This design comes from an exercise in tuning for low power on the open sky130 flow, not from production work.
The RTL was checked by simulation tests, not by an equivalence proof against the original design.
The series may have gaps, and a smaller design here may also do less where the tests do not look.

[design/flow/design.v]
module pipeline_md5(
    input clk,
    input [63:0] num,
    output reg [127:0] answer,
    output reg [63:0] currnum
    );
function [31:0] add_bk(input [31:0] a, input [31:0] b);
  reg [31:0] G, P, p0; integer i, s;
  begin
    p0 = a ^ b; G = a & b; P = p0;
    for (s = 1; s < 32; s = s * 2)
      for (i = 2 * s - 1; i < 32; i = i + 2 * s) begin
        G[i] = G[i] | (P[i] & G[i - s]); P[i] = P[i] & P[i - s];
      end
    for (s = 8; s >= 1; s = s / 2)
      for (i = 3 * s - 1; i < 32; i = i + 2 * s) begin
        G[i] = G[i] | (P[i] & G[i - s]); P[i] = P[i] & P[i - s];
      end
    add_bk = p0 ^ {G[30:0], 1'b0};
  end
endfunction
function [31:0] add_rc(input [31:0] a, input [31:0] b);
  reg c; integer i; reg [31:0] y;
  begin
    c = 1'b0;
    for (i = 0; i < 32; i = i + 1) begin
      y[i] = a[i] ^ b[i] ^ c;
      c = (a[i] & b[i]) | (a[i] & c) | (b[i] & c);
    end
    add_rc = y;
  end
endfunction
function [31:0] add3_bk(input [31:0] a, input [31:0] b, input [31:0] k);
  begin
    add3_bk = add_bk(a ^ b ^ k, {(a[30:0] & b[30:0]) | (a[30:0] & k[30:0]) | (b[30:0] & k[30:0]), 1'b0});
  end
endfunction
function [31:0] add3_ks(input [31:0] a, input [31:0] b, input [31:0] k);
  begin
    add3_ks = a + b + k;
  end
endfunction
function [31:0] add_sk(input [31:0] a, input [31:0] b);
  reg [31:0] G, P, p0; integer i, l, j;
  begin
    p0 = a ^ b; G = a & b; P = p0;
    for (l = 0; l < 5; l = l + 1)
      for (i = 0; i < 32; i = i + 1)
        if ((i >> l) & 1) begin
          j = ((i >> l) << l) - 1;
          G[i] = G[i] | (P[i] & G[j]); P[i] = P[i] & P[j];
        end
    add_sk = p0 ^ {G[30:0], 1'b0};
  end
endfunction
function [31:0] add_hc(input [31:0] a, input [31:0] b);
  reg [31:0] G, P, p0; integer i, s;
  begin
    p0 = a ^ b; G = a & b; P = p0;
    for (s = 1; s < 32; s = s * 2)
      for (i = 31; i >= 1; i = i - 1)
        if ((i & 1) && i - s >= 0) begin
          G[i] = G[i] | (P[i] & G[i - s]); P[i] = P[i] & P[i - s];
        end
    for (i = 2; i < 32; i = i + 2) begin
      G[i] = G[i] | (P[i] & G[i - 1]); P[i] = P[i] & P[i - 1];
    end
    add_hc = p0 ^ {G[30:0], 1'b0};
  end
endfunction
function [31:0] add_pr(input [31:0] a, input [31:0] b);
  reg [31:0] p, g; reg [32:0] c; integer i;
  begin
    p = a ^ b; g = a & b; c[0] = 1'b0;
    for (i = 0; i < 32; i = i + 1) c[i + 1] = g[i] | (p[i] & c[i]);
    add_pr = p ^ c[31:0];
  end
endfunction
function [31:0] add_bkpg(input [31:0] p0, input [31:0] g0);
  reg [31:0] G, P; integer i, s;
  begin
    G = g0; P = p0;
    for (s = 1; s < 32; s = s * 2)
      for (i = 2 * s - 1; i < 32; i = i + 2 * s) begin
        G[i] = G[i] | (P[i] & G[i - s]); P[i] = P[i] & P[i - s];
      end
    for (s = 8; s >= 1; s = s / 2)
      for (i = 3 * s - 1; i < 32; i = i + 2 * s) begin
        G[i] = G[i] | (P[i] & G[i - s]); P[i] = P[i] & P[i - s];
      end
    add_bkpg = p0 ^ {G[30:0], 1'b0};
  end
endfunction
reg [31:0] b0_n;   
wire [31:0] b0 = ~b0_n;
reg [31:0] u0;
reg [63:0] n0;
reg [31:0] b1_n;   
wire [31:0] b1 = ~b1_n;
reg [31:0] c1;
reg [31:0] u1;
reg [63:0] n1;
reg [31:0] b2_n;   
wire [31:0] b2 = ~b2_n;
reg [31:0] c2;
reg [31:0] d2;
reg [31:0] u2;
reg [63:0] n2;
reg [31:0] b3_n;   
wire [31:0] b3 = ~b3_n;
reg [31:0] c3;
reg [31:0] d3;
reg [31:0] u3;
reg [63:0] n3;
reg [31:0] b4_n;   
wire [31:0] b4 = ~b4_n;
reg [31:0] c4;
reg [31:0] d4;
reg [31:0] u4;
reg [63:0] n4;
reg [31:0] b5_n;   
wire [31:0] b5 = ~b5_n;
reg [31:0] c5;
reg [31:0] d5;
reg [31:0] u5;
reg [63:0] n5;
reg [31:0] b6_n;   
wire [31:0] b6 = ~b6_n;
reg [31:0] c6;
reg [31:0] d6;
reg [31:0] u6;
reg [63:0] n6;
reg [31:0] b7_n;   
wire [31:0] b7 = ~b7_n;
reg [31:0] c7;
reg [31:0] d7;
reg [31:0] u7;
reg [63:0] n7;
reg [31:0] b8_n;   
wire [31:0] b8 = ~b8_n;
reg [31:0] c8;
reg [31:0] d8;
reg [31:0] u8;
reg [63:0] n8;
reg [31:0] b9_n;   
wire [31:0] b9 = ~b9_n;
reg [31:0] c9;
reg [31:0] d9;
reg [31:0] u9;
reg [63:0] n9;
reg [31:0] b10_n;   
wire [31:0] b10 = ~b10_n;
reg [31:0] c10;
reg [31:0] d10;
reg [31:0] u10;
reg [63:0] n10;
reg [31:0] b11_n;   
wire [31:0] b11 = ~b11_n;
reg [31:0] c11;
reg [31:0] d11;
reg [31:0] u11;
reg [63:0] n11;
reg [31:0] b12_n;   
wire [31:0] b12 = ~b12_n;
reg [31:0] c12;
reg [31:0] d12;
reg [31:0] u12;
reg [63:0] n12;
reg [31:0] b13_n;   
wire [31:0] b13 = ~b13_n;
reg [31:0] c13;
reg [31:0] d13;
reg [31:0] u13;
reg [63:0] n13;
reg [31:0] b14_n;   
wire [31:0] b14 = ~b14_n;
reg [31:0] c14;
reg [31:0] d14;
reg [31:0] u14;
reg [63:0] n14;
reg [31:0] b15_n;   
wire [31:0] b15 = ~b15_n;
reg [31:0] c15;
reg [31:0] d15;
reg [31:0] u15;
reg [63:0] n15;
reg [31:0] b16_n;   
wire [31:0] b16 = ~b16_n;
reg [31:0] c16;
reg [31:0] d16;
reg [31:0] u16;
reg [63:0] n16;
reg [31:0] b17_n;   
wire [31:0] b17 = ~b17_n;
reg [31:0] c17;
reg [31:0] d17;
reg [31:0] u17;
reg [63:0] n17;
reg [31:0] b18_n;   
wire [31:0] b18 = ~b18_n;
reg [31:0] c18;
reg [31:0] d18;
reg [31:0] u18;
reg [63:0] n18;
reg [31:0] b19_n;   
wire [31:0] b19 = ~b19_n;
reg [31:0] c19;
reg [31:0] d19;
reg [31:0] u19;
reg [63:0] n19;
reg [31:0] b20_n;   
wire [31:0] b20 = ~b20_n;
reg [31:0] c20;
reg [31:0] d20;
reg [31:0] u20;
reg [63:0] n20;
reg [31:0] b21_n;   
wire [31:0] b21 = ~b21_n;
reg [31:0] c21;
reg [31:0] d21;
reg [31:0] u21;
reg [63:0] n21;
reg [31:0] b22_n;   
wire [31:0] b22 = ~b22_n;
reg [31:0] c22;
reg [31:0] d22;
reg [31:0] u22;
reg [63:0] n22;
reg [31:0] b23_n;   
wire [31:0] b23 = ~b23_n;
reg [31:0] c23;
reg [31:0] d23;
reg [31:0] u23;
reg [63:0] n23;
reg [31:0] b24_n;   
wire [31:0] b24 = ~b24_n;
reg [31:0] c24;
reg [31:0] d24;
reg [31:0] u24;
reg [63:0] n24;
reg [31:0] b25_n;   
wire [31:0] b25 = ~b25_n;
reg [31:0] c25;
reg [31:0] d25;
reg [31:0] u25;
reg [63:0] n25;
reg [31:0] b26_n;   
wire [31:0] b26 = ~b26_n;
reg [31:0] c26;
reg [31:0] d26;
reg [31:0] u26;
reg [63:0] n26;
reg [31:0] b27_n;   
wire [31:0] b27 = ~b27_n;
reg [31:0] c27;
reg [31:0] d27;
reg [31:0] u27;
reg [63:0] n27;
reg [31:0] b28_n;   
wire [31:0] b28 = ~b28_n;
reg [31:0] c28;
reg [31:0] d28;
reg [31:0] u28;
reg [63:0] n28;
reg [31:0] b29_n;   
wire [31:0] b29 = ~b29_n;
reg [31:0] c29;
reg [31:0] d29;
reg [31:0] u29;
reg [63:0] n29;
reg [31:0] b30_n;   
wire [31:0] b30 = ~b30_n;
reg [31:0] c30;
reg [31:0] d30;
reg [31:0] u30;
reg [63:0] n30;
reg [31:0] b31_n;   
wire [31:0] b31 = ~b31_n;
reg [31:0] c31;
reg [31:0] x31_n;   
wire [31:0] x31 = ~x31_n;
reg [31:0] u31;
reg [63:0] n31;
reg [31:0] b32_n;   
wire [31:0] b32 = ~b32_n;
reg [31:0] c32;
reg [31:0] x32_n;   
wire [31:0] x32 = ~x32_n;
reg [31:0] u32;
reg [63:0] n32;
reg [31:0] b33_n;   
wire [31:0] b33 = ~b33_n;
reg [31:0] c33;
reg [31:0] x33_n;   
wire [31:0] x33 = ~x33_n;
reg [31:0] u33;
reg [63:0] n33;
reg [31:0] b34_n;   
wire [31:0] b34 = ~b34_n;
reg [31:0] c34;
reg [31:0] x34_n;   
wire [31:0] x34 = ~x34_n;
reg [31:0] u34;
reg [63:0] n34;
reg [31:0] b35_n;   
wire [31:0] b35 = ~b35_n;
reg [31:0] c35;
reg [31:0] x35_n;   
wire [31:0] x35 = ~x35_n;
reg [31:0] u35;
reg [63:0] n35;
reg [31:0] b36_n;   
wire [31:0] b36 = ~b36_n;
reg [31:0] c36;
reg [31:0] x36_n;   
wire [31:0] x36 = ~x36_n;
reg [31:0] u36;
reg [63:0] n36;
reg [31:0] b37_n;   
wire [31:0] b37 = ~b37_n;
reg [31:0] c37;
reg [31:0] x37_n;   
wire [31:0] x37 = ~x37_n;
reg [31:0] u37;
reg [63:0] n37;
reg [31:0] b38_n;   
wire [31:0] b38 = ~b38_n;
reg [31:0] c38;
reg [31:0] x38_n;   
wire [31:0] x38 = ~x38_n;
reg [31:0] u38;
reg [63:0] n38;
reg [31:0] b39_n;   
wire [31:0] b39 = ~b39_n;
reg [31:0] c39;
reg [31:0] x39_n;   
wire [31:0] x39 = ~x39_n;
reg [31:0] u39;
reg [63:0] n39;
reg [31:0] b40_n;   
wire [31:0] b40 = ~b40_n;
reg [31:0] c40;
reg [31:0] x40_n;   
wire [31:0] x40 = ~x40_n;
reg [31:0] u40;
reg [63:0] n40;
reg [31:0] b41_n;   
wire [31:0] b41 = ~b41_n;
reg [31:0] c41;
reg [31:0] x41_n;   
wire [31:0] x41 = ~x41_n;
reg [31:0] u41;
reg [63:0] n41;
reg [31:0] b42_n;   
wire [31:0] b42 = ~b42_n;
reg [31:0] c42;
reg [31:0] x42_n;   
wire [31:0] x42 = ~x42_n;
reg [31:0] u42;
reg [63:0] n42;
reg [31:0] b43_n;   
wire [31:0] b43 = ~b43_n;
reg [31:0] c43;
reg [31:0] x43_n;   
wire [31:0] x43 = ~x43_n;
reg [31:0] u43;
reg [63:0] n43;
reg [31:0] b44_n;   
wire [31:0] b44 = ~b44_n;
reg [31:0] c44;
reg [31:0] x44_n;   
wire [31:0] x44 = ~x44_n;
reg [31:0] u44;
reg [63:0] n44;
reg [31:0] b45_n;   
wire [31:0] b45 = ~b45_n;
reg [31:0] c45;
reg [31:0] x45_n;   
wire [31:0] x45 = ~x45_n;
reg [31:0] u45;
reg [63:0] n45;
reg [31:0] b46_n;   
wire [31:0] b46 = ~b46_n;
reg [31:0] c46;
reg [31:0] x46_n;   
wire [31:0] x46 = ~x46_n;
reg [31:0] u46;
reg [63:0] n46;
reg [31:0] b47_n;   
wire [31:0] b47 = ~b47_n;
reg [31:0] c47;
reg [31:0] z47_n;   
wire [31:0] z47 = ~z47_n;
reg [31:0] u47;
reg [63:0] n47;
reg [31:0] b48_n;   
wire [31:0] b48 = ~b48_n;
reg [31:0] c48;
reg [31:0] z48_n;   
wire [31:0] z48 = ~z48_n;
reg [31:0] u48;
reg [63:0] n48;
reg [31:0] b49_n;   
wire [31:0] b49 = ~b49_n;
reg [31:0] c49;
reg [31:0] z49_n;   
wire [31:0] z49 = ~z49_n;
reg [31:0] u49;
reg [63:0] n49;
reg [31:0] b50_n;   
wire [31:0] b50 = ~b50_n;
reg [31:0] c50;
reg [31:0] z50_n;   
wire [31:0] z50 = ~z50_n;
reg [31:0] u50;
reg [63:0] n50;
reg [31:0] b51_n;   
wire [31:0] b51 = ~b51_n;
reg [31:0] c51;
reg [31:0] z51_n;   
wire [31:0] z51 = ~z51_n;
reg [31:0] u51;
reg [63:0] n51;
reg [31:0] b52_n;   
wire [31:0] b52 = ~b52_n;
reg [31:0] c52;
reg [31:0] z52_n;   
wire [31:0] z52 = ~z52_n;
reg [31:0] u52;
reg [63:0] n52;
reg [31:0] b53_n;   
wire [31:0] b53 = ~b53_n;
reg [31:0] c53;
reg [31:0] z53_n;   
wire [31:0] z53 = ~z53_n;
reg [31:0] u53;
reg [63:0] n53;
reg [31:0] b54_n;   
wire [31:0] b54 = ~b54_n;
reg [31:0] c54;
reg [31:0] z54_n;   
wire [31:0] z54 = ~z54_n;
reg [31:0] u54;
reg [63:0] n54;
reg [31:0] b55_n;   
wire [31:0] b55 = ~b55_n;
reg [31:0] c55;
reg [31:0] z55_n;   
wire [31:0] z55 = ~z55_n;
reg [31:0] u55;
reg [63:0] n55;
reg [31:0] b56_n;   
wire [31:0] b56 = ~b56_n;
reg [31:0] c56;
reg [31:0] z56_n;   
wire [31:0] z56 = ~z56_n;
reg [31:0] u56;
reg [63:0] n56;
reg [31:0] b57_n;   
wire [31:0] b57 = ~b57_n;
reg [31:0] c57;
reg [31:0] z57_n;   
wire [31:0] z57 = ~z57_n;
reg [31:0] u57;
reg [63:0] n57;
reg [31:0] b58_n;   
wire [31:0] b58 = ~b58_n;
reg [31:0] c58;
reg [31:0] z58_n;   
wire [31:0] z58 = ~z58_n;
reg [31:0] u58;
reg [63:0] n58;
reg [31:0] b59_n;   
wire [31:0] b59 = ~b59_n;
reg [31:0] c59;
reg [31:0] z59_n;   
wire [31:0] z59 = ~z59_n;
reg [31:0] u59;
reg [63:0] n59;
reg [31:0] b60_n;   
wire [31:0] b60 = ~b60_n;
reg [31:0] c60;
reg [31:0] z60_n;   
wire [31:0] z60 = ~z60_n;
reg [31:0] u60;
reg [63:0] n60;
reg [31:0] b61_n;   
wire [31:0] b61 = ~b61_n;
reg [31:0] c61;
reg [31:0] z61_n;   
wire [31:0] z61 = ~z61_n;
reg [31:0] u61;
reg [63:0] n61;
reg [31:0] b62_n;   
wire [31:0] b62 = ~b62_n;
reg [31:0] c62;
reg [31:0] z62_n;   
wire [31:0] z62 = ~z62_n;
reg [31:0] u62;
reg [63:0] n62;
wire [31:0] t0 = add_bk({num[39:32], num[47:40], num[55:48], num[63:56]}, 32'hd76aa477);
wire [31:0] y0 = add_bk(32'hefcdab89, {t0[24:0], t0[31:25]});
always @(posedge clk) begin
  b0_n <= ~(y0);
  u0 <= add3_bk(32'h10325476, {num[7:0], num[15:8], num[23:16], num[31:24]}, 32'he8c7b756);
  n0 <= num;
end
wire [31:0] f1 = ((b0 & 32'hefcdab89) | (~b0 & 32'h98badcfe));
wire [31:0] t1 = add_bk(u0, f1);
wire [31:0] y1 = add_bk(b0, {t1[19:0], t1[31:20]});
wire [31:0] un1 = add_rc(32'h98badcfe, 32'h2420715b);
always @(posedge clk) begin
  b1_n <= ~(y1);
  c1 <= b0;
  u1 <= un1;
  n1 <= n0;
end
wire [31:0] f2 = ((b1 & c1) | (~b1 & 32'hefcdab89));
wire [31:0] t2 = add_bk(u1, f2);
wire [31:0] y2 = add_bk(b1, {t2[14:0], t2[31:15]});
wire [31:0] un2 = add_rc(32'hefcdab89, 32'hc1bdceee);
always @(posedge clk) begin
  b2_n <= ~(y2);
  c2 <= b1;
  d2 <= c1;
  u2 <= un2;
  n2 <= n1;
end
wire [31:0] f3 = ((b2 & c2) | (~b2 & d2));
wire [31:0] t3 = add_bk(u2, f3);
wire [31:0] y3 = add_bk(b2, {t3[9:0], t3[31:10]});
wire [31:0] un3 = add_rc(d2, 32'hf57c0faf);
always @(posedge clk) begin
  b3_n <= ~(y3);
  c3 <= b2;
  d3 <= c2;
  u3 <= un3;
  n3 <= n2;
end
wire [31:0] f4 = ((b3 & c3) | (~b3 & d3));
wire [31:0] t4 = add_bk(u3, f4);
wire [31:0] y4 = add_bk(b3, {t4[24:0], t4[31:25]});
wire [31:0] un4 = add_rc(d3, 32'h4787c62a);
always @(posedge clk) begin
  b4_n <= ~(y4);
  c4 <= b3;
  d4 <= c3;
  u4 <= un4;
  n4 <= n3;
end
wire [31:0] f5 = ((b4 & c4) | (~b4 & d4));
wire [31:0] t5 = add_bk(u4, f5);
wire [31:0] y5 = add_bk(b4, {t5[19:0], t5[31:20]});
wire [31:0] un5 = add_rc(d4, 32'ha8304613);
always @(posedge clk) begin
  b5_n <= ~(y5);
  c5 <= b4;
  d5 <= c4;
  u5 <= un5;
  n5 <= n4;
end
wire [31:0] f6 = ((b5 & c5) | (~b5 & d5));
wire [31:0] t6 = add_bk(u5, f6);
wire [31:0] y6 = add_bk(b5, {t6[14:0], t6[31:15]});
wire [31:0] un6 = add_rc(d5, 32'hfd469501);
always @(posedge clk) begin
  b6_n <= ~(y6);
  c6 <= b5;
  d6 <= c5;
  u6 <= un6;
  n6 <= n5;
end
wire [31:0] f7 = ((b6 & c6) | (~b6 & d6));
wire [31:0] t7 = add_bk(u6, f7);
wire [31:0] y7 = add_bk(b6, {t7[9:0], t7[31:10]});
wire [31:0] un7 = add_rc(d6, 32'h698098d8);
always @(posedge clk) begin
  b7_n <= ~(y7);
  c7 <= b6;
  d7 <= c6;
  u7 <= un7;
  n7 <= n6;
end
wire [31:0] f8 = ((b7 & c7) | (~b7 & d7));
wire [31:0] t8 = add_bk(u7, f8);
wire [31:0] y8 = add_bk(b7, {t8[24:0], t8[31:25]});
wire [31:0] un8 = add_rc(d7, 32'h8b44f7af);
always @(posedge clk) begin
  b8_n <= ~(y8);
  c8 <= b7;
  d8 <= c7;
  u8 <= un8;
  n8 <= n7;
end
wire [31:0] f9 = ((b8 & c8) | (~b8 & d8));
wire [31:0] t9 = add_bk(u8, f9);
wire [31:0] y9 = add_bk(b8, {t9[19:0], t9[31:20]});
wire [31:0] un9 = add_rc(d8, 32'hffff5bb1);
always @(posedge clk) begin
  b9_n <= ~(y9);
  c9 <= b8;
  d9 <= c8;
  u9 <= un9;
  n9 <= n8;
end
wire [31:0] f10 = ((b9 & c9) | (~b9 & d9));
wire [31:0] t10 = add_bk(u9, f10);
wire [31:0] y10 = add_bk(b9, {t10[14:0], t10[31:15]});
wire [31:0] un10 = add_rc(d9, 32'h895cd7be);
always @(posedge clk) begin
  b10_n <= ~(y10);
  c10 <= b9;
  d10 <= c9;
  u10 <= un10;
  n10 <= n9;
end
wire [31:0] f11 = ((b10 & c10) | (~b10 & d10));
wire [31:0] t11 = add_bk(u10, f11);
wire [31:0] y11 = add_bk(b10, {t11[9:0], t11[31:10]});
wire [31:0] un11 = add_rc(d10, 32'h6b901122);
always @(posedge clk) begin
  b11_n <= ~(y11);
  c11 <= b10;
  d11 <= c10;
  u11 <= un11;
  n11 <= n10;
end
wire [31:0] f12 = ((b11 & c11) | (~b11 & d11));
wire [31:0] t12 = add_bk(u11, f12);
wire [31:0] y12 = add_bk(b11, {t12[24:0], t12[31:25]});
wire [31:0] un12 = add_rc(d11, 32'hfd987193);
always @(posedge clk) begin
  b12_n <= ~(y12);
  c12 <= b11;
  d12 <= c11;
  u12 <= un12;
  n12 <= n11;
end
wire [31:0] f13 = ((b12 & c12) | (~b12 & d12));
wire [31:0] t13 = add_bk(u12, f13);
wire [31:0] y13 = add_bk(b12, {t13[19:0], t13[31:20]});
wire [31:0] un13 = add_rc(d12, 32'ha67943ce);
always @(posedge clk) begin
  b13_n <= ~(y13);
  c13 <= b12;
  d13 <= c12;
  u13 <= un13;
  n13 <= n12;
end
wire [31:0] f14 = ((b13 & c13) | (~b13 & d13));
wire [31:0] t14 = add_bk(u13, f14);
wire [31:0] y14 = add_bk(b13, {t14[14:0], t14[31:15]});
wire [31:0] un14 = add_rc(d13, 32'h49b40821);
always @(posedge clk) begin
  b14_n <= ~(y14);
  c14 <= b13;
  d14 <= c13;
  u14 <= un14;
  n14 <= n13;
end
wire [31:0] f15 = ((b14 & c14) | (~b14 & d14));
wire [31:0] t15 = add_bk(u14, f15);
wire [31:0] y15 = add_bk(b14, {t15[9:0], t15[31:10]});
wire [31:0] un15 = add3_bk(d14, {n14[7:0], n14[15:8], n14[23:16], n14[31:24]}, 32'hf61e2562);
always @(posedge clk) begin
  b15_n <= ~(y15);
  c15 <= b14;
  d15 <= c14;
  u15 <= un15;
  n15 <= n14;
end
wire [31:0] f16 = ((d15 & b15) | (~d15 & c15));
wire [31:0] t16 = add_bk(u15, f16);
wire [31:0] y16 = add_bk(b15, {t16[26:0], t16[31:27]});
wire [31:0] un16 = add_rc(d15, 32'hc040b340);
always @(posedge clk) begin
  b16_n <= ~(y16);
  c16 <= b15;
  d16 <= c15;
  u16 <= un16;
  n16 <= n15;
end
wire [31:0] f17 = ((d16 & b16) | (~d16 & c16));
wire [31:0] t17 = add_bk(u16, f17);
wire [31:0] y17 = add_bk(b16, {t17[22:0], t17[31:23]});
wire [31:0] un17 = add_rc(d16, 32'h265e5a51);
always @(posedge clk) begin
  b17_n <= ~(y17);
  c17 <= b16;
  d17 <= c16;
  u17 <= un17;
  n17 <= n16;
end
wire [31:0] f18 = ((d17 & b17) | (~d17 & c17));
wire [31:0] t18 = add_bk(u17, f18);
wire [31:0] y18 = add_bk(b17, {t18[17:0], t18[31:18]});
wire [31:0] un18 = add3_bk(d17, {n17[39:32], n17[47:40], n17[55:48], n17[63:56]}, 32'he9b6c7aa);
always @(posedge clk) begin
  b18_n <= ~(y18);
  c18 <= b17;
  d18 <= c17;
  u18 <= un18;
  n18 <= n17;
end
wire [31:0] f19 = ((d18 & b18) | (~d18 & c18));
wire [31:0] t19 = add_bk(u18, f19);
wire [31:0] y19 = add_bk(b18, {t19[11:0], t19[31:12]});
wire [31:0] un19 = add_rc(d18, 32'hd62f105d);
always @(posedge clk) begin
  b19_n <= ~(y19);
  c19 <= b18;
  d19 <= c18;
  u19 <= un19;
  n19 <= n18;
end
wire [31:0] f20 = ((d19 & b19) | (~d19 & c19));
wire [31:0] t20 = add_bk(u19, f20);
wire [31:0] y20 = add_bk(b19, {t20[26:0], t20[31:27]});
wire [31:0] un20 = add_rc(d19, 32'h02441453);
always @(posedge clk) begin
  b20_n <= ~(y20);
  c20 <= b19;
  d20 <= c19;
  u20 <= un20;
  n20 <= n19;
end
wire [31:0] f21 = ((d20 & b20) | (~d20 & c20));
wire [31:0] t21 = add_bk(u20, f21);
wire [31:0] y21 = add_bk(b20, {t21[22:0], t21[31:23]});
wire [31:0] un21 = add_rc(d20, 32'hd8a1e681);
always @(posedge clk) begin
  b21_n <= ~(y21);
  c21 <= b20;
  d21 <= c20;
  u21 <= un21;
  n21 <= n20;
end
wire [31:0] f22 = ((d21 & b21) | (~d21 & c21));
wire [31:0] t22 = add_bk(u21, f22);
wire [31:0] y22 = add_bk(b21, {t22[17:0], t22[31:18]});
wire [31:0] un22 = add_rc(d21, 32'he7d3fbc8);
always @(posedge clk) begin
  b22_n <= ~(y22);
  c22 <= b21;
  d22 <= c21;
  u22 <= un22;
  n22 <= n21;
end
wire [31:0] f23 = ((d22 & b22) | (~d22 & c22));
wire [31:0] t23 = add_bk(u22, f23);
wire [31:0] y23 = add_bk(b22, {t23[11:0], t23[31:12]});
wire [31:0] un23 = add_rc(d22, 32'h21e1cde6);
always @(posedge clk) begin
  b23_n <= ~(y23);
  c23 <= b22;
  d23 <= c22;
  u23 <= un23;
  n23 <= n22;
end
wire [31:0] f24 = ((d23 & b23) | (~d23 & c23));
wire [31:0] t24 = add_bk(u23, f24);
wire [31:0] y24 = add_bk(b23, {t24[26:0], t24[31:27]});
wire [31:0] un24 = add_rc(d23, 32'hc3370816);
always @(posedge clk) begin
  b24_n <= ~(y24);
  c24 <= b23;
  d24 <= c23;
  u24 <= un24;
  n24 <= n23;
end
wire [31:0] f25 = ((d24 & b24) | (~d24 & c24));
wire [31:0] t25 = add_bk(u24, f25);
wire [31:0] y25 = add_bk(b24, {t25[22:0], t25[31:23]});
wire [31:0] un25 = add_rc(d24, 32'hf4d50d87);
always @(posedge clk) begin
  b25_n <= ~(y25);
  c25 <= b24;
  d25 <= c24;
  u25 <= un25;
  n25 <= n24;
end
wire [31:0] f26 = ((d25 & b25) | (~d25 & c25));
wire [31:0] t26 = add_bk(u25, f26);
wire [31:0] y26 = add_bk(b25, {t26[17:0], t26[31:18]});
wire [31:0] un26 = add_rc(d25, 32'h455a14ed);
always @(posedge clk) begin
  b26_n <= ~(y26);
  c26 <= b25;
  d26 <= c25;
  u26 <= un26;
  n26 <= n25;
end
wire [31:0] f27 = ((d26 & b26) | (~d26 & c26));
wire [31:0] t27 = add_bk(u26, f27);
wire [31:0] y27 = add_bk(b26, {t27[11:0], t27[31:12]});
wire [31:0] un27 = add_rc(d26, 32'ha9e3e905);
always @(posedge clk) begin
  b27_n <= ~(y27);
  c27 <= b26;
  d27 <= c26;
  u27 <= un27;
  n27 <= n26;
end
wire [31:0] f28 = ((d27 & b27) | (~d27 & c27));
wire [31:0] t28 = add_bk(u27, f28);
wire [31:0] y28 = add_bk(b27, {t28[26:0], t28[31:27]});
wire [31:0] un28 = add_rc(d27, 32'hfcefa478);
always @(posedge clk) begin
  b28_n <= ~(y28);
  c28 <= b27;
  d28 <= c27;
  u28 <= un28;
  n28 <= n27;
end
wire [31:0] f29 = ((d28 & b28) | (~d28 & c28));
wire [31:0] t29 = add_bk(u28, f29);
wire [31:0] y29 = add_bk(b28, {t29[22:0], t29[31:23]});
wire [31:0] un29 = add_rc(d28, 32'h676f02d9);
always @(posedge clk) begin
  b29_n <= ~(y29);
  c29 <= b28;
  d29 <= c28;
  u29 <= un29;
  n29 <= n28;
end
wire [31:0] f30 = ((d29 & b29) | (~d29 & c29));
wire [31:0] t30 = add_bk(u29, f30);
wire [31:0] y30 = add_bk(b29, {t30[17:0], t30[31:18]});
wire [31:0] un30 = add_rc(d29, 32'h8d2a4c8a);
always @(posedge clk) begin
  b30_n <= ~(y30);
  c30 <= b29;
  d30 <= c29;
  u30 <= un30;
  n30 <= n29;
end
wire [31:0] f31 = ((d30 & b30) | (~d30 & c30));
wire [31:0] t31 = add_bk(u30, f31);
wire [31:0] y31 = add_bk(b30, {t31[11:0], t31[31:12]});
wire [31:0] un31 = add_rc(d30, 32'hfffa3942);
always @(posedge clk) begin
  b31_n <= ~(y31);
  c31 <= b30;
  x31_n <= ~(b30 ^ c30);
  u31 <= un31;
  n31 <= n30;
end
wire [31:0] dd32 = x31 ^ c31;
wire [31:0] f32 = (b31 ^ x31);
wire [31:0] t32 = add_bk(u31, f32);
wire [31:0] y32 = add_bk(b31, {t32[27:0], t32[31:28]});
wire [31:0] un32 = add_rc(dd32, 32'h8771f681);
always @(posedge clk) begin
  b32_n <= ~(y32);
  c32 <= b31;
  x32_n <= ~(b31 ^ c31);
  u32 <= un32;
  n32 <= n31;
end
wire [31:0] dd33 = x32 ^ c32;
wire [31:0] f33 = (b32 ^ x32);
wire [31:0] t33 = add_bk(u32, f33);
wire [31:0] y33 = add_bk(b32, {t33[20:0], t33[31:21]});
wire [31:0] un33 = add_rc(dd33, 32'h6d9d6122);
always @(posedge clk) begin
  b33_n <= ~(y33);
  c33 <= b32;
  x33_n <= ~(b32 ^ c32);
  u33 <= un33;
  n33 <= n32;
end
wire [31:0] dd34 = x33 ^ c33;
wire [31:0] f34 = (b33 ^ x33);
wire [31:0] t34 = add_bk(u33, f34);
wire [31:0] y34 = add_bk(b33, {t34[15:0], t34[31:16]});
wire [31:0] un34 = add_rc(dd34, 32'hfde5384c);
always @(posedge clk) begin
  b34_n <= ~(y34);
  c34 <= b33;
  x34_n <= ~(b33 ^ c33);
  u34 <= un34;
  n34 <= n33;
end
wire [31:0] dd35 = x34 ^ c34;
wire [31:0] f35 = (b34 ^ x34);
wire [31:0] t35 = add_bk(u34, f35);
wire [31:0] y35 = add_bk(b34, {t35[8:0], t35[31:9]});
wire [31:0] un35 = add3_bk(dd35, {n34[7:0], n34[15:8], n34[23:16], n34[31:24]}, 32'ha4beea44);
always @(posedge clk) begin
  b35_n <= ~(y35);
  c35 <= b34;
  x35_n <= ~(b34 ^ c34);
  u35 <= un35;
  n35 <= n34;
end
wire [31:0] dd36 = x35 ^ c35;
wire [31:0] f36 = (b35 ^ x35);
wire [31:0] t36 = add_bk(u35, f36);
wire [31:0] y36 = add_bk(b35, {t36[27:0], t36[31:28]});
wire [31:0] un36 = add_rc(dd36, 32'h4bdecfa9);
always @(posedge clk) begin
  b36_n <= ~(y36);
  c36 <= b35;
  x36_n <= ~(b35 ^ c35);
  u36 <= un36;
  n36 <= n35;
end
wire [31:0] dd37 = x36 ^ c36;
wire [31:0] f37 = (b36 ^ x36);
wire [31:0] t37 = add_bk(u36, f37);
wire [31:0] y37 = add_bk(b36, {t37[20:0], t37[31:21]});
wire [31:0] un37 = add_rc(dd37, 32'hf6bb4b60);
always @(posedge clk) begin
  b37_n <= ~(y37);
  c37 <= b36;
  x37_n <= ~(b36 ^ c36);
  u37 <= un37;
  n37 <= n36;
end
wire [31:0] dd38 = x37 ^ c37;
wire [31:0] f38 = (b37 ^ x37);
wire [31:0] t38 = add_bk(u37, f38);
wire [31:0] y38 = add_bk(b37, {t38[15:0], t38[31:16]});
wire [31:0] un38 = add_rc(dd38, 32'hbebfbc70);
always @(posedge clk) begin
  b38_n <= ~(y38);
  c38 <= b37;
  x38_n <= ~(b37 ^ c37);
  u38 <= un38;
  n38 <= n37;
end
wire [31:0] dd39 = x38 ^ c38;
wire [31:0] f39 = (b38 ^ x38);
wire [31:0] t39 = add_bk(u38, f39);
wire [31:0] y39 = add_bk(b38, {t39[8:0], t39[31:9]});
wire [31:0] un39 = add_rc(dd39, 32'h289b7ec6);
always @(posedge clk) begin
  b39_n <= ~(y39);
  c39 <= b38;
  x39_n <= ~(b38 ^ c38);
  u39 <= un39;
  n39 <= n38;
end
wire [31:0] dd40 = x39 ^ c39;
wire [31:0] f40 = (b39 ^ x39);
wire [31:0] t40 = add_bk(u39, f40);
wire [31:0] y40 = add_bk(b39, {t40[27:0], t40[31:28]});
wire [31:0] un40 = add3_bk(dd40, {n39[39:32], n39[47:40], n39[55:48], n39[63:56]}, 32'heaa127fa);
always @(posedge clk) begin
  b40_n <= ~(y40);
  c40 <= b39;
  x40_n <= ~(b39 ^ c39);
  u40 <= un40;
  n40 <= n39;
end
wire [31:0] dd41 = x40 ^ c40;
wire [31:0] f41 = (b40 ^ x40);
wire [31:0] t41 = add_bk(u40, f41);
wire [31:0] y41 = add_bk(b40, {t41[20:0], t41[31:21]});
wire [31:0] un41 = add_rc(dd41, 32'hd4ef3085);
always @(posedge clk) begin
  b41_n <= ~(y41);
  c41 <= b40;
  x41_n <= ~(b40 ^ c40);
  u41 <= un41;
  n41 <= n40;
end
wire [31:0] dd42 = x41 ^ c41;
wire [31:0] f42 = (b41 ^ x41);
wire [31:0] t42 = add_bk(u41, f42);
wire [31:0] y42 = add_bk(b41, {t42[15:0], t42[31:16]});
wire [31:0] un42 = add_rc(dd42, 32'h04881d05);
always @(posedge clk) begin
  b42_n <= ~(y42);
  c42 <= b41;
  x42_n <= ~(b41 ^ c41);
  u42 <= un42;
  n42 <= n41;
end
wire [31:0] dd43 = x42 ^ c42;
wire [31:0] f43 = (b42 ^ x42);
wire [31:0] t43 = add_bk(u42, f43);
wire [31:0] y43 = add_bk(b42, {t43[8:0], t43[31:9]});
wire [31:0] un43 = add_rc(dd43, 32'hd9d4d039);
always @(posedge clk) begin
  b43_n <= ~(y43);
  c43 <= b42;
  x43_n <= ~(b42 ^ c42);
  u43 <= un43;
  n43 <= n42;
end
wire [31:0] dd44 = x43 ^ c43;
wire [31:0] f44 = (b43 ^ x43);
wire [31:0] t44 = add_bk(u43, f44);
wire [31:0] y44 = add_bk(b43, {t44[27:0], t44[31:28]});
wire [31:0] un44 = add_rc(dd44, 32'he6db99e5);
always @(posedge clk) begin
  b44_n <= ~(y44);
  c44 <= b43;
  x44_n <= ~(b43 ^ c43);
  u44 <= un44;
  n44 <= n43;
end
wire [31:0] dd45 = x44 ^ c44;
wire [31:0] f45 = (b44 ^ x44);
wire [31:0] t45 = add_bk(u44, f45);
wire [31:0] y45 = add_bk(b44, {t45[20:0], t45[31:21]});
wire [31:0] un45 = add_rc(dd45, 32'h1fa27cf8);
always @(posedge clk) begin
  b45_n <= ~(y45);
  c45 <= b44;
  x45_n <= ~(b44 ^ c44);
  u45 <= un45;
  n45 <= n44;
end
wire [31:0] dd46 = x45 ^ c45;
wire [31:0] f46 = (b45 ^ x45);
wire [31:0] t46 = add_bk(u45, f46);
wire [31:0] y46 = add_bk(b45, {t46[15:0], t46[31:16]});
wire [31:0] un46 = add_rc(dd46, 32'hc4ac56e5);
always @(posedge clk) begin
  b46_n <= ~(y46);
  c46 <= b45;
  x46_n <= ~(b45 ^ c45);
  u46 <= un46;
  n46 <= n45;
end
wire [31:0] dd47 = x46 ^ c46;
wire [31:0] f47 = (b46 ^ x46);
wire [31:0] t47 = add_bk(u46, f47);
wire [31:0] y47 = add_bk(b46, {t47[8:0], t47[31:9]});
wire [31:0] un47 = add3_bk(dd47, {n46[39:32], n46[47:40], n46[55:48], n46[63:56]}, 32'hf4292244);
always @(posedge clk) begin
  b47_n <= ~(y47);
  c47 <= b46;
  z47_n <= ~(~(b46 ^ c46));
  u47 <= un47;
  n47 <= n46;
end
wire [31:0] dd48 = ~(z47 ^ c47);
wire [31:0] f48 = ((b47 & ~c47) | (~b47 & z47));
wire [31:0] t48 = add_bk(u47, f48);
wire [31:0] y48 = add_bk(b47, {t48[25:0], t48[31:26]});
wire [31:0] un48 = add_rc(dd48, 32'h432aff97);
always @(posedge clk) begin
  b48_n <= ~(y48);
  c48 <= b47;
  z48_n <= ~(~(b47 ^ c47));
  u48 <= un48;
  n48 <= n47;
end
wire [31:0] dd49 = ~(z48 ^ c48);
wire [31:0] f49 = ((b48 & ~c48) | (~b48 & z48));
wire [31:0] t49 = add_bk(u48, f49);
wire [31:0] y49 = add_bk(b48, {t49[21:0], t49[31:22]});
wire [31:0] un49 = add_rc(dd49, 32'hab9423e7);
always @(posedge clk) begin
  b49_n <= ~(y49);
  c49 <= b48;
  z49_n <= ~(~(b48 ^ c48));
  u49 <= un49;
  n49 <= n48;
end
wire [31:0] dd50 = ~(z49 ^ c49);
wire [31:0] f50 = ((b49 & ~c49) | (~b49 & z49));
wire [31:0] t50 = add_bk(u49, f50);
wire [31:0] y50 = add_bk(b49, {t50[16:0], t50[31:17]});
wire [31:0] un50 = add_rc(dd50, 32'hfc93a039);
always @(posedge clk) begin
  b50_n <= ~(y50);
  c50 <= b49;
  z50_n <= ~(~(b49 ^ c49));
  u50 <= un50;
  n50 <= n49;
end
wire [31:0] dd51 = ~(z50 ^ c50);
wire [31:0] f51 = ((b50 & ~c50) | (~b50 & z50));
wire [31:0] t51 = add_bk(u50, f51);
wire [31:0] y51 = add_bk(b50, {t51[10:0], t51[31:11]});
wire [31:0] un51 = add_rc(dd51, 32'h655b59c3);
always @(posedge clk) begin
  b51_n <= ~(y51);
  c51 <= b50;
  z51_n <= ~(~(b50 ^ c50));
  u51 <= un51;
  n51 <= n50;
end
wire [31:0] dd52 = ~(z51 ^ c51);
wire [31:0] f52 = ((b51 & ~c51) | (~b51 & z51));
wire [31:0] t52 = add_bk(u51, f52);
wire [31:0] y52 = add_bk(b51, {t52[25:0], t52[31:26]});
wire [31:0] un52 = add_rc(dd52, 32'h8f0ccc92);
always @(posedge clk) begin
  b52_n <= ~(y52);
  c52 <= b51;
  z52_n <= ~(~(b51 ^ c51));
  u52 <= un52;
  n52 <= n51;
end
wire [31:0] dd53 = ~(z52 ^ c52);
wire [31:0] f53 = ((b52 & ~c52) | (~b52 & z52));
wire [31:0] t53 = add_bk(u52, f53);
wire [31:0] y53 = add_bk(b52, {t53[21:0], t53[31:22]});
wire [31:0] un53 = add_rc(dd53, 32'hffeff47d);
always @(posedge clk) begin
  b53_n <= ~(y53);
  c53 <= b52;
  z53_n <= ~(~(b52 ^ c52));
  u53 <= un53;
  n53 <= n52;
end
wire [31:0] dd54 = ~(z53 ^ c53);
wire [31:0] f54 = ((b53 & ~c53) | (~b53 & z53));
wire [31:0] t54 = add_bk(u53, f54);
wire [31:0] y54 = add_bk(b53, {t54[16:0], t54[31:17]});
wire [31:0] un54 = add3_bk(dd54, {n53[7:0], n53[15:8], n53[23:16], n53[31:24]}, 32'h85845dd1);
always @(posedge clk) begin
  b54_n <= ~(y54);
  c54 <= b53;
  z54_n <= ~(~(b53 ^ c53));
  u54 <= un54;
  n54 <= n53;
end
wire [31:0] dd55 = ~(z54 ^ c54);
wire [31:0] f55 = ((b54 & ~c54) | (~b54 & z54));
wire [31:0] t55 = add_bk(u54, f55);
wire [31:0] y55 = add_bk(b54, {t55[10:0], t55[31:11]});
wire [31:0] un55 = add_rc(dd55, 32'h6fa87e4f);
always @(posedge clk) begin
  b55_n <= ~(y55);
  c55 <= b54;
  z55_n <= ~(~(b54 ^ c54));
  u55 <= un55;
  n55 <= n54;
end
wire [31:0] dd56 = ~(z55 ^ c55);
wire [31:0] f56 = ((b55 & ~c55) | (~b55 & z55));
wire [31:0] t56 = add_bk(u55, f56);
wire [31:0] y56 = add_bk(b55, {t56[25:0], t56[31:26]});
wire [31:0] un56 = add_rc(dd56, 32'hfe2ce6e0);
always @(posedge clk) begin
  b56_n <= ~(y56);
  c56 <= b55;
  z56_n <= ~(~(b55 ^ c55));
  u56 <= un56;
  n56 <= n55;
end
wire [31:0] dd57 = ~(z56 ^ c56);
wire [31:0] f57 = ((b56 & ~c56) | (~b56 & z56));
wire [31:0] t57 = add_bk(u56, f57);
wire [31:0] y57 = add_bk(b56, {t57[21:0], t57[31:22]});
wire [31:0] un57 = add_rc(dd57, 32'ha3014314);
always @(posedge clk) begin
  b57_n <= ~(y57);
  c57 <= b56;
  z57_n <= ~(~(b56 ^ c56));
  u57 <= un57;
  n57 <= n56;
end
wire [31:0] dd58 = ~(z57 ^ c57);
wire [31:0] f58 = ((b57 & ~c57) | (~b57 & z57));
wire [31:0] t58 = add_bk(u57, f58);
wire [31:0] y58 = add_bk(b57, {t58[16:0], t58[31:17]});
wire [31:0] un58 = add_rc(dd58, 32'h4e0811a1);
always @(posedge clk) begin
  b58_n <= ~(y58);
  c58 <= b57;
  z58_n <= ~(~(b57 ^ c57));
  u58 <= un58;
  n58 <= n57;
end
wire [31:0] dd59 = ~(z58 ^ c58);
wire [31:0] f59 = ((b58 & ~c58) | (~b58 & z58));
wire [31:0] t59 = add_bk(u58, f59);
wire [31:0] y59 = add_bk(b58, {t59[10:0], t59[31:11]});
wire [31:0] un59 = add_rc(dd59, 32'hf7537e82);
always @(posedge clk) begin
  b59_n <= ~(y59);
  c59 <= b58;
  z59_n <= ~(~(b58 ^ c58));
  u59 <= un59;
  n59 <= n58;
end
wire [31:0] dd60 = ~(z59 ^ c59);
wire [31:0] f60 = ((b59 & ~c59) | (~b59 & z59));
wire [31:0] t60 = add_bk(u59, f60);
wire [31:0] y60 = add_bk(b59, {t60[25:0], t60[31:26]});
wire [31:0] un60 = add_rc(dd60, 32'hbd3af235);
always @(posedge clk) begin
  b60_n <= ~(y60);
  c60 <= b59;
  z60_n <= ~(~(b59 ^ c59));
  u60 <= un60;
  n60 <= n59;
end
wire [31:0] dd61 = ~(z60 ^ c60);
wire [31:0] f61 = ((b60 & ~c60) | (~b60 & z60));
wire [31:0] t61 = add_bk(u60, f61);
wire [31:0] y61 = add_bk(b60, {t61[21:0], t61[31:22]});
wire [31:0] un61 = add_rc(dd61, 32'h2ad7d33b);
always @(posedge clk) begin
  b61_n <= ~(y61);
  c61 <= b60;
  z61_n <= ~(~(b60 ^ c60));
  u61 <= un61;
  n61 <= n60;
end
wire [31:0] dd62 = ~(z61 ^ c61);
wire [31:0] f62 = ((b61 & ~c61) | (~b61 & z61));
wire [31:0] t62 = add_bk(u61, f62);
wire [31:0] y62 = add_bk(b61, {t62[16:0], t62[31:17]});
wire [31:0] un62 = add_rc(dd62, 32'heb86d391);
always @(posedge clk) begin
  b62_n <= ~(y62);
  c62 <= b61;
  z62_n <= ~(~(b61 ^ c61));
  u62 <= un62;
  n62 <= n61;
end
wire [31:0] dd63 = ~(z62 ^ c62);
wire [31:0] f63 = ((b62 & ~c62) | (~b62 & z62));
wire [31:0] t63 = add_bk(u62, f63);
wire [31:0] y63 = add3_bk(b62, {t63[10:0], t63[31:11]}, 32'hefcdab89);
wire [31:0] fa = add_rc(dd63, 32'h67452301);
wire [31:0] fc = add_rc(b62, 32'h98badcfe);
wire [31:0] fd = add_rc(c62, 32'h10325476);
always @(posedge clk) begin
  answer <= {fa[7:0], fa[15:8], fa[23:16], fa[31:24],
             y63[7:0], y63[15:8], y63[23:16], y63[31:24],
             fc[7:0], fc[15:8], fc[23:16], fc[31:24],
             fd[7:0], fd[15:8], fd[23:16], fd[31:24]};
  currnum <= n62;
end
endmodule
[design/flow/flow/run.sh]
#!/bin/bash
# The standard layout, with clock tree synthesis told not to add dummy loads
# (the loads only balance the tree, and each one draws clock power) and to
# cluster more flip-flops on each leaf buffer; then gates off the critical
# paths are downsized after global routing (RECOVER_POWER).
set -euo pipefail
export CTS_ARGS="-sink_clustering_enable -repair_clock_nets -dont_use_dummy_load -sink_clustering_size 16 -sink_clustering_max_diameter 50 -buf_list {sky130_fd_sc_hd__clkbuf_8}"
export RECOVER_POWER=100
bash standard.sh > standard.log 2>&1
[design/flow/standard.sh]
#!/bin/bash
# synth_recipe.tcl (not shown) runs the flow's synth.tcl, then flattens the netlist and writes it again
# the make line also repeats each setting of config.mk as NAME=value (left out here)
make -C /OpenROAD-flow-scripts/flow DESIGN_CONFIG=/design/flow/config.mk WORK_HOME=/design/flow/orfs CLKGATE_MAP_FILE= SYNTH_SCRIPT=/design/flow/synth_recipe.tcl "${@:-finish}"
[design/flow/config.mk]
export PLATFORM = sky130hd
export DESIGN_NAME = pipeline_md5
export DESIGN_NICKNAME = pipeline_md5
export VERILOG_FILES = /design/flow/design.v
export SDC_FILE = /design/flow/constraint.sdc
export NUM_CORES = 8
export LEC_CHECK = 0
export CAP_MARGIN = 20
export CORE_MARGIN = 2
export CORE_UTILIZATION = 40
export SLEW_MARGIN = 20
[design/flow/constraint.sdc]
create_clock -name core_clock -period 9.0 [get_ports {clk}]
set_input_delay 1.8000 -clock core_clock [delete_from_list [all_inputs] [get_ports {clk}]]
set_output_delay 1.8000 -clock core_clock [all_outputs]
set_load 0.01 [all_outputs]
Figure 1. Clock wires, drivers and flops (run 1).
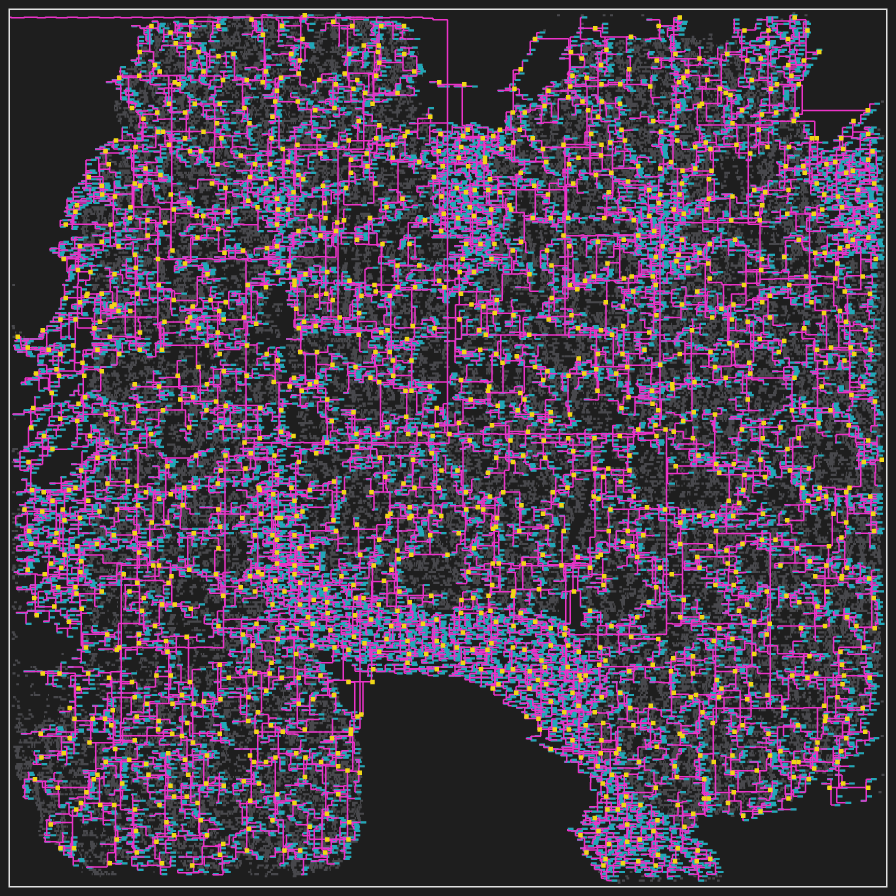
Key: cyan = flip-flops [count 12126]; yellow = cells driving clock nets [count 1387]; magenta = clock wires [length 142 mm]
Position of the flops: spread over the die.
Worst Clk Skew: 0.1475 ns

Figure 2. Routed metal, one color a layer (run 1).
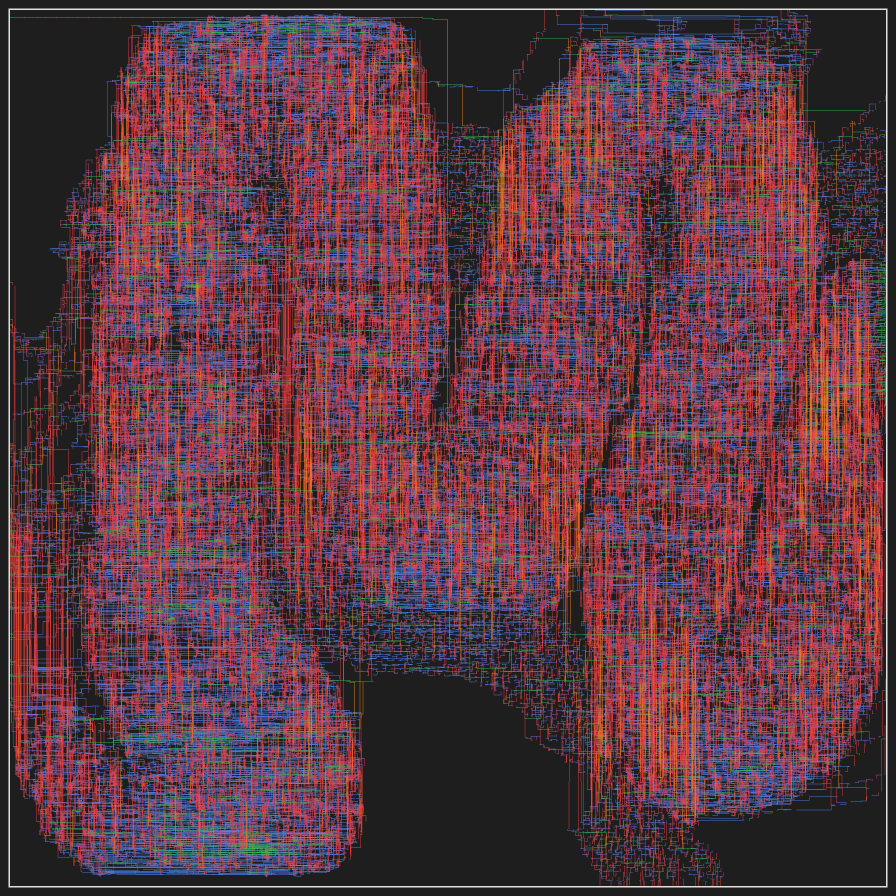
Key: red = met2 [wire length 684 mm]; purple = met5 [wire length 179 µm]; green = met3 [wire length 45.9 mm]; orange = met4 [wire length 54.8 mm]; blue = met1 [wire length 564 mm]

==> impl_summary.log, run 1 <==
INFO  metric post-route-drc-count = 0
INFO  metric finalWeightedCongestion = 0.9336
INFO  metric dr_total_vias = 279000
INFO  metric final_report_max_slew_violation_count = 5
INFO  metric so_faults = max-capacitance violations, max-slew violations
INFO  metric placementRows = 404
INFO  metric total_global_route_track_usage = 0.2177
INFO  metric area_growth_syn_to_layout = 8.632%
INFO  metric synthesis.instances = approximately 41000
INFO  metric critical-path-max-stage-delay = 0.85 ns
INFO  metric critical-path-top-cell-by-count = sky130_fd_sc_hd__xor2_1
INFO  metric drv_cap = 1
INFO  metric postCtsHoldBufs = 0
INFO  metric grt_overflow_total = 0
INFO  metric yosysTopAreaCellShare = 0.5014
INFO  metric syn-mean-instance-area = 11.80 µm²
INFO  metric drt-vias-per-instance = 4.746
INFO  metric worst-slew-pin-transition = 1.654 ns
INFO  metric timing.critical_path.to_type = flop
INFO  metric clock_sinks = 12130
INFO  metric critical-path-slowest-cell = sky130_fd_sc_hd__xor2_1
INFO  metric drive_gt1_frac = 0.04609
INFO  metric antenna_found_initial = 107
INFO  metric grt_max_degree = 17
INFO  metric fmax = 0.1229 GHz
INFO  metric edff_count_synth = 0
INFO  metric fp.dieArea = 1.219 mm²
INFO  metric cts.htree.levels = 7
INFO  metric largest_register_ff_count = 128
INFO  metric setup.worst_path.start_class = flop
INFO  metric yosysSeqAreaShare = 0.5014
INFO  metric floorplan.die.height = 1104 µm
INFO  metric cts_resized = 0
INFO  metric run_status = complete, but fails checks
INFO  metric async_flop_share = 0
INFO  metric multi_input_comb_area = 0.2152 mm²
Figure 3. Port wiring (run 1).
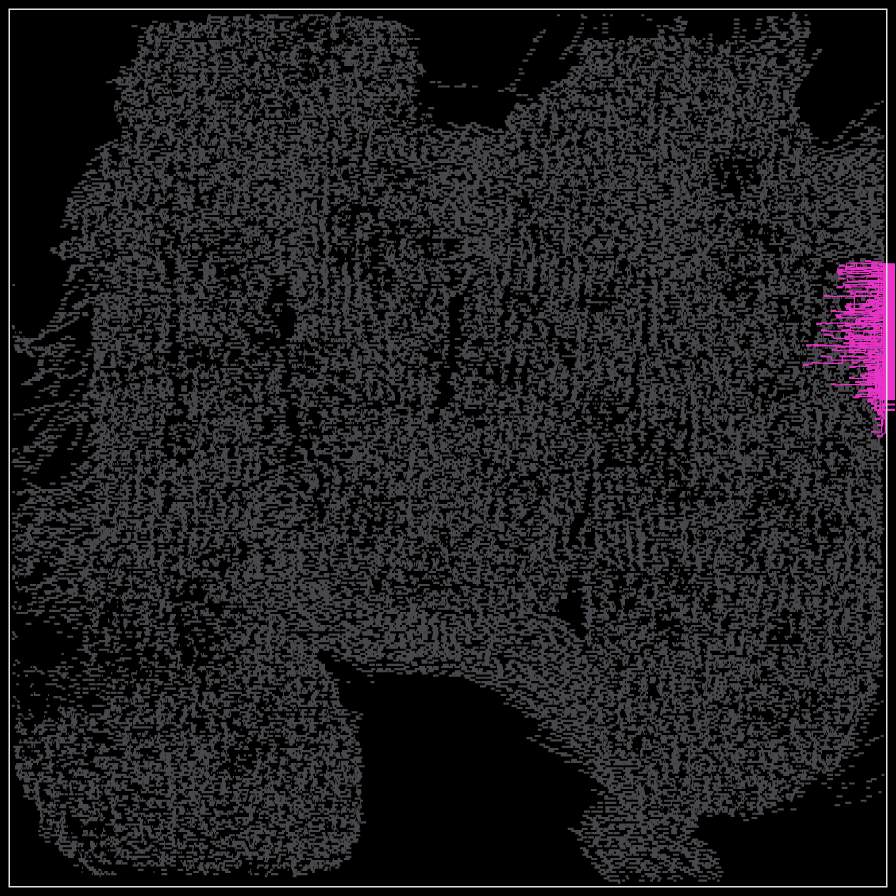
Key: magenta = answer [direction output, edge right, end cells 128, buffers 128, wire 4830 µm]
# IOs: 257
number of buffers added on ports: 256

==> run 1: metrics by stage <==
stage | cell area [µm²] | hold slack (ns) | std cells | utilization | setup WS (ns)
finish | 525900 | 0.2379 | 58780 | 0.4352 | 0.8627
global route | 525900 | 0.2314 | 58750 | 0.4351 | 0.5080
CTS | 526100 | 0.2195 | 58740 | 0.4353 | 1.411
detailed placement | 507000 | 0.3121 | 57350 | 0.4195 | 1.518
global placement | 507000 | 0.3096 | 57350 | 0.4195 | 1.460
floorplan | 484100 | 0.3096 | 41030 | - | 2.658
==> run 1: area by class of cell <==
type | count | area share
timing repair buffer | 279 | 0.005051
tap | 16040 | 0.03815
inverter | 6952 | 0.04962
multi-input combinational | 21960 | 0.4091
sequential | 12130 | 0.4616
antenna | 42 | 0.0001998
clock buffer | 1387 | 0.03630
==> run 1: final timing paths <==
path / startpoint / to / slack, ns / cells after the start
worst max register to register: b3_n[14] / b4_n[31] / 0.86 / 24
worst max-delay path: b3_n[14] / b4_n[31] / 0.86 / 24
worst min-delay path: n30[25] / n31[25] / 0.24 / 0
worst min register to register: n30[25] / n31[25] / 0.24 / 0
==> run 1: metal layers <==
| layer | vias up | global-route usage | part of all wire |
|---|---|---|---|
| li1 | 134900 | - | - |
| met1 | 136300 | 0.2628 | 0.42 |
| met2 | 5409 | 0.3990 | 0.51 |
| met3 | 2332 | 0.02419 | 0.034 |
| met4 | 26 | 0.07817 | 0.041 |
| met5 | - | 0 | 0.00013 |
==> run 1: critical path, delay by kind of cell, from the launching register on <==
kind	cells	cell delay, ns
and+or+nand+nor	2	0.28
muxes	1	0.55
buffers and inverters	1	0.09
xor gates and xnor gates	4	1.32
adders and majority gates	4	1.25
DFF	1	0.40
AOI/OAI and AO/OA	12	4.17
==> run 1: kinds of logic (layout without fill, tap and decap cells) <==
| group | after synthesis | count (layout) | share of synthesized area |
|---|---|---|---|
| adders and majority gates | 7810 | 7810 | 0.2341 |
| AOI/OAI and AO/OA | 4899 | 4899 | 0.06690 |
| xor gates and xnor gates | 4778 | 4778 | 0.08644 |
| other | 0 | 42 | 0 |
| buffers and inverters | 6952 | 8618 | 0.05390 |
| DFF | 12130 | 12130 | 0.5014 |
| and+or+nand+nor | 3318 | 3318 | 0.03224 |
| muxes | 1151 | 1151 | 0.02502 |
==> run 1: placed cells by master (no fill, tap or decap), types with 39 or more instances in the layout <==
cell type,instances
sky130_fd_sc_hd__nand3_1,297
sky130_fd_sc_hd__nand4_1,152
sky130_fd_sc_hd__nand2b_1,132
sky130_fd_sc_hd__a221oi_1,41
sky130_fd_sc_hd__a41o_1,85
sky130_fd_sc_hd__a41oi_1,137
sky130_fd_sc_hd__a21o_1,1179
sky130_fd_sc_hd__o21bai_1,135
sky130_fd_sc_hd__diode_2,42
sky130_fd_sc_hd__a211oi_1,69
sky130_fd_sc_hd__a21boi_0,43
sky130_fd_sc_hd__a31oi_1,84
sky130_fd_sc_hd__inv_1,6952
sky130_fd_sc_hd__and3_1,99
sky130_fd_sc_hd__o41ai_1,51
sky130_fd_sc_hd__nand2_1,884
sky130_fd_sc_hd__xor2_1,2736
sky130_fd_sc_hd__a31o_2,58
sky130_fd_sc_hd__fa_1,2081
sky130_fd_sc_hd__nor4_1,44
sky130_fd_sc_hd__o21ai_0,645
sky130_fd_sc_hd__o21a_1,403
sky130_fd_sc_hd__nor3_1,313
sky130_fd_sc_hd__ha_1,5729
sky130_fd_sc_hd__xnor2_1,2042
sky130_fd_sc_hd__and4_1,46
sky130_fd_sc_hd__or2_2,39
sky130_fd_sc_hd__dlygate4sd3_1,242
sky130_fd_sc_hd__o211ai_1,41
sky130_fd_sc_hd__clkbuf_8,1387
sky130_fd_sc_hd__mux2i_1,676
sky130_fd_sc_hd__mux2_2,475
sky130_fd_sc_hd__nor2b_1,167
sky130_fd_sc_hd__nor2_1,958
sky130_fd_sc_hd__or3_1,45
sky130_fd_sc_hd__and2_1,73
sky130_fd_sc_hd__a21oi_1,1544
sky130_fd_sc_hd__o31ai_1,44
sky130_fd_sc_hd__dfxtp_1,12130
sky130_fd_sc_hd__a211o_1,56
Figure 4. Path with the least slack (run 1).
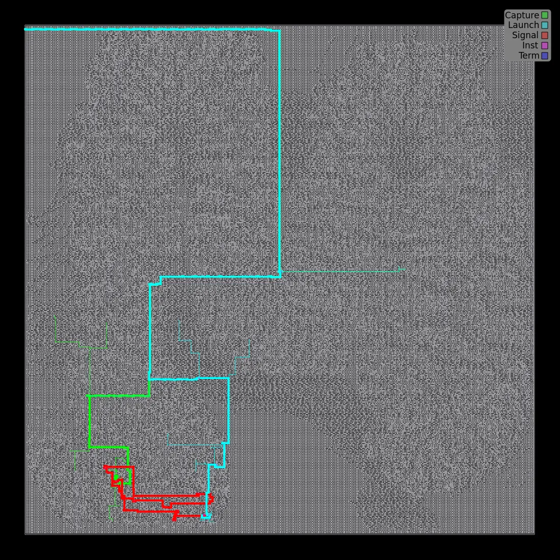

==> run 1 -> run 2 <==
==> design/flow/flow/run.sh (replaced) <==
#!/bin/bash
# The standard layout, with clock tree synthesis told not to add dummy loads
# (the loads only balance the tree, and each one draws clock power) and to
# cluster more flip-flops on each leaf buffer.
set -euo pipefail
export CTS_ARGS="-sink_clustering_enable -repair_clock_nets -dont_use_dummy_load -sink_clustering_size 16 -sink_clustering_max_diameter 50 -buf_list {sky130_fd_sc_hd__clkbuf_8}"
bash standard.sh > standard.log 2>&1
--- a/design/flow/config.mk
+++ b/design/flow/config.mk
@@ -8,4 +8,7 @@
 export CAP_MARGIN = 20
 export CORE_MARGIN = 2
 export CORE_UTILIZATION = 40
+export GPL_ROUTABILITY_DRIVEN = 0
+export GPL_TIMING_DRIVEN = 0
+export PLACE_DENSITY = 0.9
 export SLEW_MARGIN = 20
Figure 5. Path with the least slack (run 2).
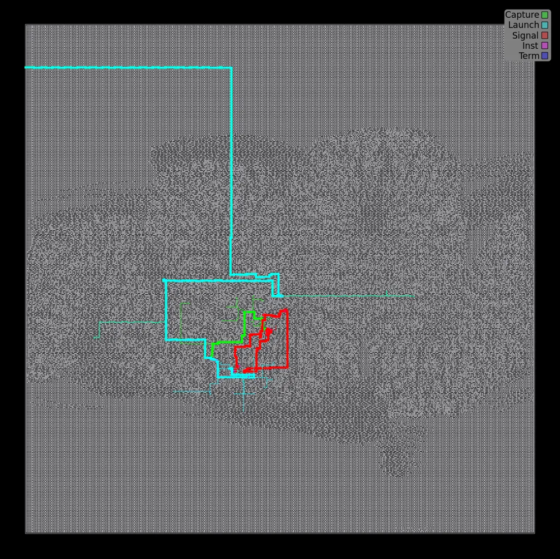
Total Neg Setup Slack: 0 ns
worst path setup slack after routing: 1.026 ns
final standard cell utilization of the core: 0.4295
number of standard cells in the final layout excluding fillers: 58250
min cycle time layout: 7.974 ns

==> run 2 against run 1 <==
The run now finishes clean. Wire length fell by 14%. Clock skew rose by 0.032 ns. Cell area decreased by 1.3%. Clock-buffer cell count shrank 503. Final cell count down 0.89%.
==> impl_summary.log, run 2 <==
INFO  metric run_status = finished clean (was complete, but fails checks)
INFO  metric clock_sinks = 12130 (unchanged)
INFO  metric largest_register_ff_count = 128 (unchanged)
INFO  metric cts_resized = 0 (unchanged)
INFO  metric drt-vias-per-instance = 4.950 (was 4.746)
INFO  metric reg2reg_slack = 1.03 ns (was 0.86 ns)
INFO  metric edff_count_synth = 0 (unchanged)
INFO  metric yosysSeqAreaShare = 0.5014 (unchanged)
INFO  metric async_flop_share = 0 (unchanged)
INFO  metric xor_xnor_fraction_of_synth_area = 0.08644 (unchanged)
INFO  metric dominant_combinational_cell_family_by_area_after_synthesis = adder cells (unchanged)
INFO  metric min_delay_worst_endpoint = n20[12] (was n31[25])
INFO  metric path_buf_inv = 0 (was 1)
INFO  metric yosysTopAreaCellShare = 0.5014 (unchanged)
INFO  metric floorplan.die.height = 1104 µm (unchanged)
INFO  metric synthesis.instances = 41030 (unchanged)
INFO  metric postCtsHoldBufs = 0 (unchanged)
INFO  metric antenna_found_initial = 89 (was 107)
INFO  metric fmax = 0.1254 GHz (was 0.1229 GHz)
INFO  metric wl_met1 = 418300 µm (was 564300 µm)
INFO  metric critical-path-top-cell-by-count = sky130_fd_sc_hd__fa_1 (was sky130_fd_sc_hd__xor2_1)
INFO  metric placementRows = 404 (unchanged)
INFO  metric critical-path-max-stage-delay = 0.71 ns (was 0.85 ns)
INFO  metric wl_met3 = 84700 µm (was 45950 µm)
INFO  metric top_library_cells_by_usage_in_the_layout_fill_and_taps_aside = sky130_fd_sc_hd__dfxtp_1, sky130_fd_sc_hd__inv_1, sky130_fd_sc_hd__ha_1, sky130_fd_sc_hd__xor2_1, sky130_fd_sc_hd__fa_1 (unchanged)
INFO  metric worstHoldPathCells = 0 (unchanged)
INFO  metric commonest_non_fill_non_tap_cell_in_the_layout = sky130_fd_sc_hd__dfxtp_1 (unchanged)
INFO  metric dr_total_vias = 288300 (was 279000)
INFO  metric drive_gt1_frac = 0.03573 (was 0.04609)
INFO  metric worst_path_dominant_cell_family = compound AO/OA/AOI/OAI gates (unchanged)
INFO  metric timing.critical_path.to_type = flop (unchanged)
INFO  metric post-route-drc-count = 0 (unchanged)
INFO  metric cts.htree.levels = 6 (was 7)
INFO  metric setup.worst_path.start_class = flop (unchanged)
INFO  metric synth_compound_area_frac = 0.06690 (unchanged)
Figure 6. Clock wires, drivers and flops (run 2).
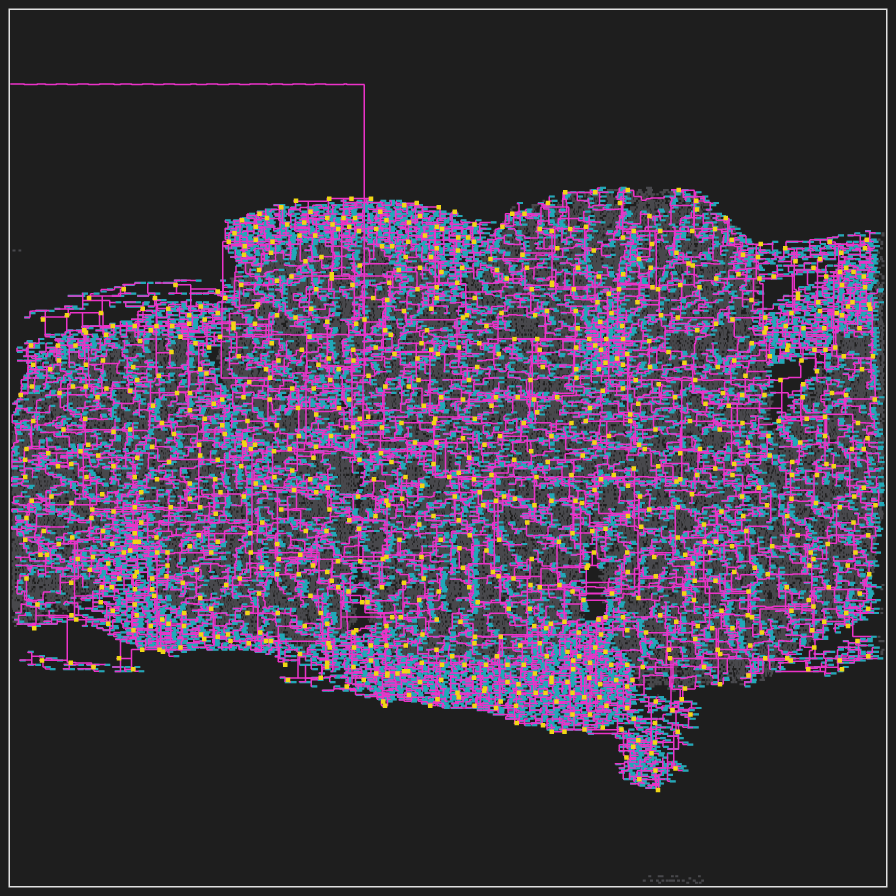
Key: magenta = clock wires [length 119 mm]; cyan = flip-flops [count 12126]; yellow = cells driving clock nets [count 884]
There are 885 routed clock nets.
Worst Clk Skew: 0.1796 ns
Worst-Skew Late Latency: 1.37 ns

-- run 2: area by class of cell --
class | count | area (µm²)
clock buffers | 884 | 12170
fillers | 105100 | 689600
well taps | 16040 | 20070
diodes | 43 | 107.6
inverters | 6952 | 26100
multi-input cells | 21960 | 215300
repair buffers | 256 | 2562
flip-flops and latches | 12130 | 242800
-- run 2: kinds of logic (layout without fill, tap and decap cells) --
group | after synthesis | in the layout
AOI/OAI and AO/OA | 4899 | 4899
xor gates and xnor gates | 4778 | 4778
and+or+nand+nor | 3318 | 3318
adders and majority gates | 7810 | 7810
buffers and inverters | 6952 | 8092
other | 0 | 43
muxes | 1151 | 1151
DFF | 12130 | 12130
-- run 2: metal layers --
layer / up-vias / GRT usage
met5: - / 0
met1: 138100 / 0.1984
li1: 134000 / -
met2: 11410 / 0.3177
met4: 46 / 0.1485
met3: 4830 / 0.03825
-- run 2: how the worst max path moves through the flow --
stage	endpoint	slack [ns]	cells past startpoint
after floorplan	b26_n[31]	2.66	28
after global placement	b30_n[31]	1.28	27
after detailed placement	b30_n[31]	1.19	27
after CTS	b30_n[31]	1.10	27
after global routing	b30_n[31]	0.55	27
final	b30_n[31]	1.03	27
-- run 2: stage by stage --
stage | cell area [µm²] | utilization | hold slack, ns
floorplan | 484100 | - | 0.3096
global placement | 506800 | 0.4193 | 0.3096
detailed placement | 506800 | 0.4193 | 0.3121
CTS | 518900 | 0.4294 | 0.2102
global route | 519000 | 0.4294 | 0.2096
finish | 519100 | 0.4295 | 0.2231
Figure 7. Routed metal, one color a layer (run 2).
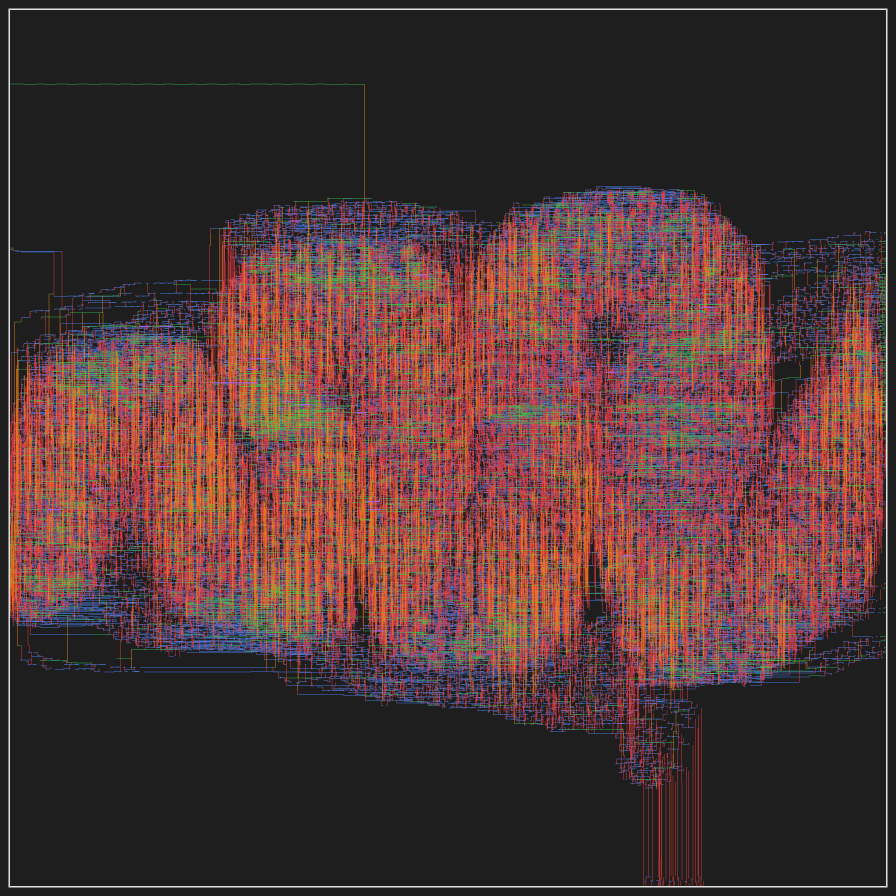

==> run 2 -> run 3 <==
--- a/design/flow/config.mk
+++ b/design/flow/config.mk
@@ -10,5 +10,4 @@
 export CORE_UTILIZATION = 40
 export GPL_ROUTABILITY_DRIVEN = 0
 export GPL_TIMING_DRIVEN = 0
-export PLACE_DENSITY = 0.9
 export SLEW_MARGIN = 20
Figure 8. Routed metal, one color a layer (run 3).
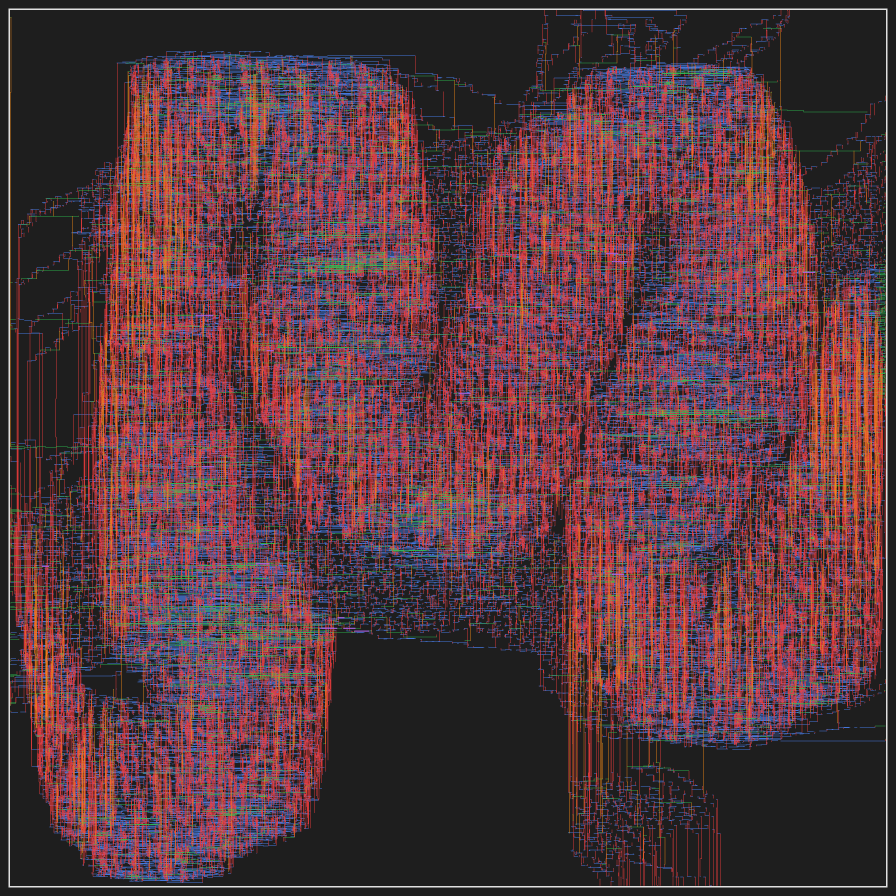
Key: green = met3 [wire length 55.9 mm]; purple = met5 [wire length 309 µm]; blue = met1 [wire length 503 mm]; orange = met4 [wire length 73.2 mm]; red = met2 [wire length 620 mm]
total global-route track usage: 0.2017
vias post-DR: 280100
WL per Instance: 21.33 µm

Figure 9. Path with the least slack (run 3).
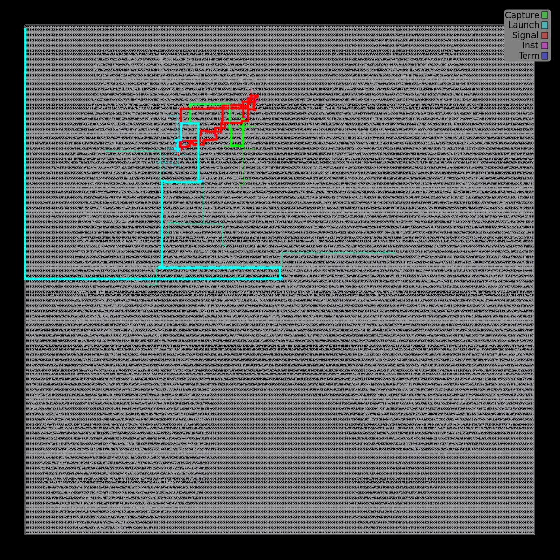
worst path setup slack after routing: 0.9338 ns
number of standard cells in the final layout excluding fillers: 58720
final standard cell utilization of the core: 0.4345
min cycle time layout: 8.066 ns

==> run 3 against run 2 <==
Non-clock buffer count is the same. Worst hold slack gained 0.011 ns. Die area is the same. Final cell count grew 0.80%. Global-route usage grew 1.7 points. Critical path type unchanged.
==> impl_summary.log, run 3 <==
INFO  metric commonest_non_fill_non_tap_cell_in_the_layout = sky130_fd_sc_hd__dfxtp_1 (unchanged)
INFO  metric largest_register_ff_count = 128 (unchanged)
INFO  metric critical-path-top-cell-by-count = sky130_fd_sc_hd__fa_1 (unchanged)
INFO  metric area_growth_syn_to_layout = 8.479% (was 7.209%)
INFO  metric synthesis.instances = 41030 (unchanged)
INFO  metric fp.dieArea = 1.219 mm² (unchanged)
INFO  metric fin_worst_hold_slack = 0.2338 ns (was 0.2231 ns)
INFO  metric setup.worst_path.start_class = flop (unchanged)
INFO  metric postCtsHoldBufs = 0 (unchanged)
INFO  metric dp.cells = 57330 (unchanged)
INFO  metric cts_buffers = 1326 (was 884)
INFO  metric n_fill_cell = 111700 (was 105100)
INFO  metric number_of_buffers_added_on_ports = 256 (unchanged)
INFO  metric run_status = finished clean (unchanged)
INFO  metric grt_overflow_total = 0 (unchanged)
INFO  metric fmax = 0.1240 GHz (was 0.1254 GHz)
INFO  metric antenna_found_initial = 101 (was 89)
INFO  metric drt-vias-per-instance = 4.770 (was 4.950)
INFO  metric post-route-cell-area = 0.5252 mm² (was 0.5191 mm²)
INFO  metric floorplan.die.height = 1104 µm (unchanged)
INFO  metric setup_repair_after_global_routing_missed_its_margin = false (unchanged)
INFO  metric placementRows = 404 (unchanged)
INFO  metric setup_viol = 0 (unchanged)
INFO  metric detailedPlace.worstSlack = 1.028 ns (was 1.191 ns)
INFO  metric clock_sinks = 12130 (unchanged)
INFO  metric timing.critical_path.to_type = flop (unchanged)
INFO  metric critical-path-slowest-cell = sky130_fd_sc_hd__o41ai_1 (was sky130_fd_sc_hd__xnor2_1)
INFO  metric cts.htree.levels = 7 (was 6)
INFO  metric worst-slew-pin-transition = 1.220 ns (was 1.104 ns)
INFO  metric yosysSeqAreaShare = 0.5014 (unchanged)
INFO  metric syn-mean-instance-area = 11.80 µm² (unchanged)
INFO  metric detailed_place.area = 0.5068 mm² (about the same)
INFO  metric critical-path-max-stage-delay = 0.77 ns (was 0.71 ns)
INFO  metric grt_max_degree = 18 (was 21)
INFO  metric edff_count_synth = 0 (unchanged)
INFO  metric top_library_cells_by_usage_in_the_layout_fill_and_taps_aside = sky130_fd_sc_hd__dfxtp_1, sky130_fd_sc_hd__inv_1, sky130_fd_sc_hd__ha_1, sky130_fd_sc_hd__xor2_1, sky130_fd_sc_hd__fa_1 (unchanged)
INFO  metric drv_cap = 0 (unchanged)
INFO  metric drive_gt1_frac = 0.04576 (was 0.03573)
INFO  metric clock_skew = 0.1758 ns (was 0.1796 ns)
INFO  metric reg2reg_slack = 0.93 ns (was 1.03 ns)
INFO  metric setup-tns-final = 0 ns (unchanged)
INFO  metric post-route-drc-count = 0 (unchanged)
-- run 3: cell type report --
| type | instances | area [µm²] | area share |
|---|---|---|---|
| antenna | 67 | 167.7 | 0.0003192 |
| timing repair buffer | 256 | 2562 | 0.004879 |
| sequential | 12130 | 242800 | 0.4622 |
| clock buffer | 1326 | 18250 | 0.03475 |
| multi-input combinational | 21960 | 215300 | 0.4100 |
| tap | 16040 | 20070 | 0.03821 |
| inverter | 6952 | 26100 | 0.04969 |
-- run 3: routing by layer --
layer  up-vias  share of wire  global-route usage
met5         -        0.00025                   0
met4        48          0.058              0.1023
met3      2898          0.045             0.02946
met2      6400           0.50              0.3620
met1    136000           0.40              0.2338
li1     134800              -                   -
-- run 3: path summary, 6_finish.rpt --
check             startpoint         to  cells past startpoint
setup / recovery      d24[0]  b25_n[31]                     28
hold / removal        n7[59]     n8[59]                      0
setup reg to reg      d24[0]  b25_n[31]                     28
hold reg to reg       n7[59]     n8[59]                      0
-- run 3: worst max-delay path, delay by kind of cell, from the launching register on --
family,cells,cell delay [ns]
compound gates,11,3.12
fa+ha+maj,6,2.05
simple gates,5,1.10
xor+xnor,3,0.87
mux,1,0.35
flops,1,0.31
buf+inv,2,0.15
-- run 3: logic make-up (layout without fill, tap and decap cells) --
| kind of cell | after synthesis | after routing | share of synthesized area |
|---|---|---|---|
| other cells | 0 | 67 | 0 |
| mux | 1151 | 1151 | 0.02502 |
| compound gates | 4899 | 4899 | 0.06690 |
| flops | 12130 | 12130 | 0.5014 |
| buf+inv | 6952 | 8534 | 0.05390 |
| fa+ha+maj | 7810 | 7810 | 0.2341 |
| simple gates | 3318 | 3318 | 0.03224 |
| xor+xnor | 4778 | 4778 | 0.08644 |
Figure 10. Port wiring (run 3).
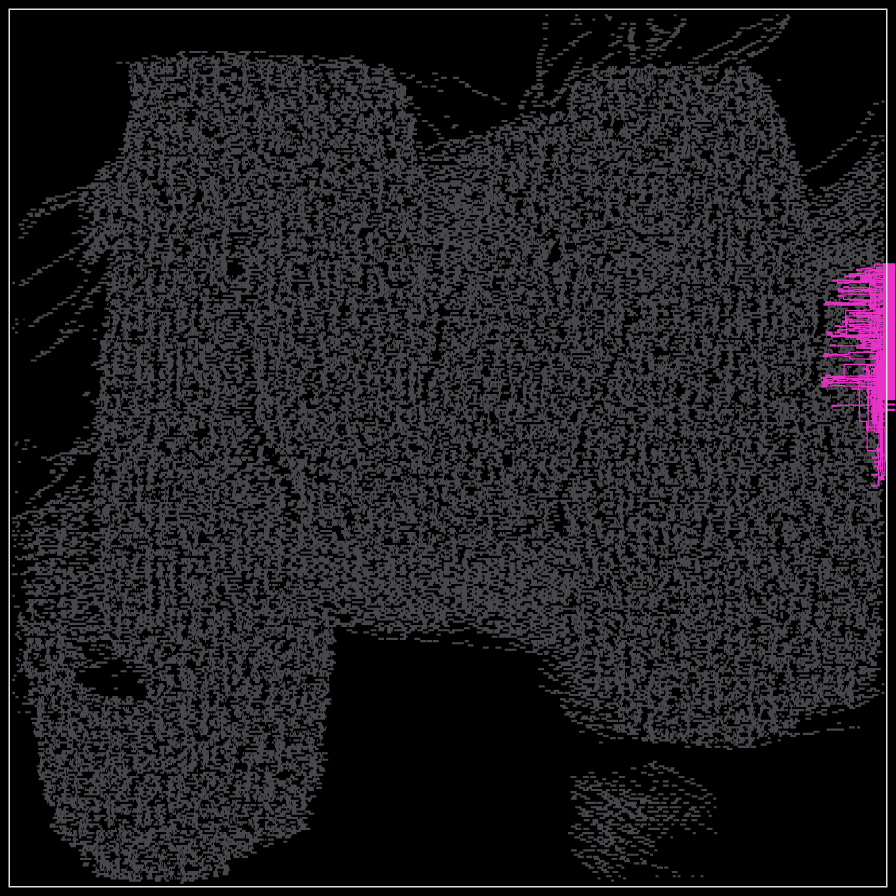

==> run 3 -> run 4 <==
--- a/design/flow/config.mk
+++ b/design/flow/config.mk
@@ -8,6 +8,4 @@
 export CAP_MARGIN = 20
 export CORE_MARGIN = 2
 export CORE_UTILIZATION = 40
-export GPL_ROUTABILITY_DRIVEN = 0
-export GPL_TIMING_DRIVEN = 0
 export SLEW_MARGIN = 20
Figure 11. Port wiring (run 4).
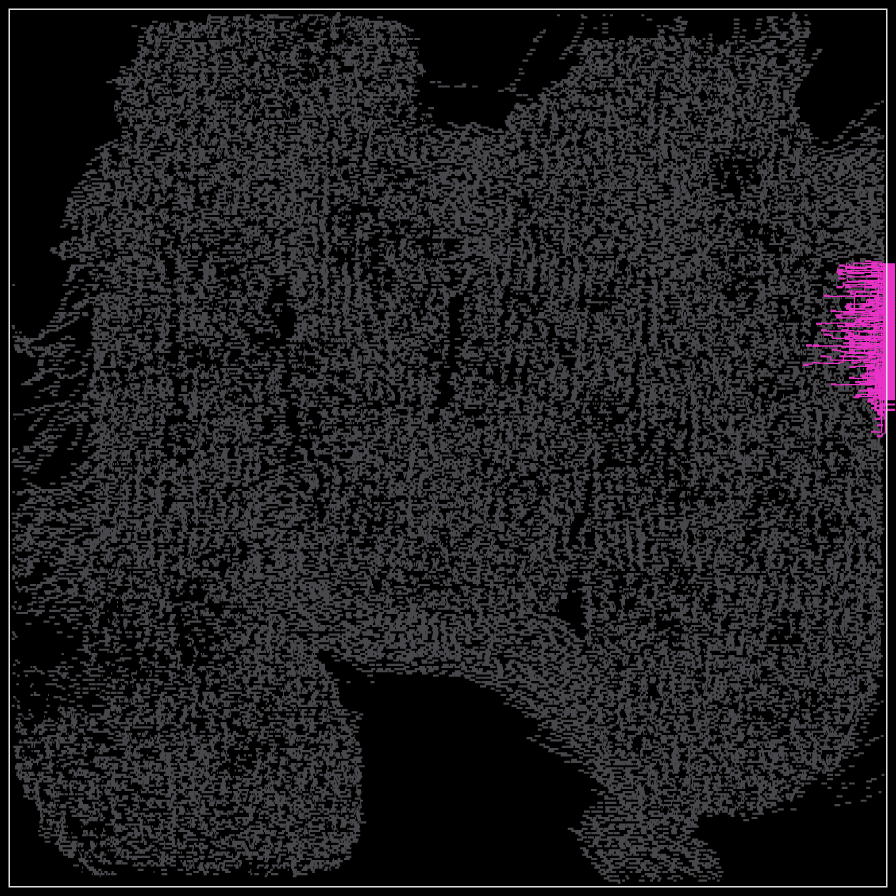
Key: magenta = answer [direction output, edge right, end cells 128, buffers 128, wire 4870 µm]

==> run 4 against run 3 <==
Clock skew fell by 0.028 ns. Register-to-register slack improved by 0.50 ns. Clock-buffer cell count rose by 61. Area after synthesis did not move. Worst setup slack improved by 0.50 ns. Critical path depth did not move. Wire length rose by 7.7%. Core utilization rose by 0.082 points. Non-clock buffer count rose by 23. Still clean on timing, DRC and antenna.
==> impl_summary.log, run 4 <==
INFO  metric setup_repair_after_global_routing_missed_its_margin = false (unchanged)
INFO  metric wire_per_inst = 22.95 µm (was 21.33 µm)
INFO  metric largest_register_ff_count = 128 (unchanged)
INFO  metric setup.worst_path.start_class = flop (unchanged)
INFO  metric yosysSeqAreaShare = 0.5014 (unchanged)
INFO  metric commonest_non_fill_non_tap_cell_in_the_layout = sky130_fd_sc_hd__dfxtp_1 (unchanged)
INFO  metric ys_ff_latch = 12130 (unchanged)
INFO  metric yosysTopAreaCellShare = 0.5014 (unchanged)
INFO  metric timing.critical_path.to_type = flop (unchanged)
INFO  metric multi_input_comb_area = 0.2153 mm² (about the same)
INFO  metric grt_max_degree = 17 (was 18)
INFO  metric dr_total_vias = 279000 (was 280100)
INFO  metric final-seq-area = 0.2428 mm² (unchanged)
INFO  metric drv_cap = 0 (unchanged)
INFO  metric fp.dieArea = 1.219 mm² (unchanged)
INFO  metric final_report_max_slew_violation_count = 0 (unchanged)
INFO  metric worstSkewPairLatency = 1.50 ns (was 1.48 ns)
INFO  metric drt-vias-per-instance = 4.746 (was 4.770)
INFO  metric postCtsHoldBufs = 0 (unchanged)
INFO  metric run_status = finished clean (unchanged)
INFO  metric dp.cells = 57350 (was 57330)
INFO  metric number_of_buffers_added_on_ports = 256 (unchanged)
INFO  metric synthesis.instances = 41030 (unchanged)
INFO  metric worst-slew-pin-transition = 1.135 ns (was 1.220 ns)
INFO  metric io_pins = 257 (unchanged)
INFO  metric clk_pin_slew_worst_paths = 0.09 ns (about the same)
INFO  metric synth-warning-count = 1 (unchanged)
INFO  metric clock_sinks = 12130 (unchanged)
INFO  metric fin_worst_hold_slack = 0.2374 ns (was 0.2338 ns)
INFO  metric cts.htree.levels = 7 (unchanged)
INFO  metric critical-path-top-cell-by-count = sky130_fd_sc_hd__fa_1 (unchanged)
INFO  metric async_flop_share = 0 (unchanged)
INFO  metric cts_resized = 0 (unchanged)
INFO  metric top_library_cells_by_usage_in_the_layout_fill_and_taps_aside = sky130_fd_sc_hd__dfxtp_1, sky130_fd_sc_hd__inv_1, sky130_fd_sc_hd__ha_1, sky130_fd_sc_hd__xor2_1, sky130_fd_sc_hd__fa_1 (unchanged)
INFO  metric clock_skew = 0.1478 ns (was 0.1758 ns)
INFO  metric post-route-drc-count = 0 (unchanged)
INFO  metric fmax = 0.1321 GHz (was 0.1240 GHz)
INFO  metric finalWeightedCongestion = roughly 0.93
INFO  metric drive_gt1_frac = 0.04768 (was 0.04576)
INFO  metric syn-mean-instance-area = 11.80 µm² (unchanged)
INFO  metric floorplan.die.height = 1104 µm (unchanged)
INFO  metric critical-path-max-stage-delay = 0.58 ns (was 0.77 ns)
INFO  metric total_global_route_track_usage = 0.2177 (was 0.2017)
INFO  metric synth.most_common_cell = sky130_fd_sc_hd__dfxtp_1 (unchanged)
INFO  metric area_growth_syn_to_layout = 8.683% (was 8.479%)
INFO  metric setup_viol = 0 (unchanged)
INFO  metric n_fill_cell = 112700 (was 111700)
INFO  metric path_buf_inv = 2 (unchanged)
INFO  metric hold_path.class = reg2reg (unchanged)
INFO  metric setup-tns-final = 0 ns (unchanged)
INFO  metric grt_overflow_total = 0 (unchanged)
INFO  metric placementRows = 404 (unchanged)
Figure 12. Path with the least slack (run 4).
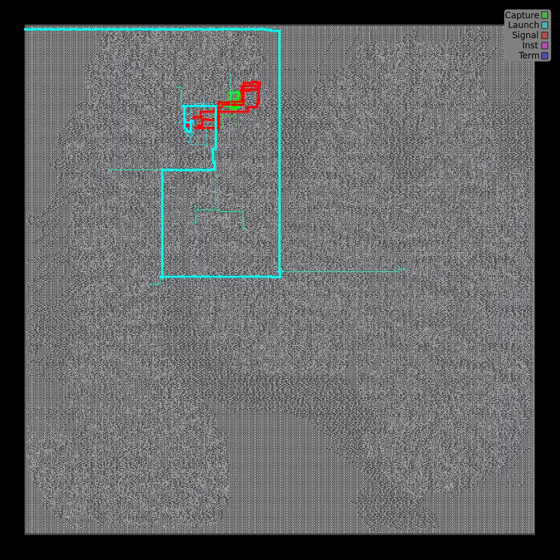
worst path setup slack after routing: 1.431 ns
final standard cell utilization of the core: 0.4354
number of standard cells in the final layout excluding fillers: 58790
min cycle time layout: 7.569 ns

run 4: cell families (layout without fill, tap and decap cells):
group           Yosys count  count (layout)  synth area share
flops                 12130           12130            0.5014
fa+ha+maj              7810            7810            0.2341
buf+inv                6952            8618           0.05390
compound gates         4899            4899           0.06690
xor+xnor               4778            4778           0.08644
simple gates           3318            3318           0.03224
mux                    1151            1151           0.02502
other cells               0              52                 0
run 4: layout make-up:
type,count,area share
Antenna cell,52,0.0002473
Multi-Input combinational cell,21960,0.4092
Timing Repair Buffer,279,0.005198
Tap cell,16040,0.03813
Inverter,6952,0.04959
Sequential cell,12130,0.4613
Clock buffer,1387,0.03628
run 4: final timing paths:
path / from / to / slack, ns / cells after the start
worst max register to register: d24[0] / b25_n[31] / 1.43 / 28
worst min-delay path: n30[25] / n31[25] / 0.24 / 0
worst max-delay path: d24[0] / b25_n[31] / 1.43 / 28
worst min register to register: n30[25] / n31[25] / 0.24 / 0
run 4: stage by stage:
stage / setup WS [ns] / instance area, µm² / util
after floorplan: 2.658 / 484100 / -
after global placement: 1.460 / 507000 / 0.4195
after detailed placement: 1.518 / 507000 / 0.4195
after CTS: 1.411 / 526100 / 0.4353
after global routing: 0.9755 / 526100 / 0.4353
final: 1.431 / 526200 / 0.4354
run 4: routing by layer:
layer	GRT usage	vias up	routed length, µm
met2	0.3990	5413	684000
met1	0.2628	136300	563500
met5	0	-	149
met4	0.07817	22	54930
met3	0.02419	2349	46710
li1	-	134900	-
Figure 13. Routed metal, one color a layer (run 4).
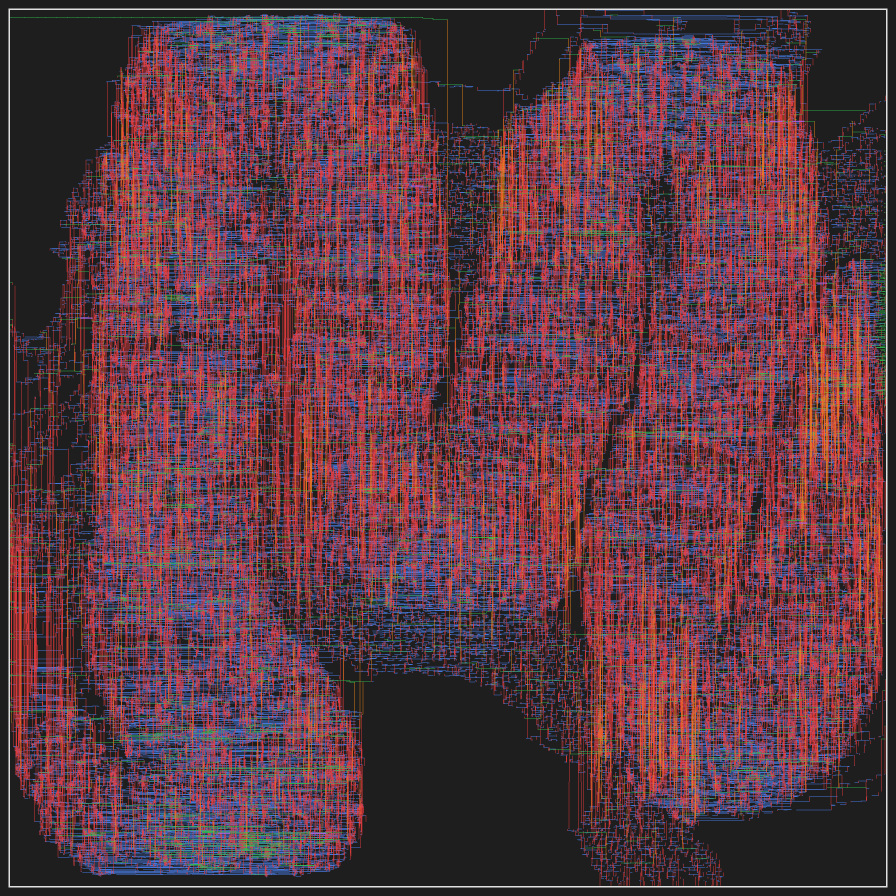

==> run 4 -> run 5 <==
==> design/flow/flow/run.sh (replaced) <==
#!/bin/bash
# The standard layout, with clock tree synthesis told not to add dummy loads
# (the loads only balance the tree, and each one draws clock power) and to
# cluster more flip-flops on each leaf buffer.
set -euo pipefail
export CTS_ARGS="-sink_clustering_enable -repair_clock_nets -dont_use_dummy_load -sink_clustering_size 20 -sink_clustering_max_diameter 50 -buf_list {sky130_fd_sc_hd__clkbuf_8}"
bash standard.sh > standard.log 2>&1
Figure 14. Routed metal, one color a layer (run 5).
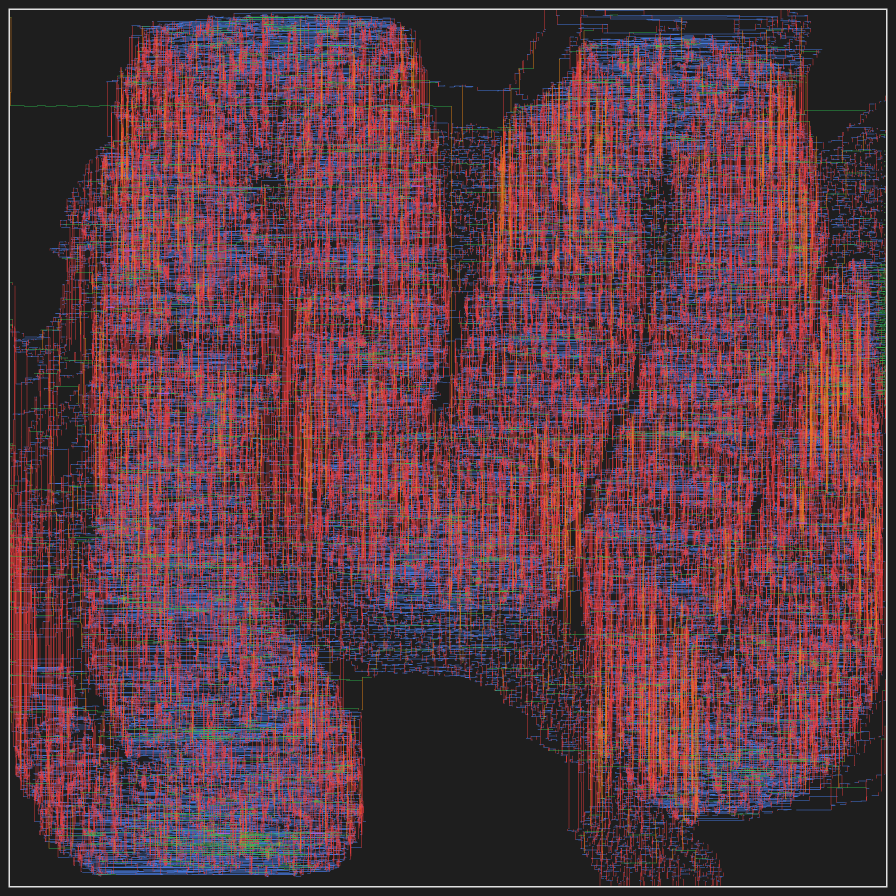
Key: purple = met5 [wire length 107 µm]; green = met3 [wire length 46.6 mm]; blue = met1 [wire length 563 mm]; orange = met4 [wire length 57.3 mm]; red = met2 [wire length 682 mm]

==> run 5 against run 4 <==
Still clean on timing, DRC and antenna. Synthesized cell count did not move. Register-to-register slack barely moved. Core utilization barely moved. Die area did not move. Sequential share of layout area barely moved. Worst hold slack got worse by 0.0017 ns. Largest cell class unchanged. Highest routed layer unchanged.
==> impl_summary.log, run 5 <==
INFO  metric io_pins = 257 (unchanged)
INFO  metric largest_register_ff_count = 128 (unchanged)
INFO  metric clk_pin_slew_worst_paths = 0.10 ns (was 0.09 ns)
INFO  metric setup-tns-final = 0 ns (unchanged)
INFO  metric synth.most_common_cell = sky130_fd_sc_hd__dfxtp_1 (unchanged)
INFO  metric critical-path-max-stage-delay = 0.81 ns (was 0.58 ns)
INFO  metric antenna_found_initial = 106 (was 104)
INFO  metric synth-warning-count = 1 (unchanged)
INFO  metric cts_buffers = 1354 (was 1387)
INFO  metric run_status = finished clean (unchanged)
INFO  metric placementRows = 404 (unchanged)
INFO  metric timing.critical_path.to_type = flop (unchanged)
INFO  metric total_global_route_track_usage = 0.2176 (was 0.2177)
INFO  metric worstHoldPathCells = 0 (unchanged)
INFO  metric critical-path-slowest-cell = sky130_fd_sc_hd__xor2_1 (was sky130_fd_sc_hd__o41ai_1)
INFO  metric wire_per_inst = 22.96 µm (was 22.95 µm)
INFO  metric final_report_max_slew_violation_count = 0 (unchanged)
INFO  metric rr_endpoint = b4_n[31] (was b25_n[31])
INFO  metric grt_overflow_total = 0 (unchanged)
INFO  metric path_buf_inv = 1 (was 2)
INFO  metric setup_viol = 0 (unchanged)
INFO  metric worstSkewPairLatency = 1.48 ns (was 1.50 ns)
INFO  metric fmax = 0.1322 GHz (was 0.1321 GHz)
INFO  metric edff_count_synth = 0 (unchanged)
INFO  metric clock_sinks = 12130 (unchanged)
INFO  metric hold_path.class = reg2reg (unchanged)
Figure 15. Path with the least slack (run 5).
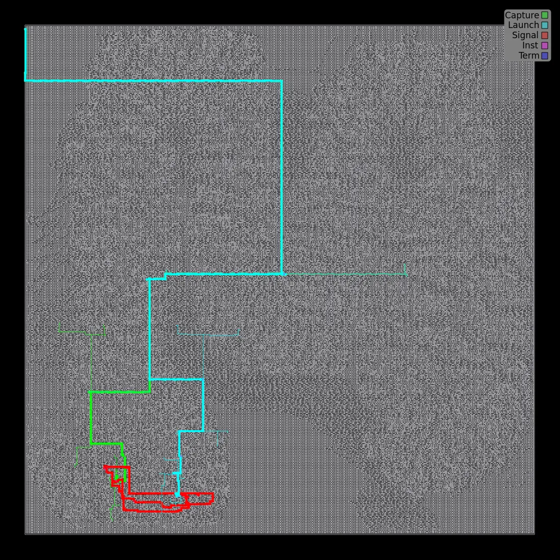
min cycle time layout: 7.562 ns
number of standard cells in the final layout excluding fillers: 58750
final standard cell utilization of the core: 0.4350

[run 5: cell counts after synthesis]
Identical to the previous run, type by type.
[run 5: cell type report]
| class | instances | area (µm²) | share of cell area |
|---|---|---|---|
| repair buffers | 279 | 2735 | 0.005203 |
| flip-flops and latches | 12130 | 242800 | 0.4617 |
| clock buffers | 1354 | 18640 | 0.03545 |
| multi-input cells | 21960 | 215300 | 0.4096 |
| well taps | 16040 | 20070 | 0.03817 |
| diodes | 49 | 122.6 | 0.0002332 |
| inverters | 6952 | 26100 | 0.04964 |
[run 5: worst register-to-register path, delay by kind of cell (launching register included)]
family	cells	cell delay, ns
fa+ha+maj	5	1.48
buf+inv	1	0.05
simple gates	1	0.11
compound gates	14	3.99
mux	1	0.22
flops	1	0.32
xor+xnor	4	1.28
[run 5: metal layers]
metal | GRT usage | vias to the layer above | wire length, µm
met5 | 0 | - | 106
met4 | 0.08051 | 16 | 57260
met3 | 0.02313 | 2399 | 46570
met2 | 0.3978 | 5568 | 682000
met1 | 0.2633 | 136300 | 563300
li1 | - | 134900 | -
[run 5: metrics by stage]
step,utilization,setup WS (ns),hold slack (ns),cell area [µm²]
2_1_floorplan,-,2.658,0.3096,484100
3_3_place_gp,0.4195,1.460,0.3096,507000
3_5_place_dp,0.4195,1.518,0.3121,507000
4_1_cts,0.4349,1.428,0.2329,525600
5_1_grt,0.4349,1.000,0.2310,525600
6_report,0.4350,1.438,0.2357,525700
[run 5: worst max path at each step]
| stage | to | slack (ns) | cells after the start | startpoint |
|---|---|---|---|---|
| global placement | u51[31] | 1.46 | 51 | c50[0] |
| floorplan | b26_n[31] | 2.66 | 28 | d25[0] |
| detailed placement | b40_n[31] | 1.52 | 25 | b39_n[0] |
| global route | b25_n[31] | 1.00 | 28 | d24[0] |
| CTS | b25_n[31] | 1.43 | 28 | d24[0] |
| finish | b4_n[31] | 1.44 | 26 | b3_n[0] |
[run 5: logic make-up (layout without fill, tap and decap cells)]
logic type | count (synthesis) | count (layout) | share of synthesized area
multiplexers | 1151 | 1151 | 0.02502
AO/OA/AOI/OAI | 4899 | 4899 | 0.06690
buffers and inverters | 6952 | 8585 | 0.05390
AND/OR/NAND/NOR | 3318 | 3318 | 0.03224
other | 0 | 49 | 0
adder cells (fa/ha/maj) | 7810 | 7810 | 0.2341
flip-flops | 12130 | 12130 | 0.5014
XOR/XNOR | 4778 | 4778 | 0.08644
Figure 16. Clock wires, drivers and flops (run 5).
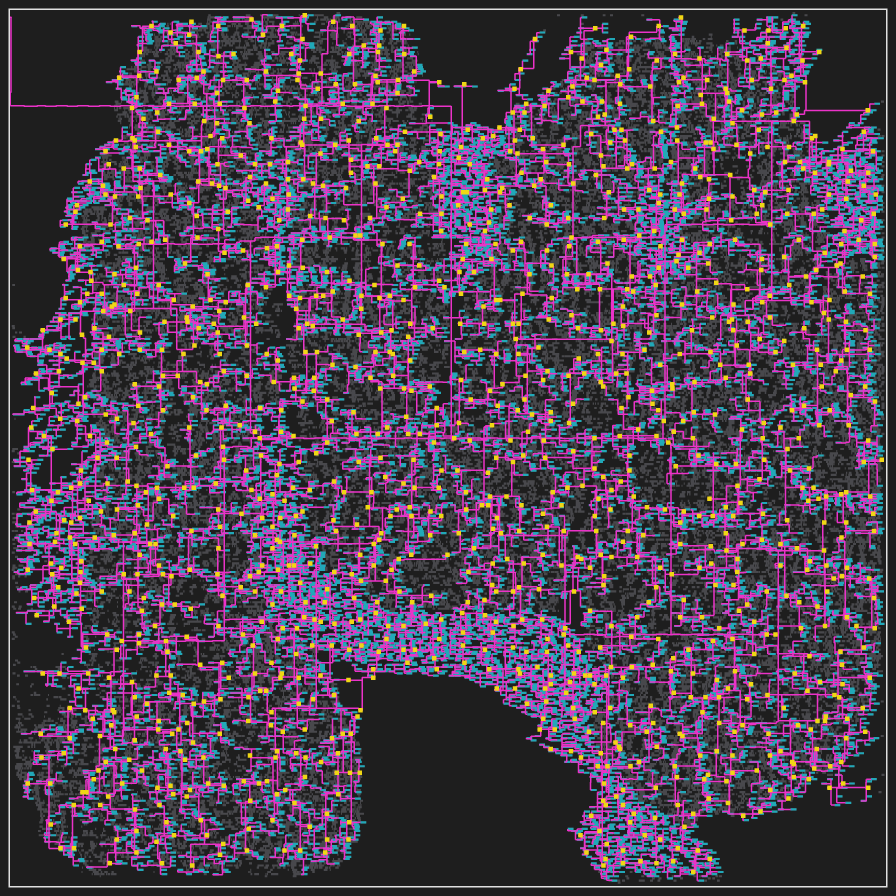

==> run 5 -> run 6 <==
==> design/flow/flow/run.sh (replaced) <==
#!/bin/bash
# The standard layout, with clock tree synthesis told not to add dummy loads
# (the loads only balance the tree, and each one draws clock power) and to
# cluster more flip-flops on each leaf buffer.
set -euo pipefail
export CTS_ARGS="-sink_clustering_enable -repair_clock_nets -dont_use_dummy_load -sink_clustering_size 24 -sink_clustering_max_diameter 50 -buf_list {sky130_fd_sc_hd__clkbuf_16}"
bash standard.sh > standard.log 2>&1
Figure 17. Clock wires, drivers and flops (run 6).
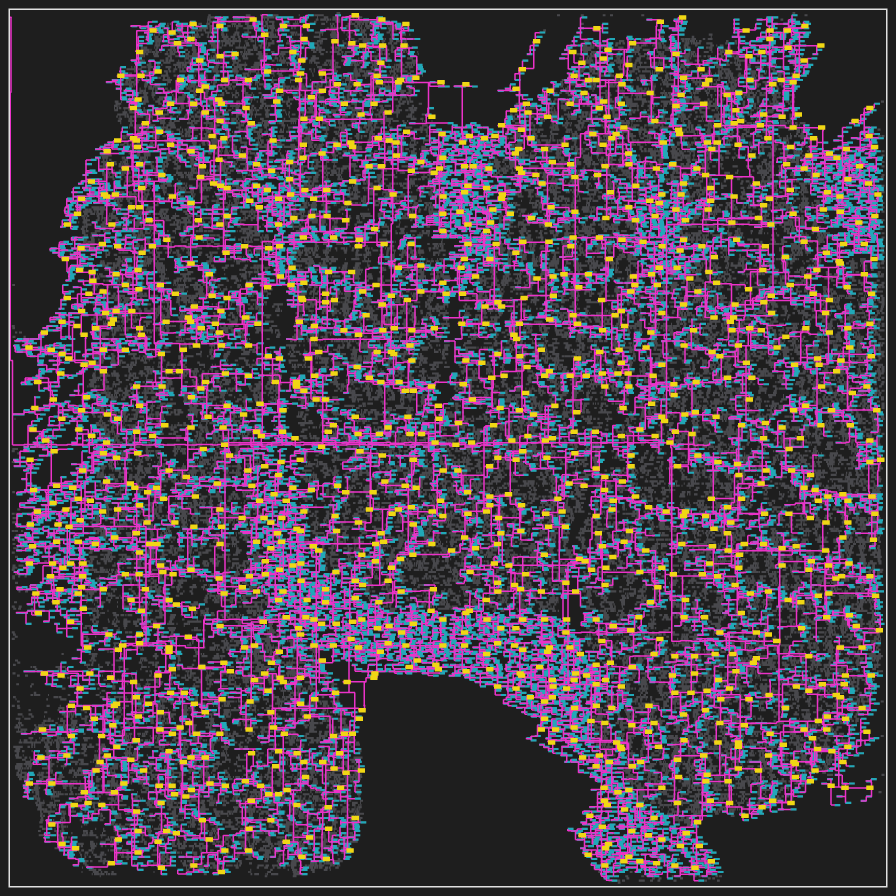
Key: yellow = cells driving clock nets [count 1352]; magenta = clock wires [length 141 mm]; cyan = flip-flops [count 12126]
Position of the flops: spread over the die.
Worst-Skew Late Latency: 1.28 ns
Worst Clk Skew: 0.1326 ns

Figure 18. Port wiring (run 6).
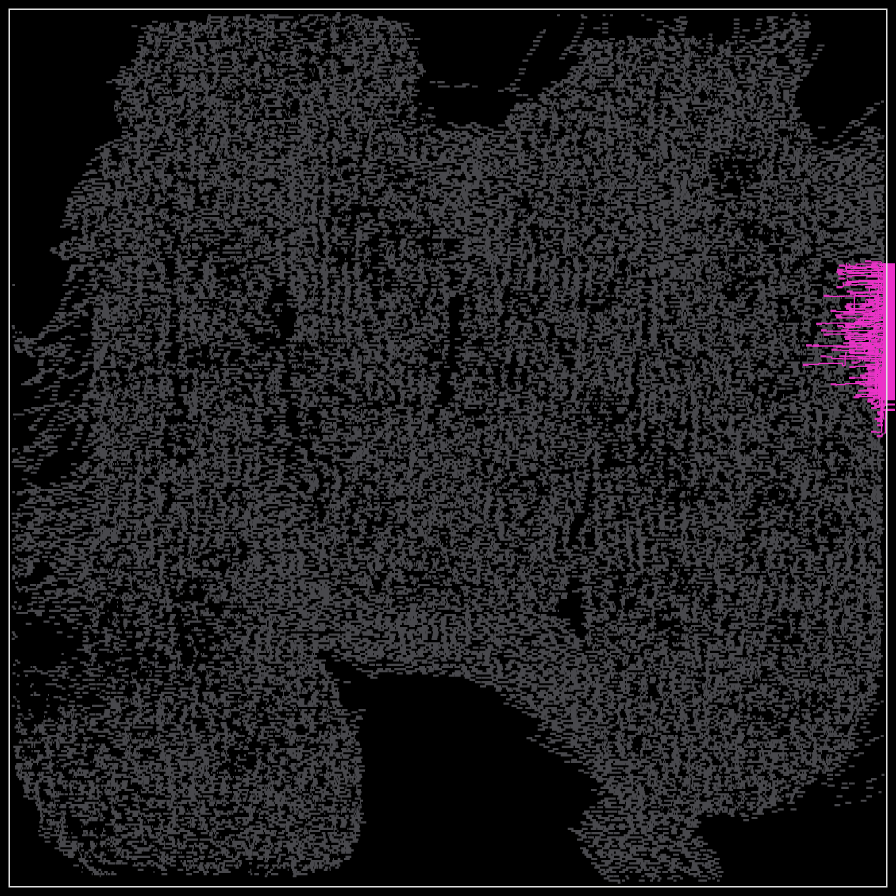
Key: magenta = answer [direction output, edge right, end cells 128, buffers 128, wire 4880 µm]

==> run 6 against run 5 <==
Worst setup slack better by 0.027 ns. Cell area rose by 2.9%. Sequential share of layout area decreased by 1.3 points. Final cell count about the same. Critical path type unchanged. Largest cell class unchanged.
==> impl_summary.log, run 6 <==
INFO  metric setup.worst_path.end = b4_n[31] (unchanged)
INFO  metric top_library_cells_by_usage_in_the_layout_fill_and_taps_aside = sky130_fd_sc_hd__dfxtp_1, sky130_fd_sc_hd__inv_1, sky130_fd_sc_hd__ha_1, sky130_fd_sc_hd__xor2_1, sky130_fd_sc_hd__fa_1 (unchanged)
INFO  metric floorplan.die.height = 1104 µm (unchanged)
INFO  metric grt_overflow_total = 0 (unchanged)
INFO  metric xor_xnor_fraction_of_synth_area = 0.08644 (unchanged)
INFO  metric n_fill_cell = 111100 (was 112700)
INFO  metric synthesis.instances = 41030 (unchanged)
INFO  metric synth.most_common_cell = sky130_fd_sc_hd__dfxtp_1 (unchanged)
INFO  metric async_flop_share = 0 (unchanged)
INFO  metric crit-reg2reg-launch = b3_n[0] (unchanged)
INFO  metric placementRows = 404 (unchanged)
INFO  metric edff_count_synth = 0 (unchanged)
INFO  metric setup_viol = 0 (unchanged)
INFO  metric clk_pin_slew_worst_paths = 0.07 ns (was 0.10 ns)
INFO  metric synth-warning-count = 1 (unchanged)
INFO  metric cts_buffers = 1352 (was 1354)
INFO  metric final_report_max_slew_violation_count = 0 (unchanged)
INFO  metric timing.critical_path.to_type = flop (unchanged)
INFO  metric post-route-drc-count = 0 (unchanged)
INFO  metric wire_per_inst = 23.01 µm (was 22.96 µm)
INFO  metric final_util = 0.4475 (was 0.4350)
INFO  metric ys_ff_latch = 12130 (unchanged)
INFO  metric fmax = 0.1327 GHz (was 0.1322 GHz)
INFO  metric run_status = finished clean (unchanged)
INFO  metric detailedPlace.worstSlack = 1.518 ns (unchanged)
INFO  metric commonest_non_fill_non_tap_cell_in_the_layout = sky130_fd_sc_hd__dfxtp_1 (unchanged)
INFO  metric drive_gt1_frac = 0.04690 (was 0.04694)
INFO  metric setup.worst_path.start = b3_n[0] (unchanged)
INFO  metric reg2reg_slack = 1.46 ns (was 1.44 ns)
INFO  metric grt_max_degree = 25 (was 21)
INFO  metric total_global_route_track_usage = 0.2180 (was 0.2176)
INFO  metric drv_cap = 0 (unchanged)
INFO  metric drt-vias-per-instance = 4.759 (was 4.751)
INFO  metric muxShareOfSynthArea = 0.02502 (unchanged)
INFO  metric hold_path.class = reg2reg (unchanged)
[run 6: cell families (layout without fill, tap and decap cells)]
kind of cell	Yosys count	in the layout
flops	12130	12130
fa+ha+maj	7810	7810
buf+inv	6952	8583
compound gates	4899	4899
xor+xnor	4778	4778
simple gates	3318	3318
mux	1151	1151
other cells	0	36
[run 6: routing by layer]
metal | part of all wire | vias to the layer above | track usage
met4 | 0.041 | 18 | 0.07739
met5 | 0.000087 | - | 0
met3 | 0.035 | 2363 | 0.02421
met2 | 0.51 | 5411 | 0.4009
met1 | 0.42 | 136700 | 0.2627
li1 | - | 135100 | -
[run 6: critical path: stages, from the launching register on]
cell	delay, ns
sky130_fd_sc_hd__dfxtp_1	0.32
sky130_fd_sc_hd__mux2_2	0.22
sky130_fd_sc_hd__ha_1	0.14
sky130_fd_sc_hd__inv_1	0.05
sky130_fd_sc_hd__fa_1	0.40
sky130_fd_sc_hd__nor2b_1	0.11
sky130_fd_sc_hd__o21ai_0	0.10
sky130_fd_sc_hd__o211a_1	0.25
sky130_fd_sc_hd__o21ai_1	0.58
sky130_fd_sc_hd__o31ai_1	0.28
sky130_fd_sc_hd__o211a_1	0.29
sky130_fd_sc_hd__a211o_1	0.32
sky130_fd_sc_hd__o21a_1	0.21
sky130_fd_sc_hd__fa_1	0.37
sky130_fd_sc_hd__xor2_1	0.17
sky130_fd_sc_hd__xor2_1	0.76
sky130_fd_sc_hd__ha_1	0.37
sky130_fd_sc_hd__o21ai_0	0.17
sky130_fd_sc_hd__a32oi_1	0.17
sky130_fd_sc_hd__a31o_2	0.38
sky130_fd_sc_hd__o31a_1	0.33
sky130_fd_sc_hd__a41o_1	0.29
sky130_fd_sc_hd__o41ai_2	0.43
sky130_fd_sc_hd__o21a_1	0.22
sky130_fd_sc_hd__fa_1	0.18
sky130_fd_sc_hd__xor2_1	0.17
sky130_fd_sc_hd__xnor2_1	0.13
[run 6: cell type report]
type / instances / area, µm² / area share
Antenna cell: 36 / 90.09 / 0.0001666
Clock buffer: 1352 / 33830 / 0.06255
Inverter: 6952 / 26100 / 0.04824
Multi-Input combinational cell: 21960 / 215300 / 0.3981
Sequential cell: 12130 / 242800 / 0.4488
Tap cell: 16040 / 20070 / 0.03710
Timing Repair Buffer: 279 / 2735 / 0.005057
[run 6: how the worst min path moves through the flow]
stage,to,startpoint,cells past startpoint
after floorplan,currnum[0],n62[0],0
after global placement,n34[41],n33[41],0
after detailed placement,n61[58],n60[58],0
after CTS,n33[60],n32[60],0
after global routing,n33[60],n32[60],0
final,n33[60],n32[60],0
Figure 19. Routed metal, one color a layer (run 6).
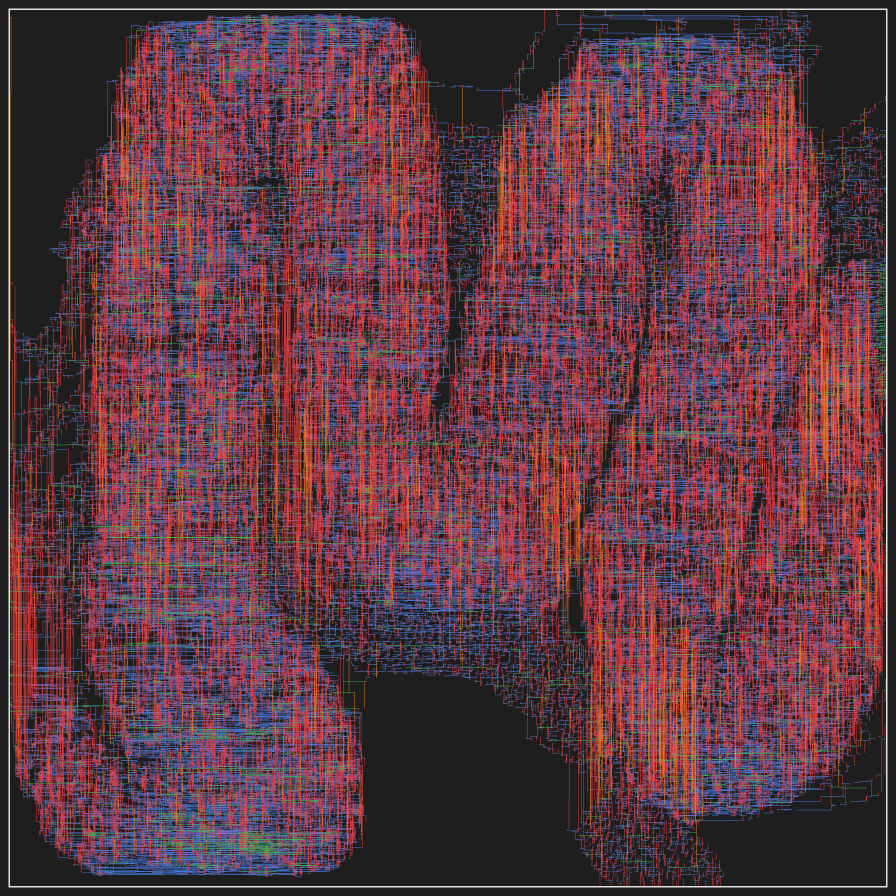

==> run 6 -> run 7 <==
==> design/flow/flow/run.sh (replaced) <==
#!/bin/bash
# The standard layout, with clock tree synthesis told not to add dummy loads
# (the loads only balance the tree, and each one draws clock power) and to
# cluster more flip-flops on each leaf buffer.
set -euo pipefail
export CTS_ARGS="-sink_clustering_enable -repair_clock_nets -dont_use_dummy_load -sink_clustering_size 14 -sink_clustering_max_diameter 50 -buf_list {sky130_fd_sc_hd__clkbuf_8}"
bash standard.sh > standard.log 2>&1
--- a/design/flow/config.mk
+++ b/design/flow/config.mk
@@ -8,4 +8,7 @@
 export CAP_MARGIN = 20
 export CORE_MARGIN = 2
 export CORE_UTILIZATION = 40
+export GPL_ROUTABILITY_DRIVEN = 0
+export GPL_TIMING_DRIVEN = 0
+export PLACE_DENSITY = 0.9
 export SLEW_MARGIN = 20
Figure 20. Routed metal, one color a layer (run 7).
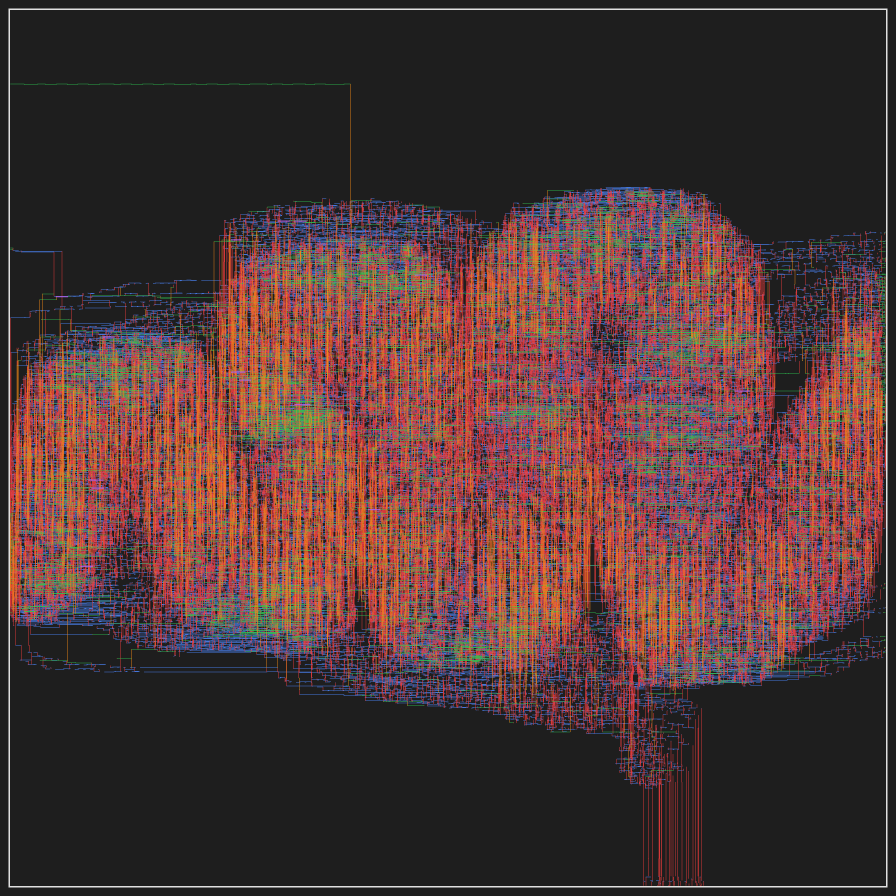
Key: green = met3 [wire length 88.0 mm]; red = met2 [wire length 550 mm]; orange = met4 [wire length 112 mm]; blue = met1 [wire length 417 mm]; purple = met5 [wire length 302 µm]
detailed-route wire length: 1167000 µm
vias post-DR: 289500
total global-route track usage: 0.1860
WL per Instance: 20.01 µm

Figure 21. Clock wires, drivers and flops (run 7).
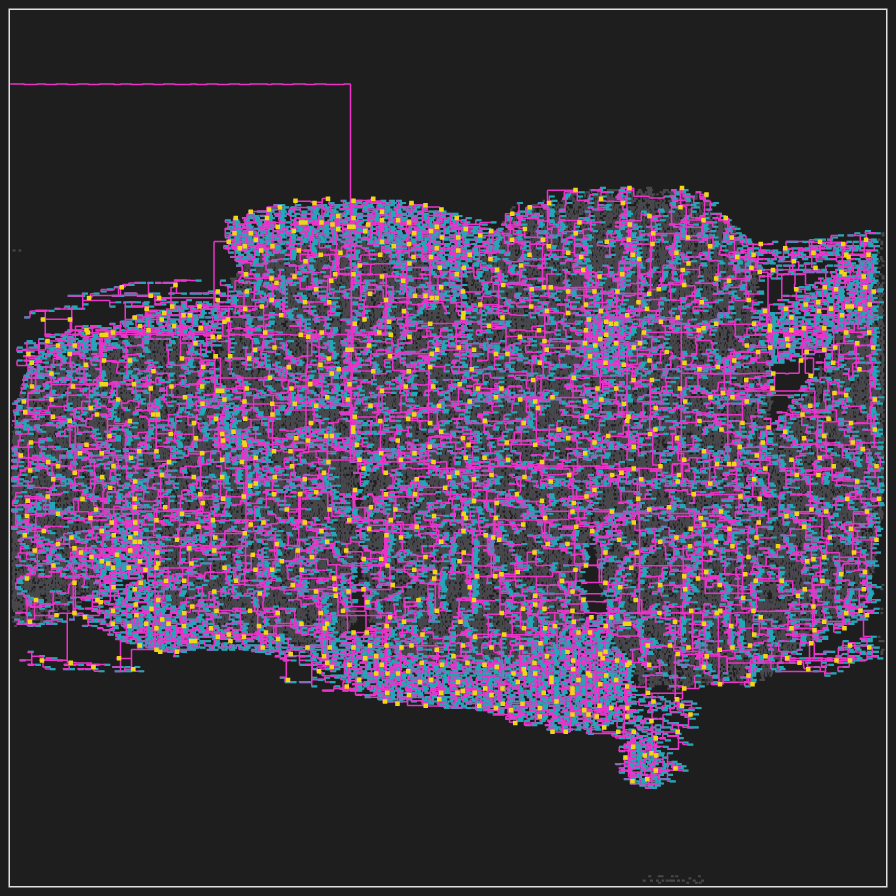
Key: cyan = flip-flops [count 12126]; yellow = cells driving clock nets [count 981]; magenta = clock wires [length 121 mm]
There are 982 routed clock nets.

==> run 7 against run 6 <==
Sequential cell count unchanged. Still clean. Core utilization down 1.7 points. Critical path depth increased by 1. Maximum frequency shrank 4.9%. Cell area is 3.8% lower. Synthesized cell count stayed put. Via count up 3.5%. Non-clock buffer count decreased by 23. Worst setup slack worse by 0.39 ns.
==> impl_summary.log, run 7 <==
INFO  metric clk_pin_slew_worst_paths = 0.10 ns (was 0.07 ns)
INFO  metric cts_buffers = 981 (was 1352)
INFO  metric placementRows = 404 (unchanged)
INFO  metric drt-vias-per-instance = 4.960 (was 4.759)
INFO  metric final_cell_count_no_fill = 58350 (was 58740)
INFO  metric final_report_max_slew_violation_count = 0 (unchanged)
INFO  metric fp.dieArea = 1.219 mm² (unchanged)
INFO  metric io_pins = 257 (unchanged)
INFO  metric run_status = finished clean (unchanged)
INFO  metric critical-path-max-stage-delay = 0.68 ns (was 0.76 ns)
INFO  metric global_route.usage.met1 = 0.1978 (was 0.2627)
INFO  metric path_buf_inv = 0 (was 1)
INFO  metric top_usage_layer = met2 (unchanged)
INFO  metric wl_met1 = 416800 µm (was 562800 µm)
INFO  metric yosysSeqAreaShare = 0.5014 (unchanged)
INFO  metric worst-r2r-cell-count = 27 (was 26)
INFO  metric async_flop_share = 0 (unchanged)
INFO  metric hold_path.class = reg2reg (unchanged)
[run 7: cell counts after synthesis]
No cell type changed its count.
[run 7: layout make-up]
cell class / count / area, µm² / area share
Antenna cell: 44 / 110.1 / 0.0002116
Clock buffer: 981 / 13500 / 0.02595
Inverter: 6952 / 26100 / 0.05015
Multi-Input combinational cell: 21960 / 215300 / 0.4137
Sequential cell: 12130 / 242800 / 0.4665
Tap cell: 16040 / 20070 / 0.03856
Timing Repair Buffer: 256 / 2562 / 0.004924
[run 7: cells by family after synthesis]
group	Yosys count	share of synthesized area
flops	12130	0.5014
fa+ha+maj	7810	0.2341
xor+xnor	4778	0.08644
simple gates	3318	0.03224
compound gates	4899	0.06690
buf+inv	6952	0.05390
mux	1151	0.02502
[run 7: worst reg2reg max path, stage by stage, from the launching register on]
cell and delay, ns:
sky130_fd_sc_hd__dfxtp_1 0.32, sky130_fd_sc_hd__nor2_1 0.10, sky130_fd_sc_hd__a21oi_1 0.05, sky130_fd_sc_hd__ha_1 0.20
sky130_fd_sc_hd__fa_1 0.45, sky130_fd_sc_hd__a21o_1 0.20, sky130_fd_sc_hd__a41oi_1 0.37, sky130_fd_sc_hd__a211oi_1 0.20
sky130_fd_sc_hd__a211o_1 0.36, sky130_fd_sc_hd__o31a_1 0.38, sky130_fd_sc_hd__a41o_1 0.29, sky130_fd_sc_hd__nor4_1 0.32
sky130_fd_sc_hd__o41ai_1 0.20, sky130_fd_sc_hd__fa_1 0.43, sky130_fd_sc_hd__xor2_1 0.18, sky130_fd_sc_hd__xnor2_1 0.68
sky130_fd_sc_hd__ha_1 0.42, sky130_fd_sc_hd__a21o_1 0.18, sky130_fd_sc_hd__a21oi_1 0.14, sky130_fd_sc_hd__nor2b_1 0.06
sky130_fd_sc_hd__or4_1 0.62, sky130_fd_sc_hd__o31a_1 0.35, sky130_fd_sc_hd__a41o_1 0.29, sky130_fd_sc_hd__o41ai_2 0.37
sky130_fd_sc_hd__o21a_1 0.22, sky130_fd_sc_hd__fa_1 0.19, sky130_fd_sc_hd__xor2_1 0.19, sky130_fd_sc_hd__xnor2_1 0.14

==> notes/layouts.md <==
Pictures saved along the way, in no particular order.

Port wiring.
picture 1
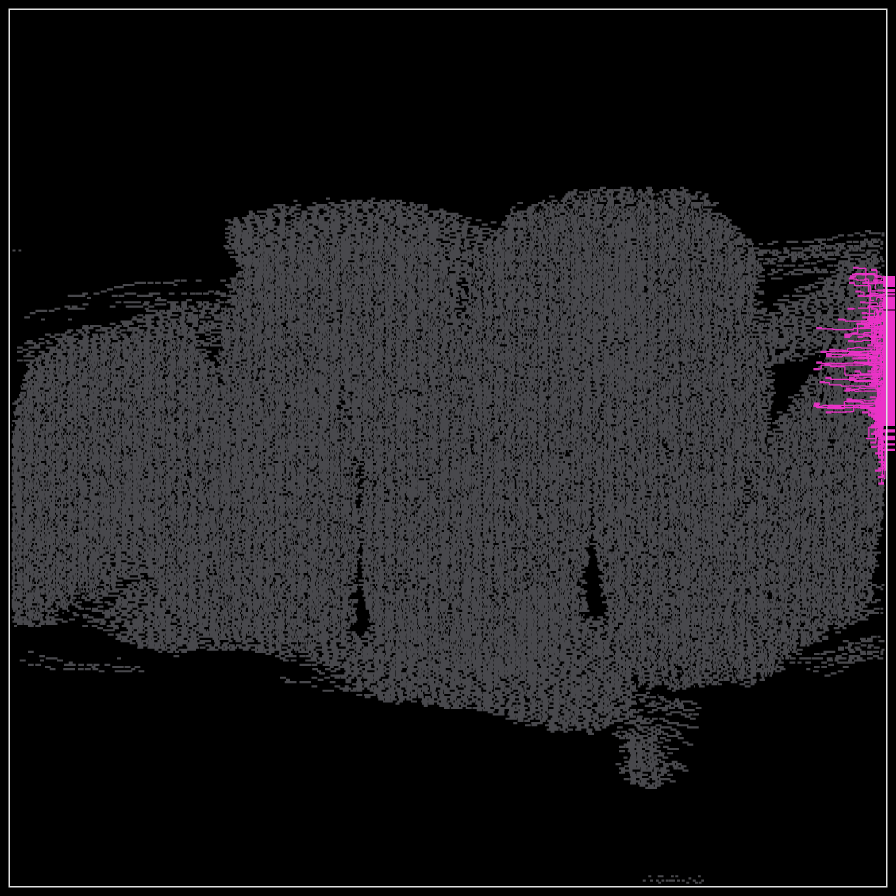
picture 2
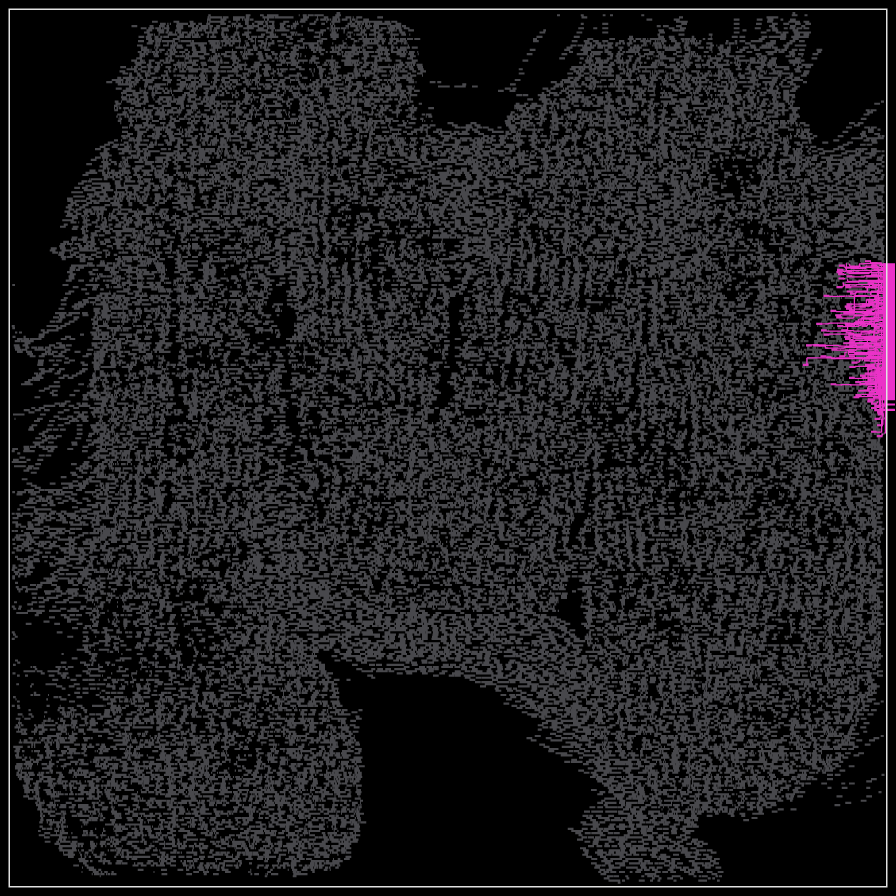
Picture 2 is run 5.
Picture 1 is run 7.

Key to picture 2:
Key: magenta = answer [direction output, edge right, end cells 128, buffers 128, wire 4840 µm]

afterwards: timing with drivers on the ports:
The flow's constraints put no driver on any port. The routed layouts listed below were extracted and timed again, unchanged, in two steps.
Step 1 (the two cells are an assumption about what drives the block):
set clk [get_ports {clk}]
set_driving_cell -lib_cell sky130_fd_sc_hd__clkbuf_16 $clk
set_driving_cell -lib_cell sky130_fd_sc_hd__buf_2 [delete_from_list [all_inputs] $clk]
Step 2, shift: input delay + t, output delay - t, t = (earliest + latest rising clock arrival at the registers) / 2. This alone moves slack from input paths to output paths.
a / b / c = ideal / step 1 / step 2; a / b = the first two.
run | t, ns | slack for setup (ns) | worst setup path at the end | pins driven straight from the clock port
run 1 | 1.587 | 0.863 / 0.863 / 0.863 | register to register | 1
run 2 | 1.452 | 1.026 / 1.026 / 1.026 | register to register | 1
run 3 | 1.544 | 0.934 / 0.934 / 0.934 | register to register | 1
run 4 | 1.585 | 1.431 / 1.431 / 1.431 | register to register | 1
run 5 | 1.582 | 1.438 / 1.438 / 1.438 | register to register | 1
run 6 | 1.380 | 1.464 / 1.464 / 1.464 | register to register | 1
run 7 | 1.444 | 1.073 / 1.073 / 1.073 | register to register | 1
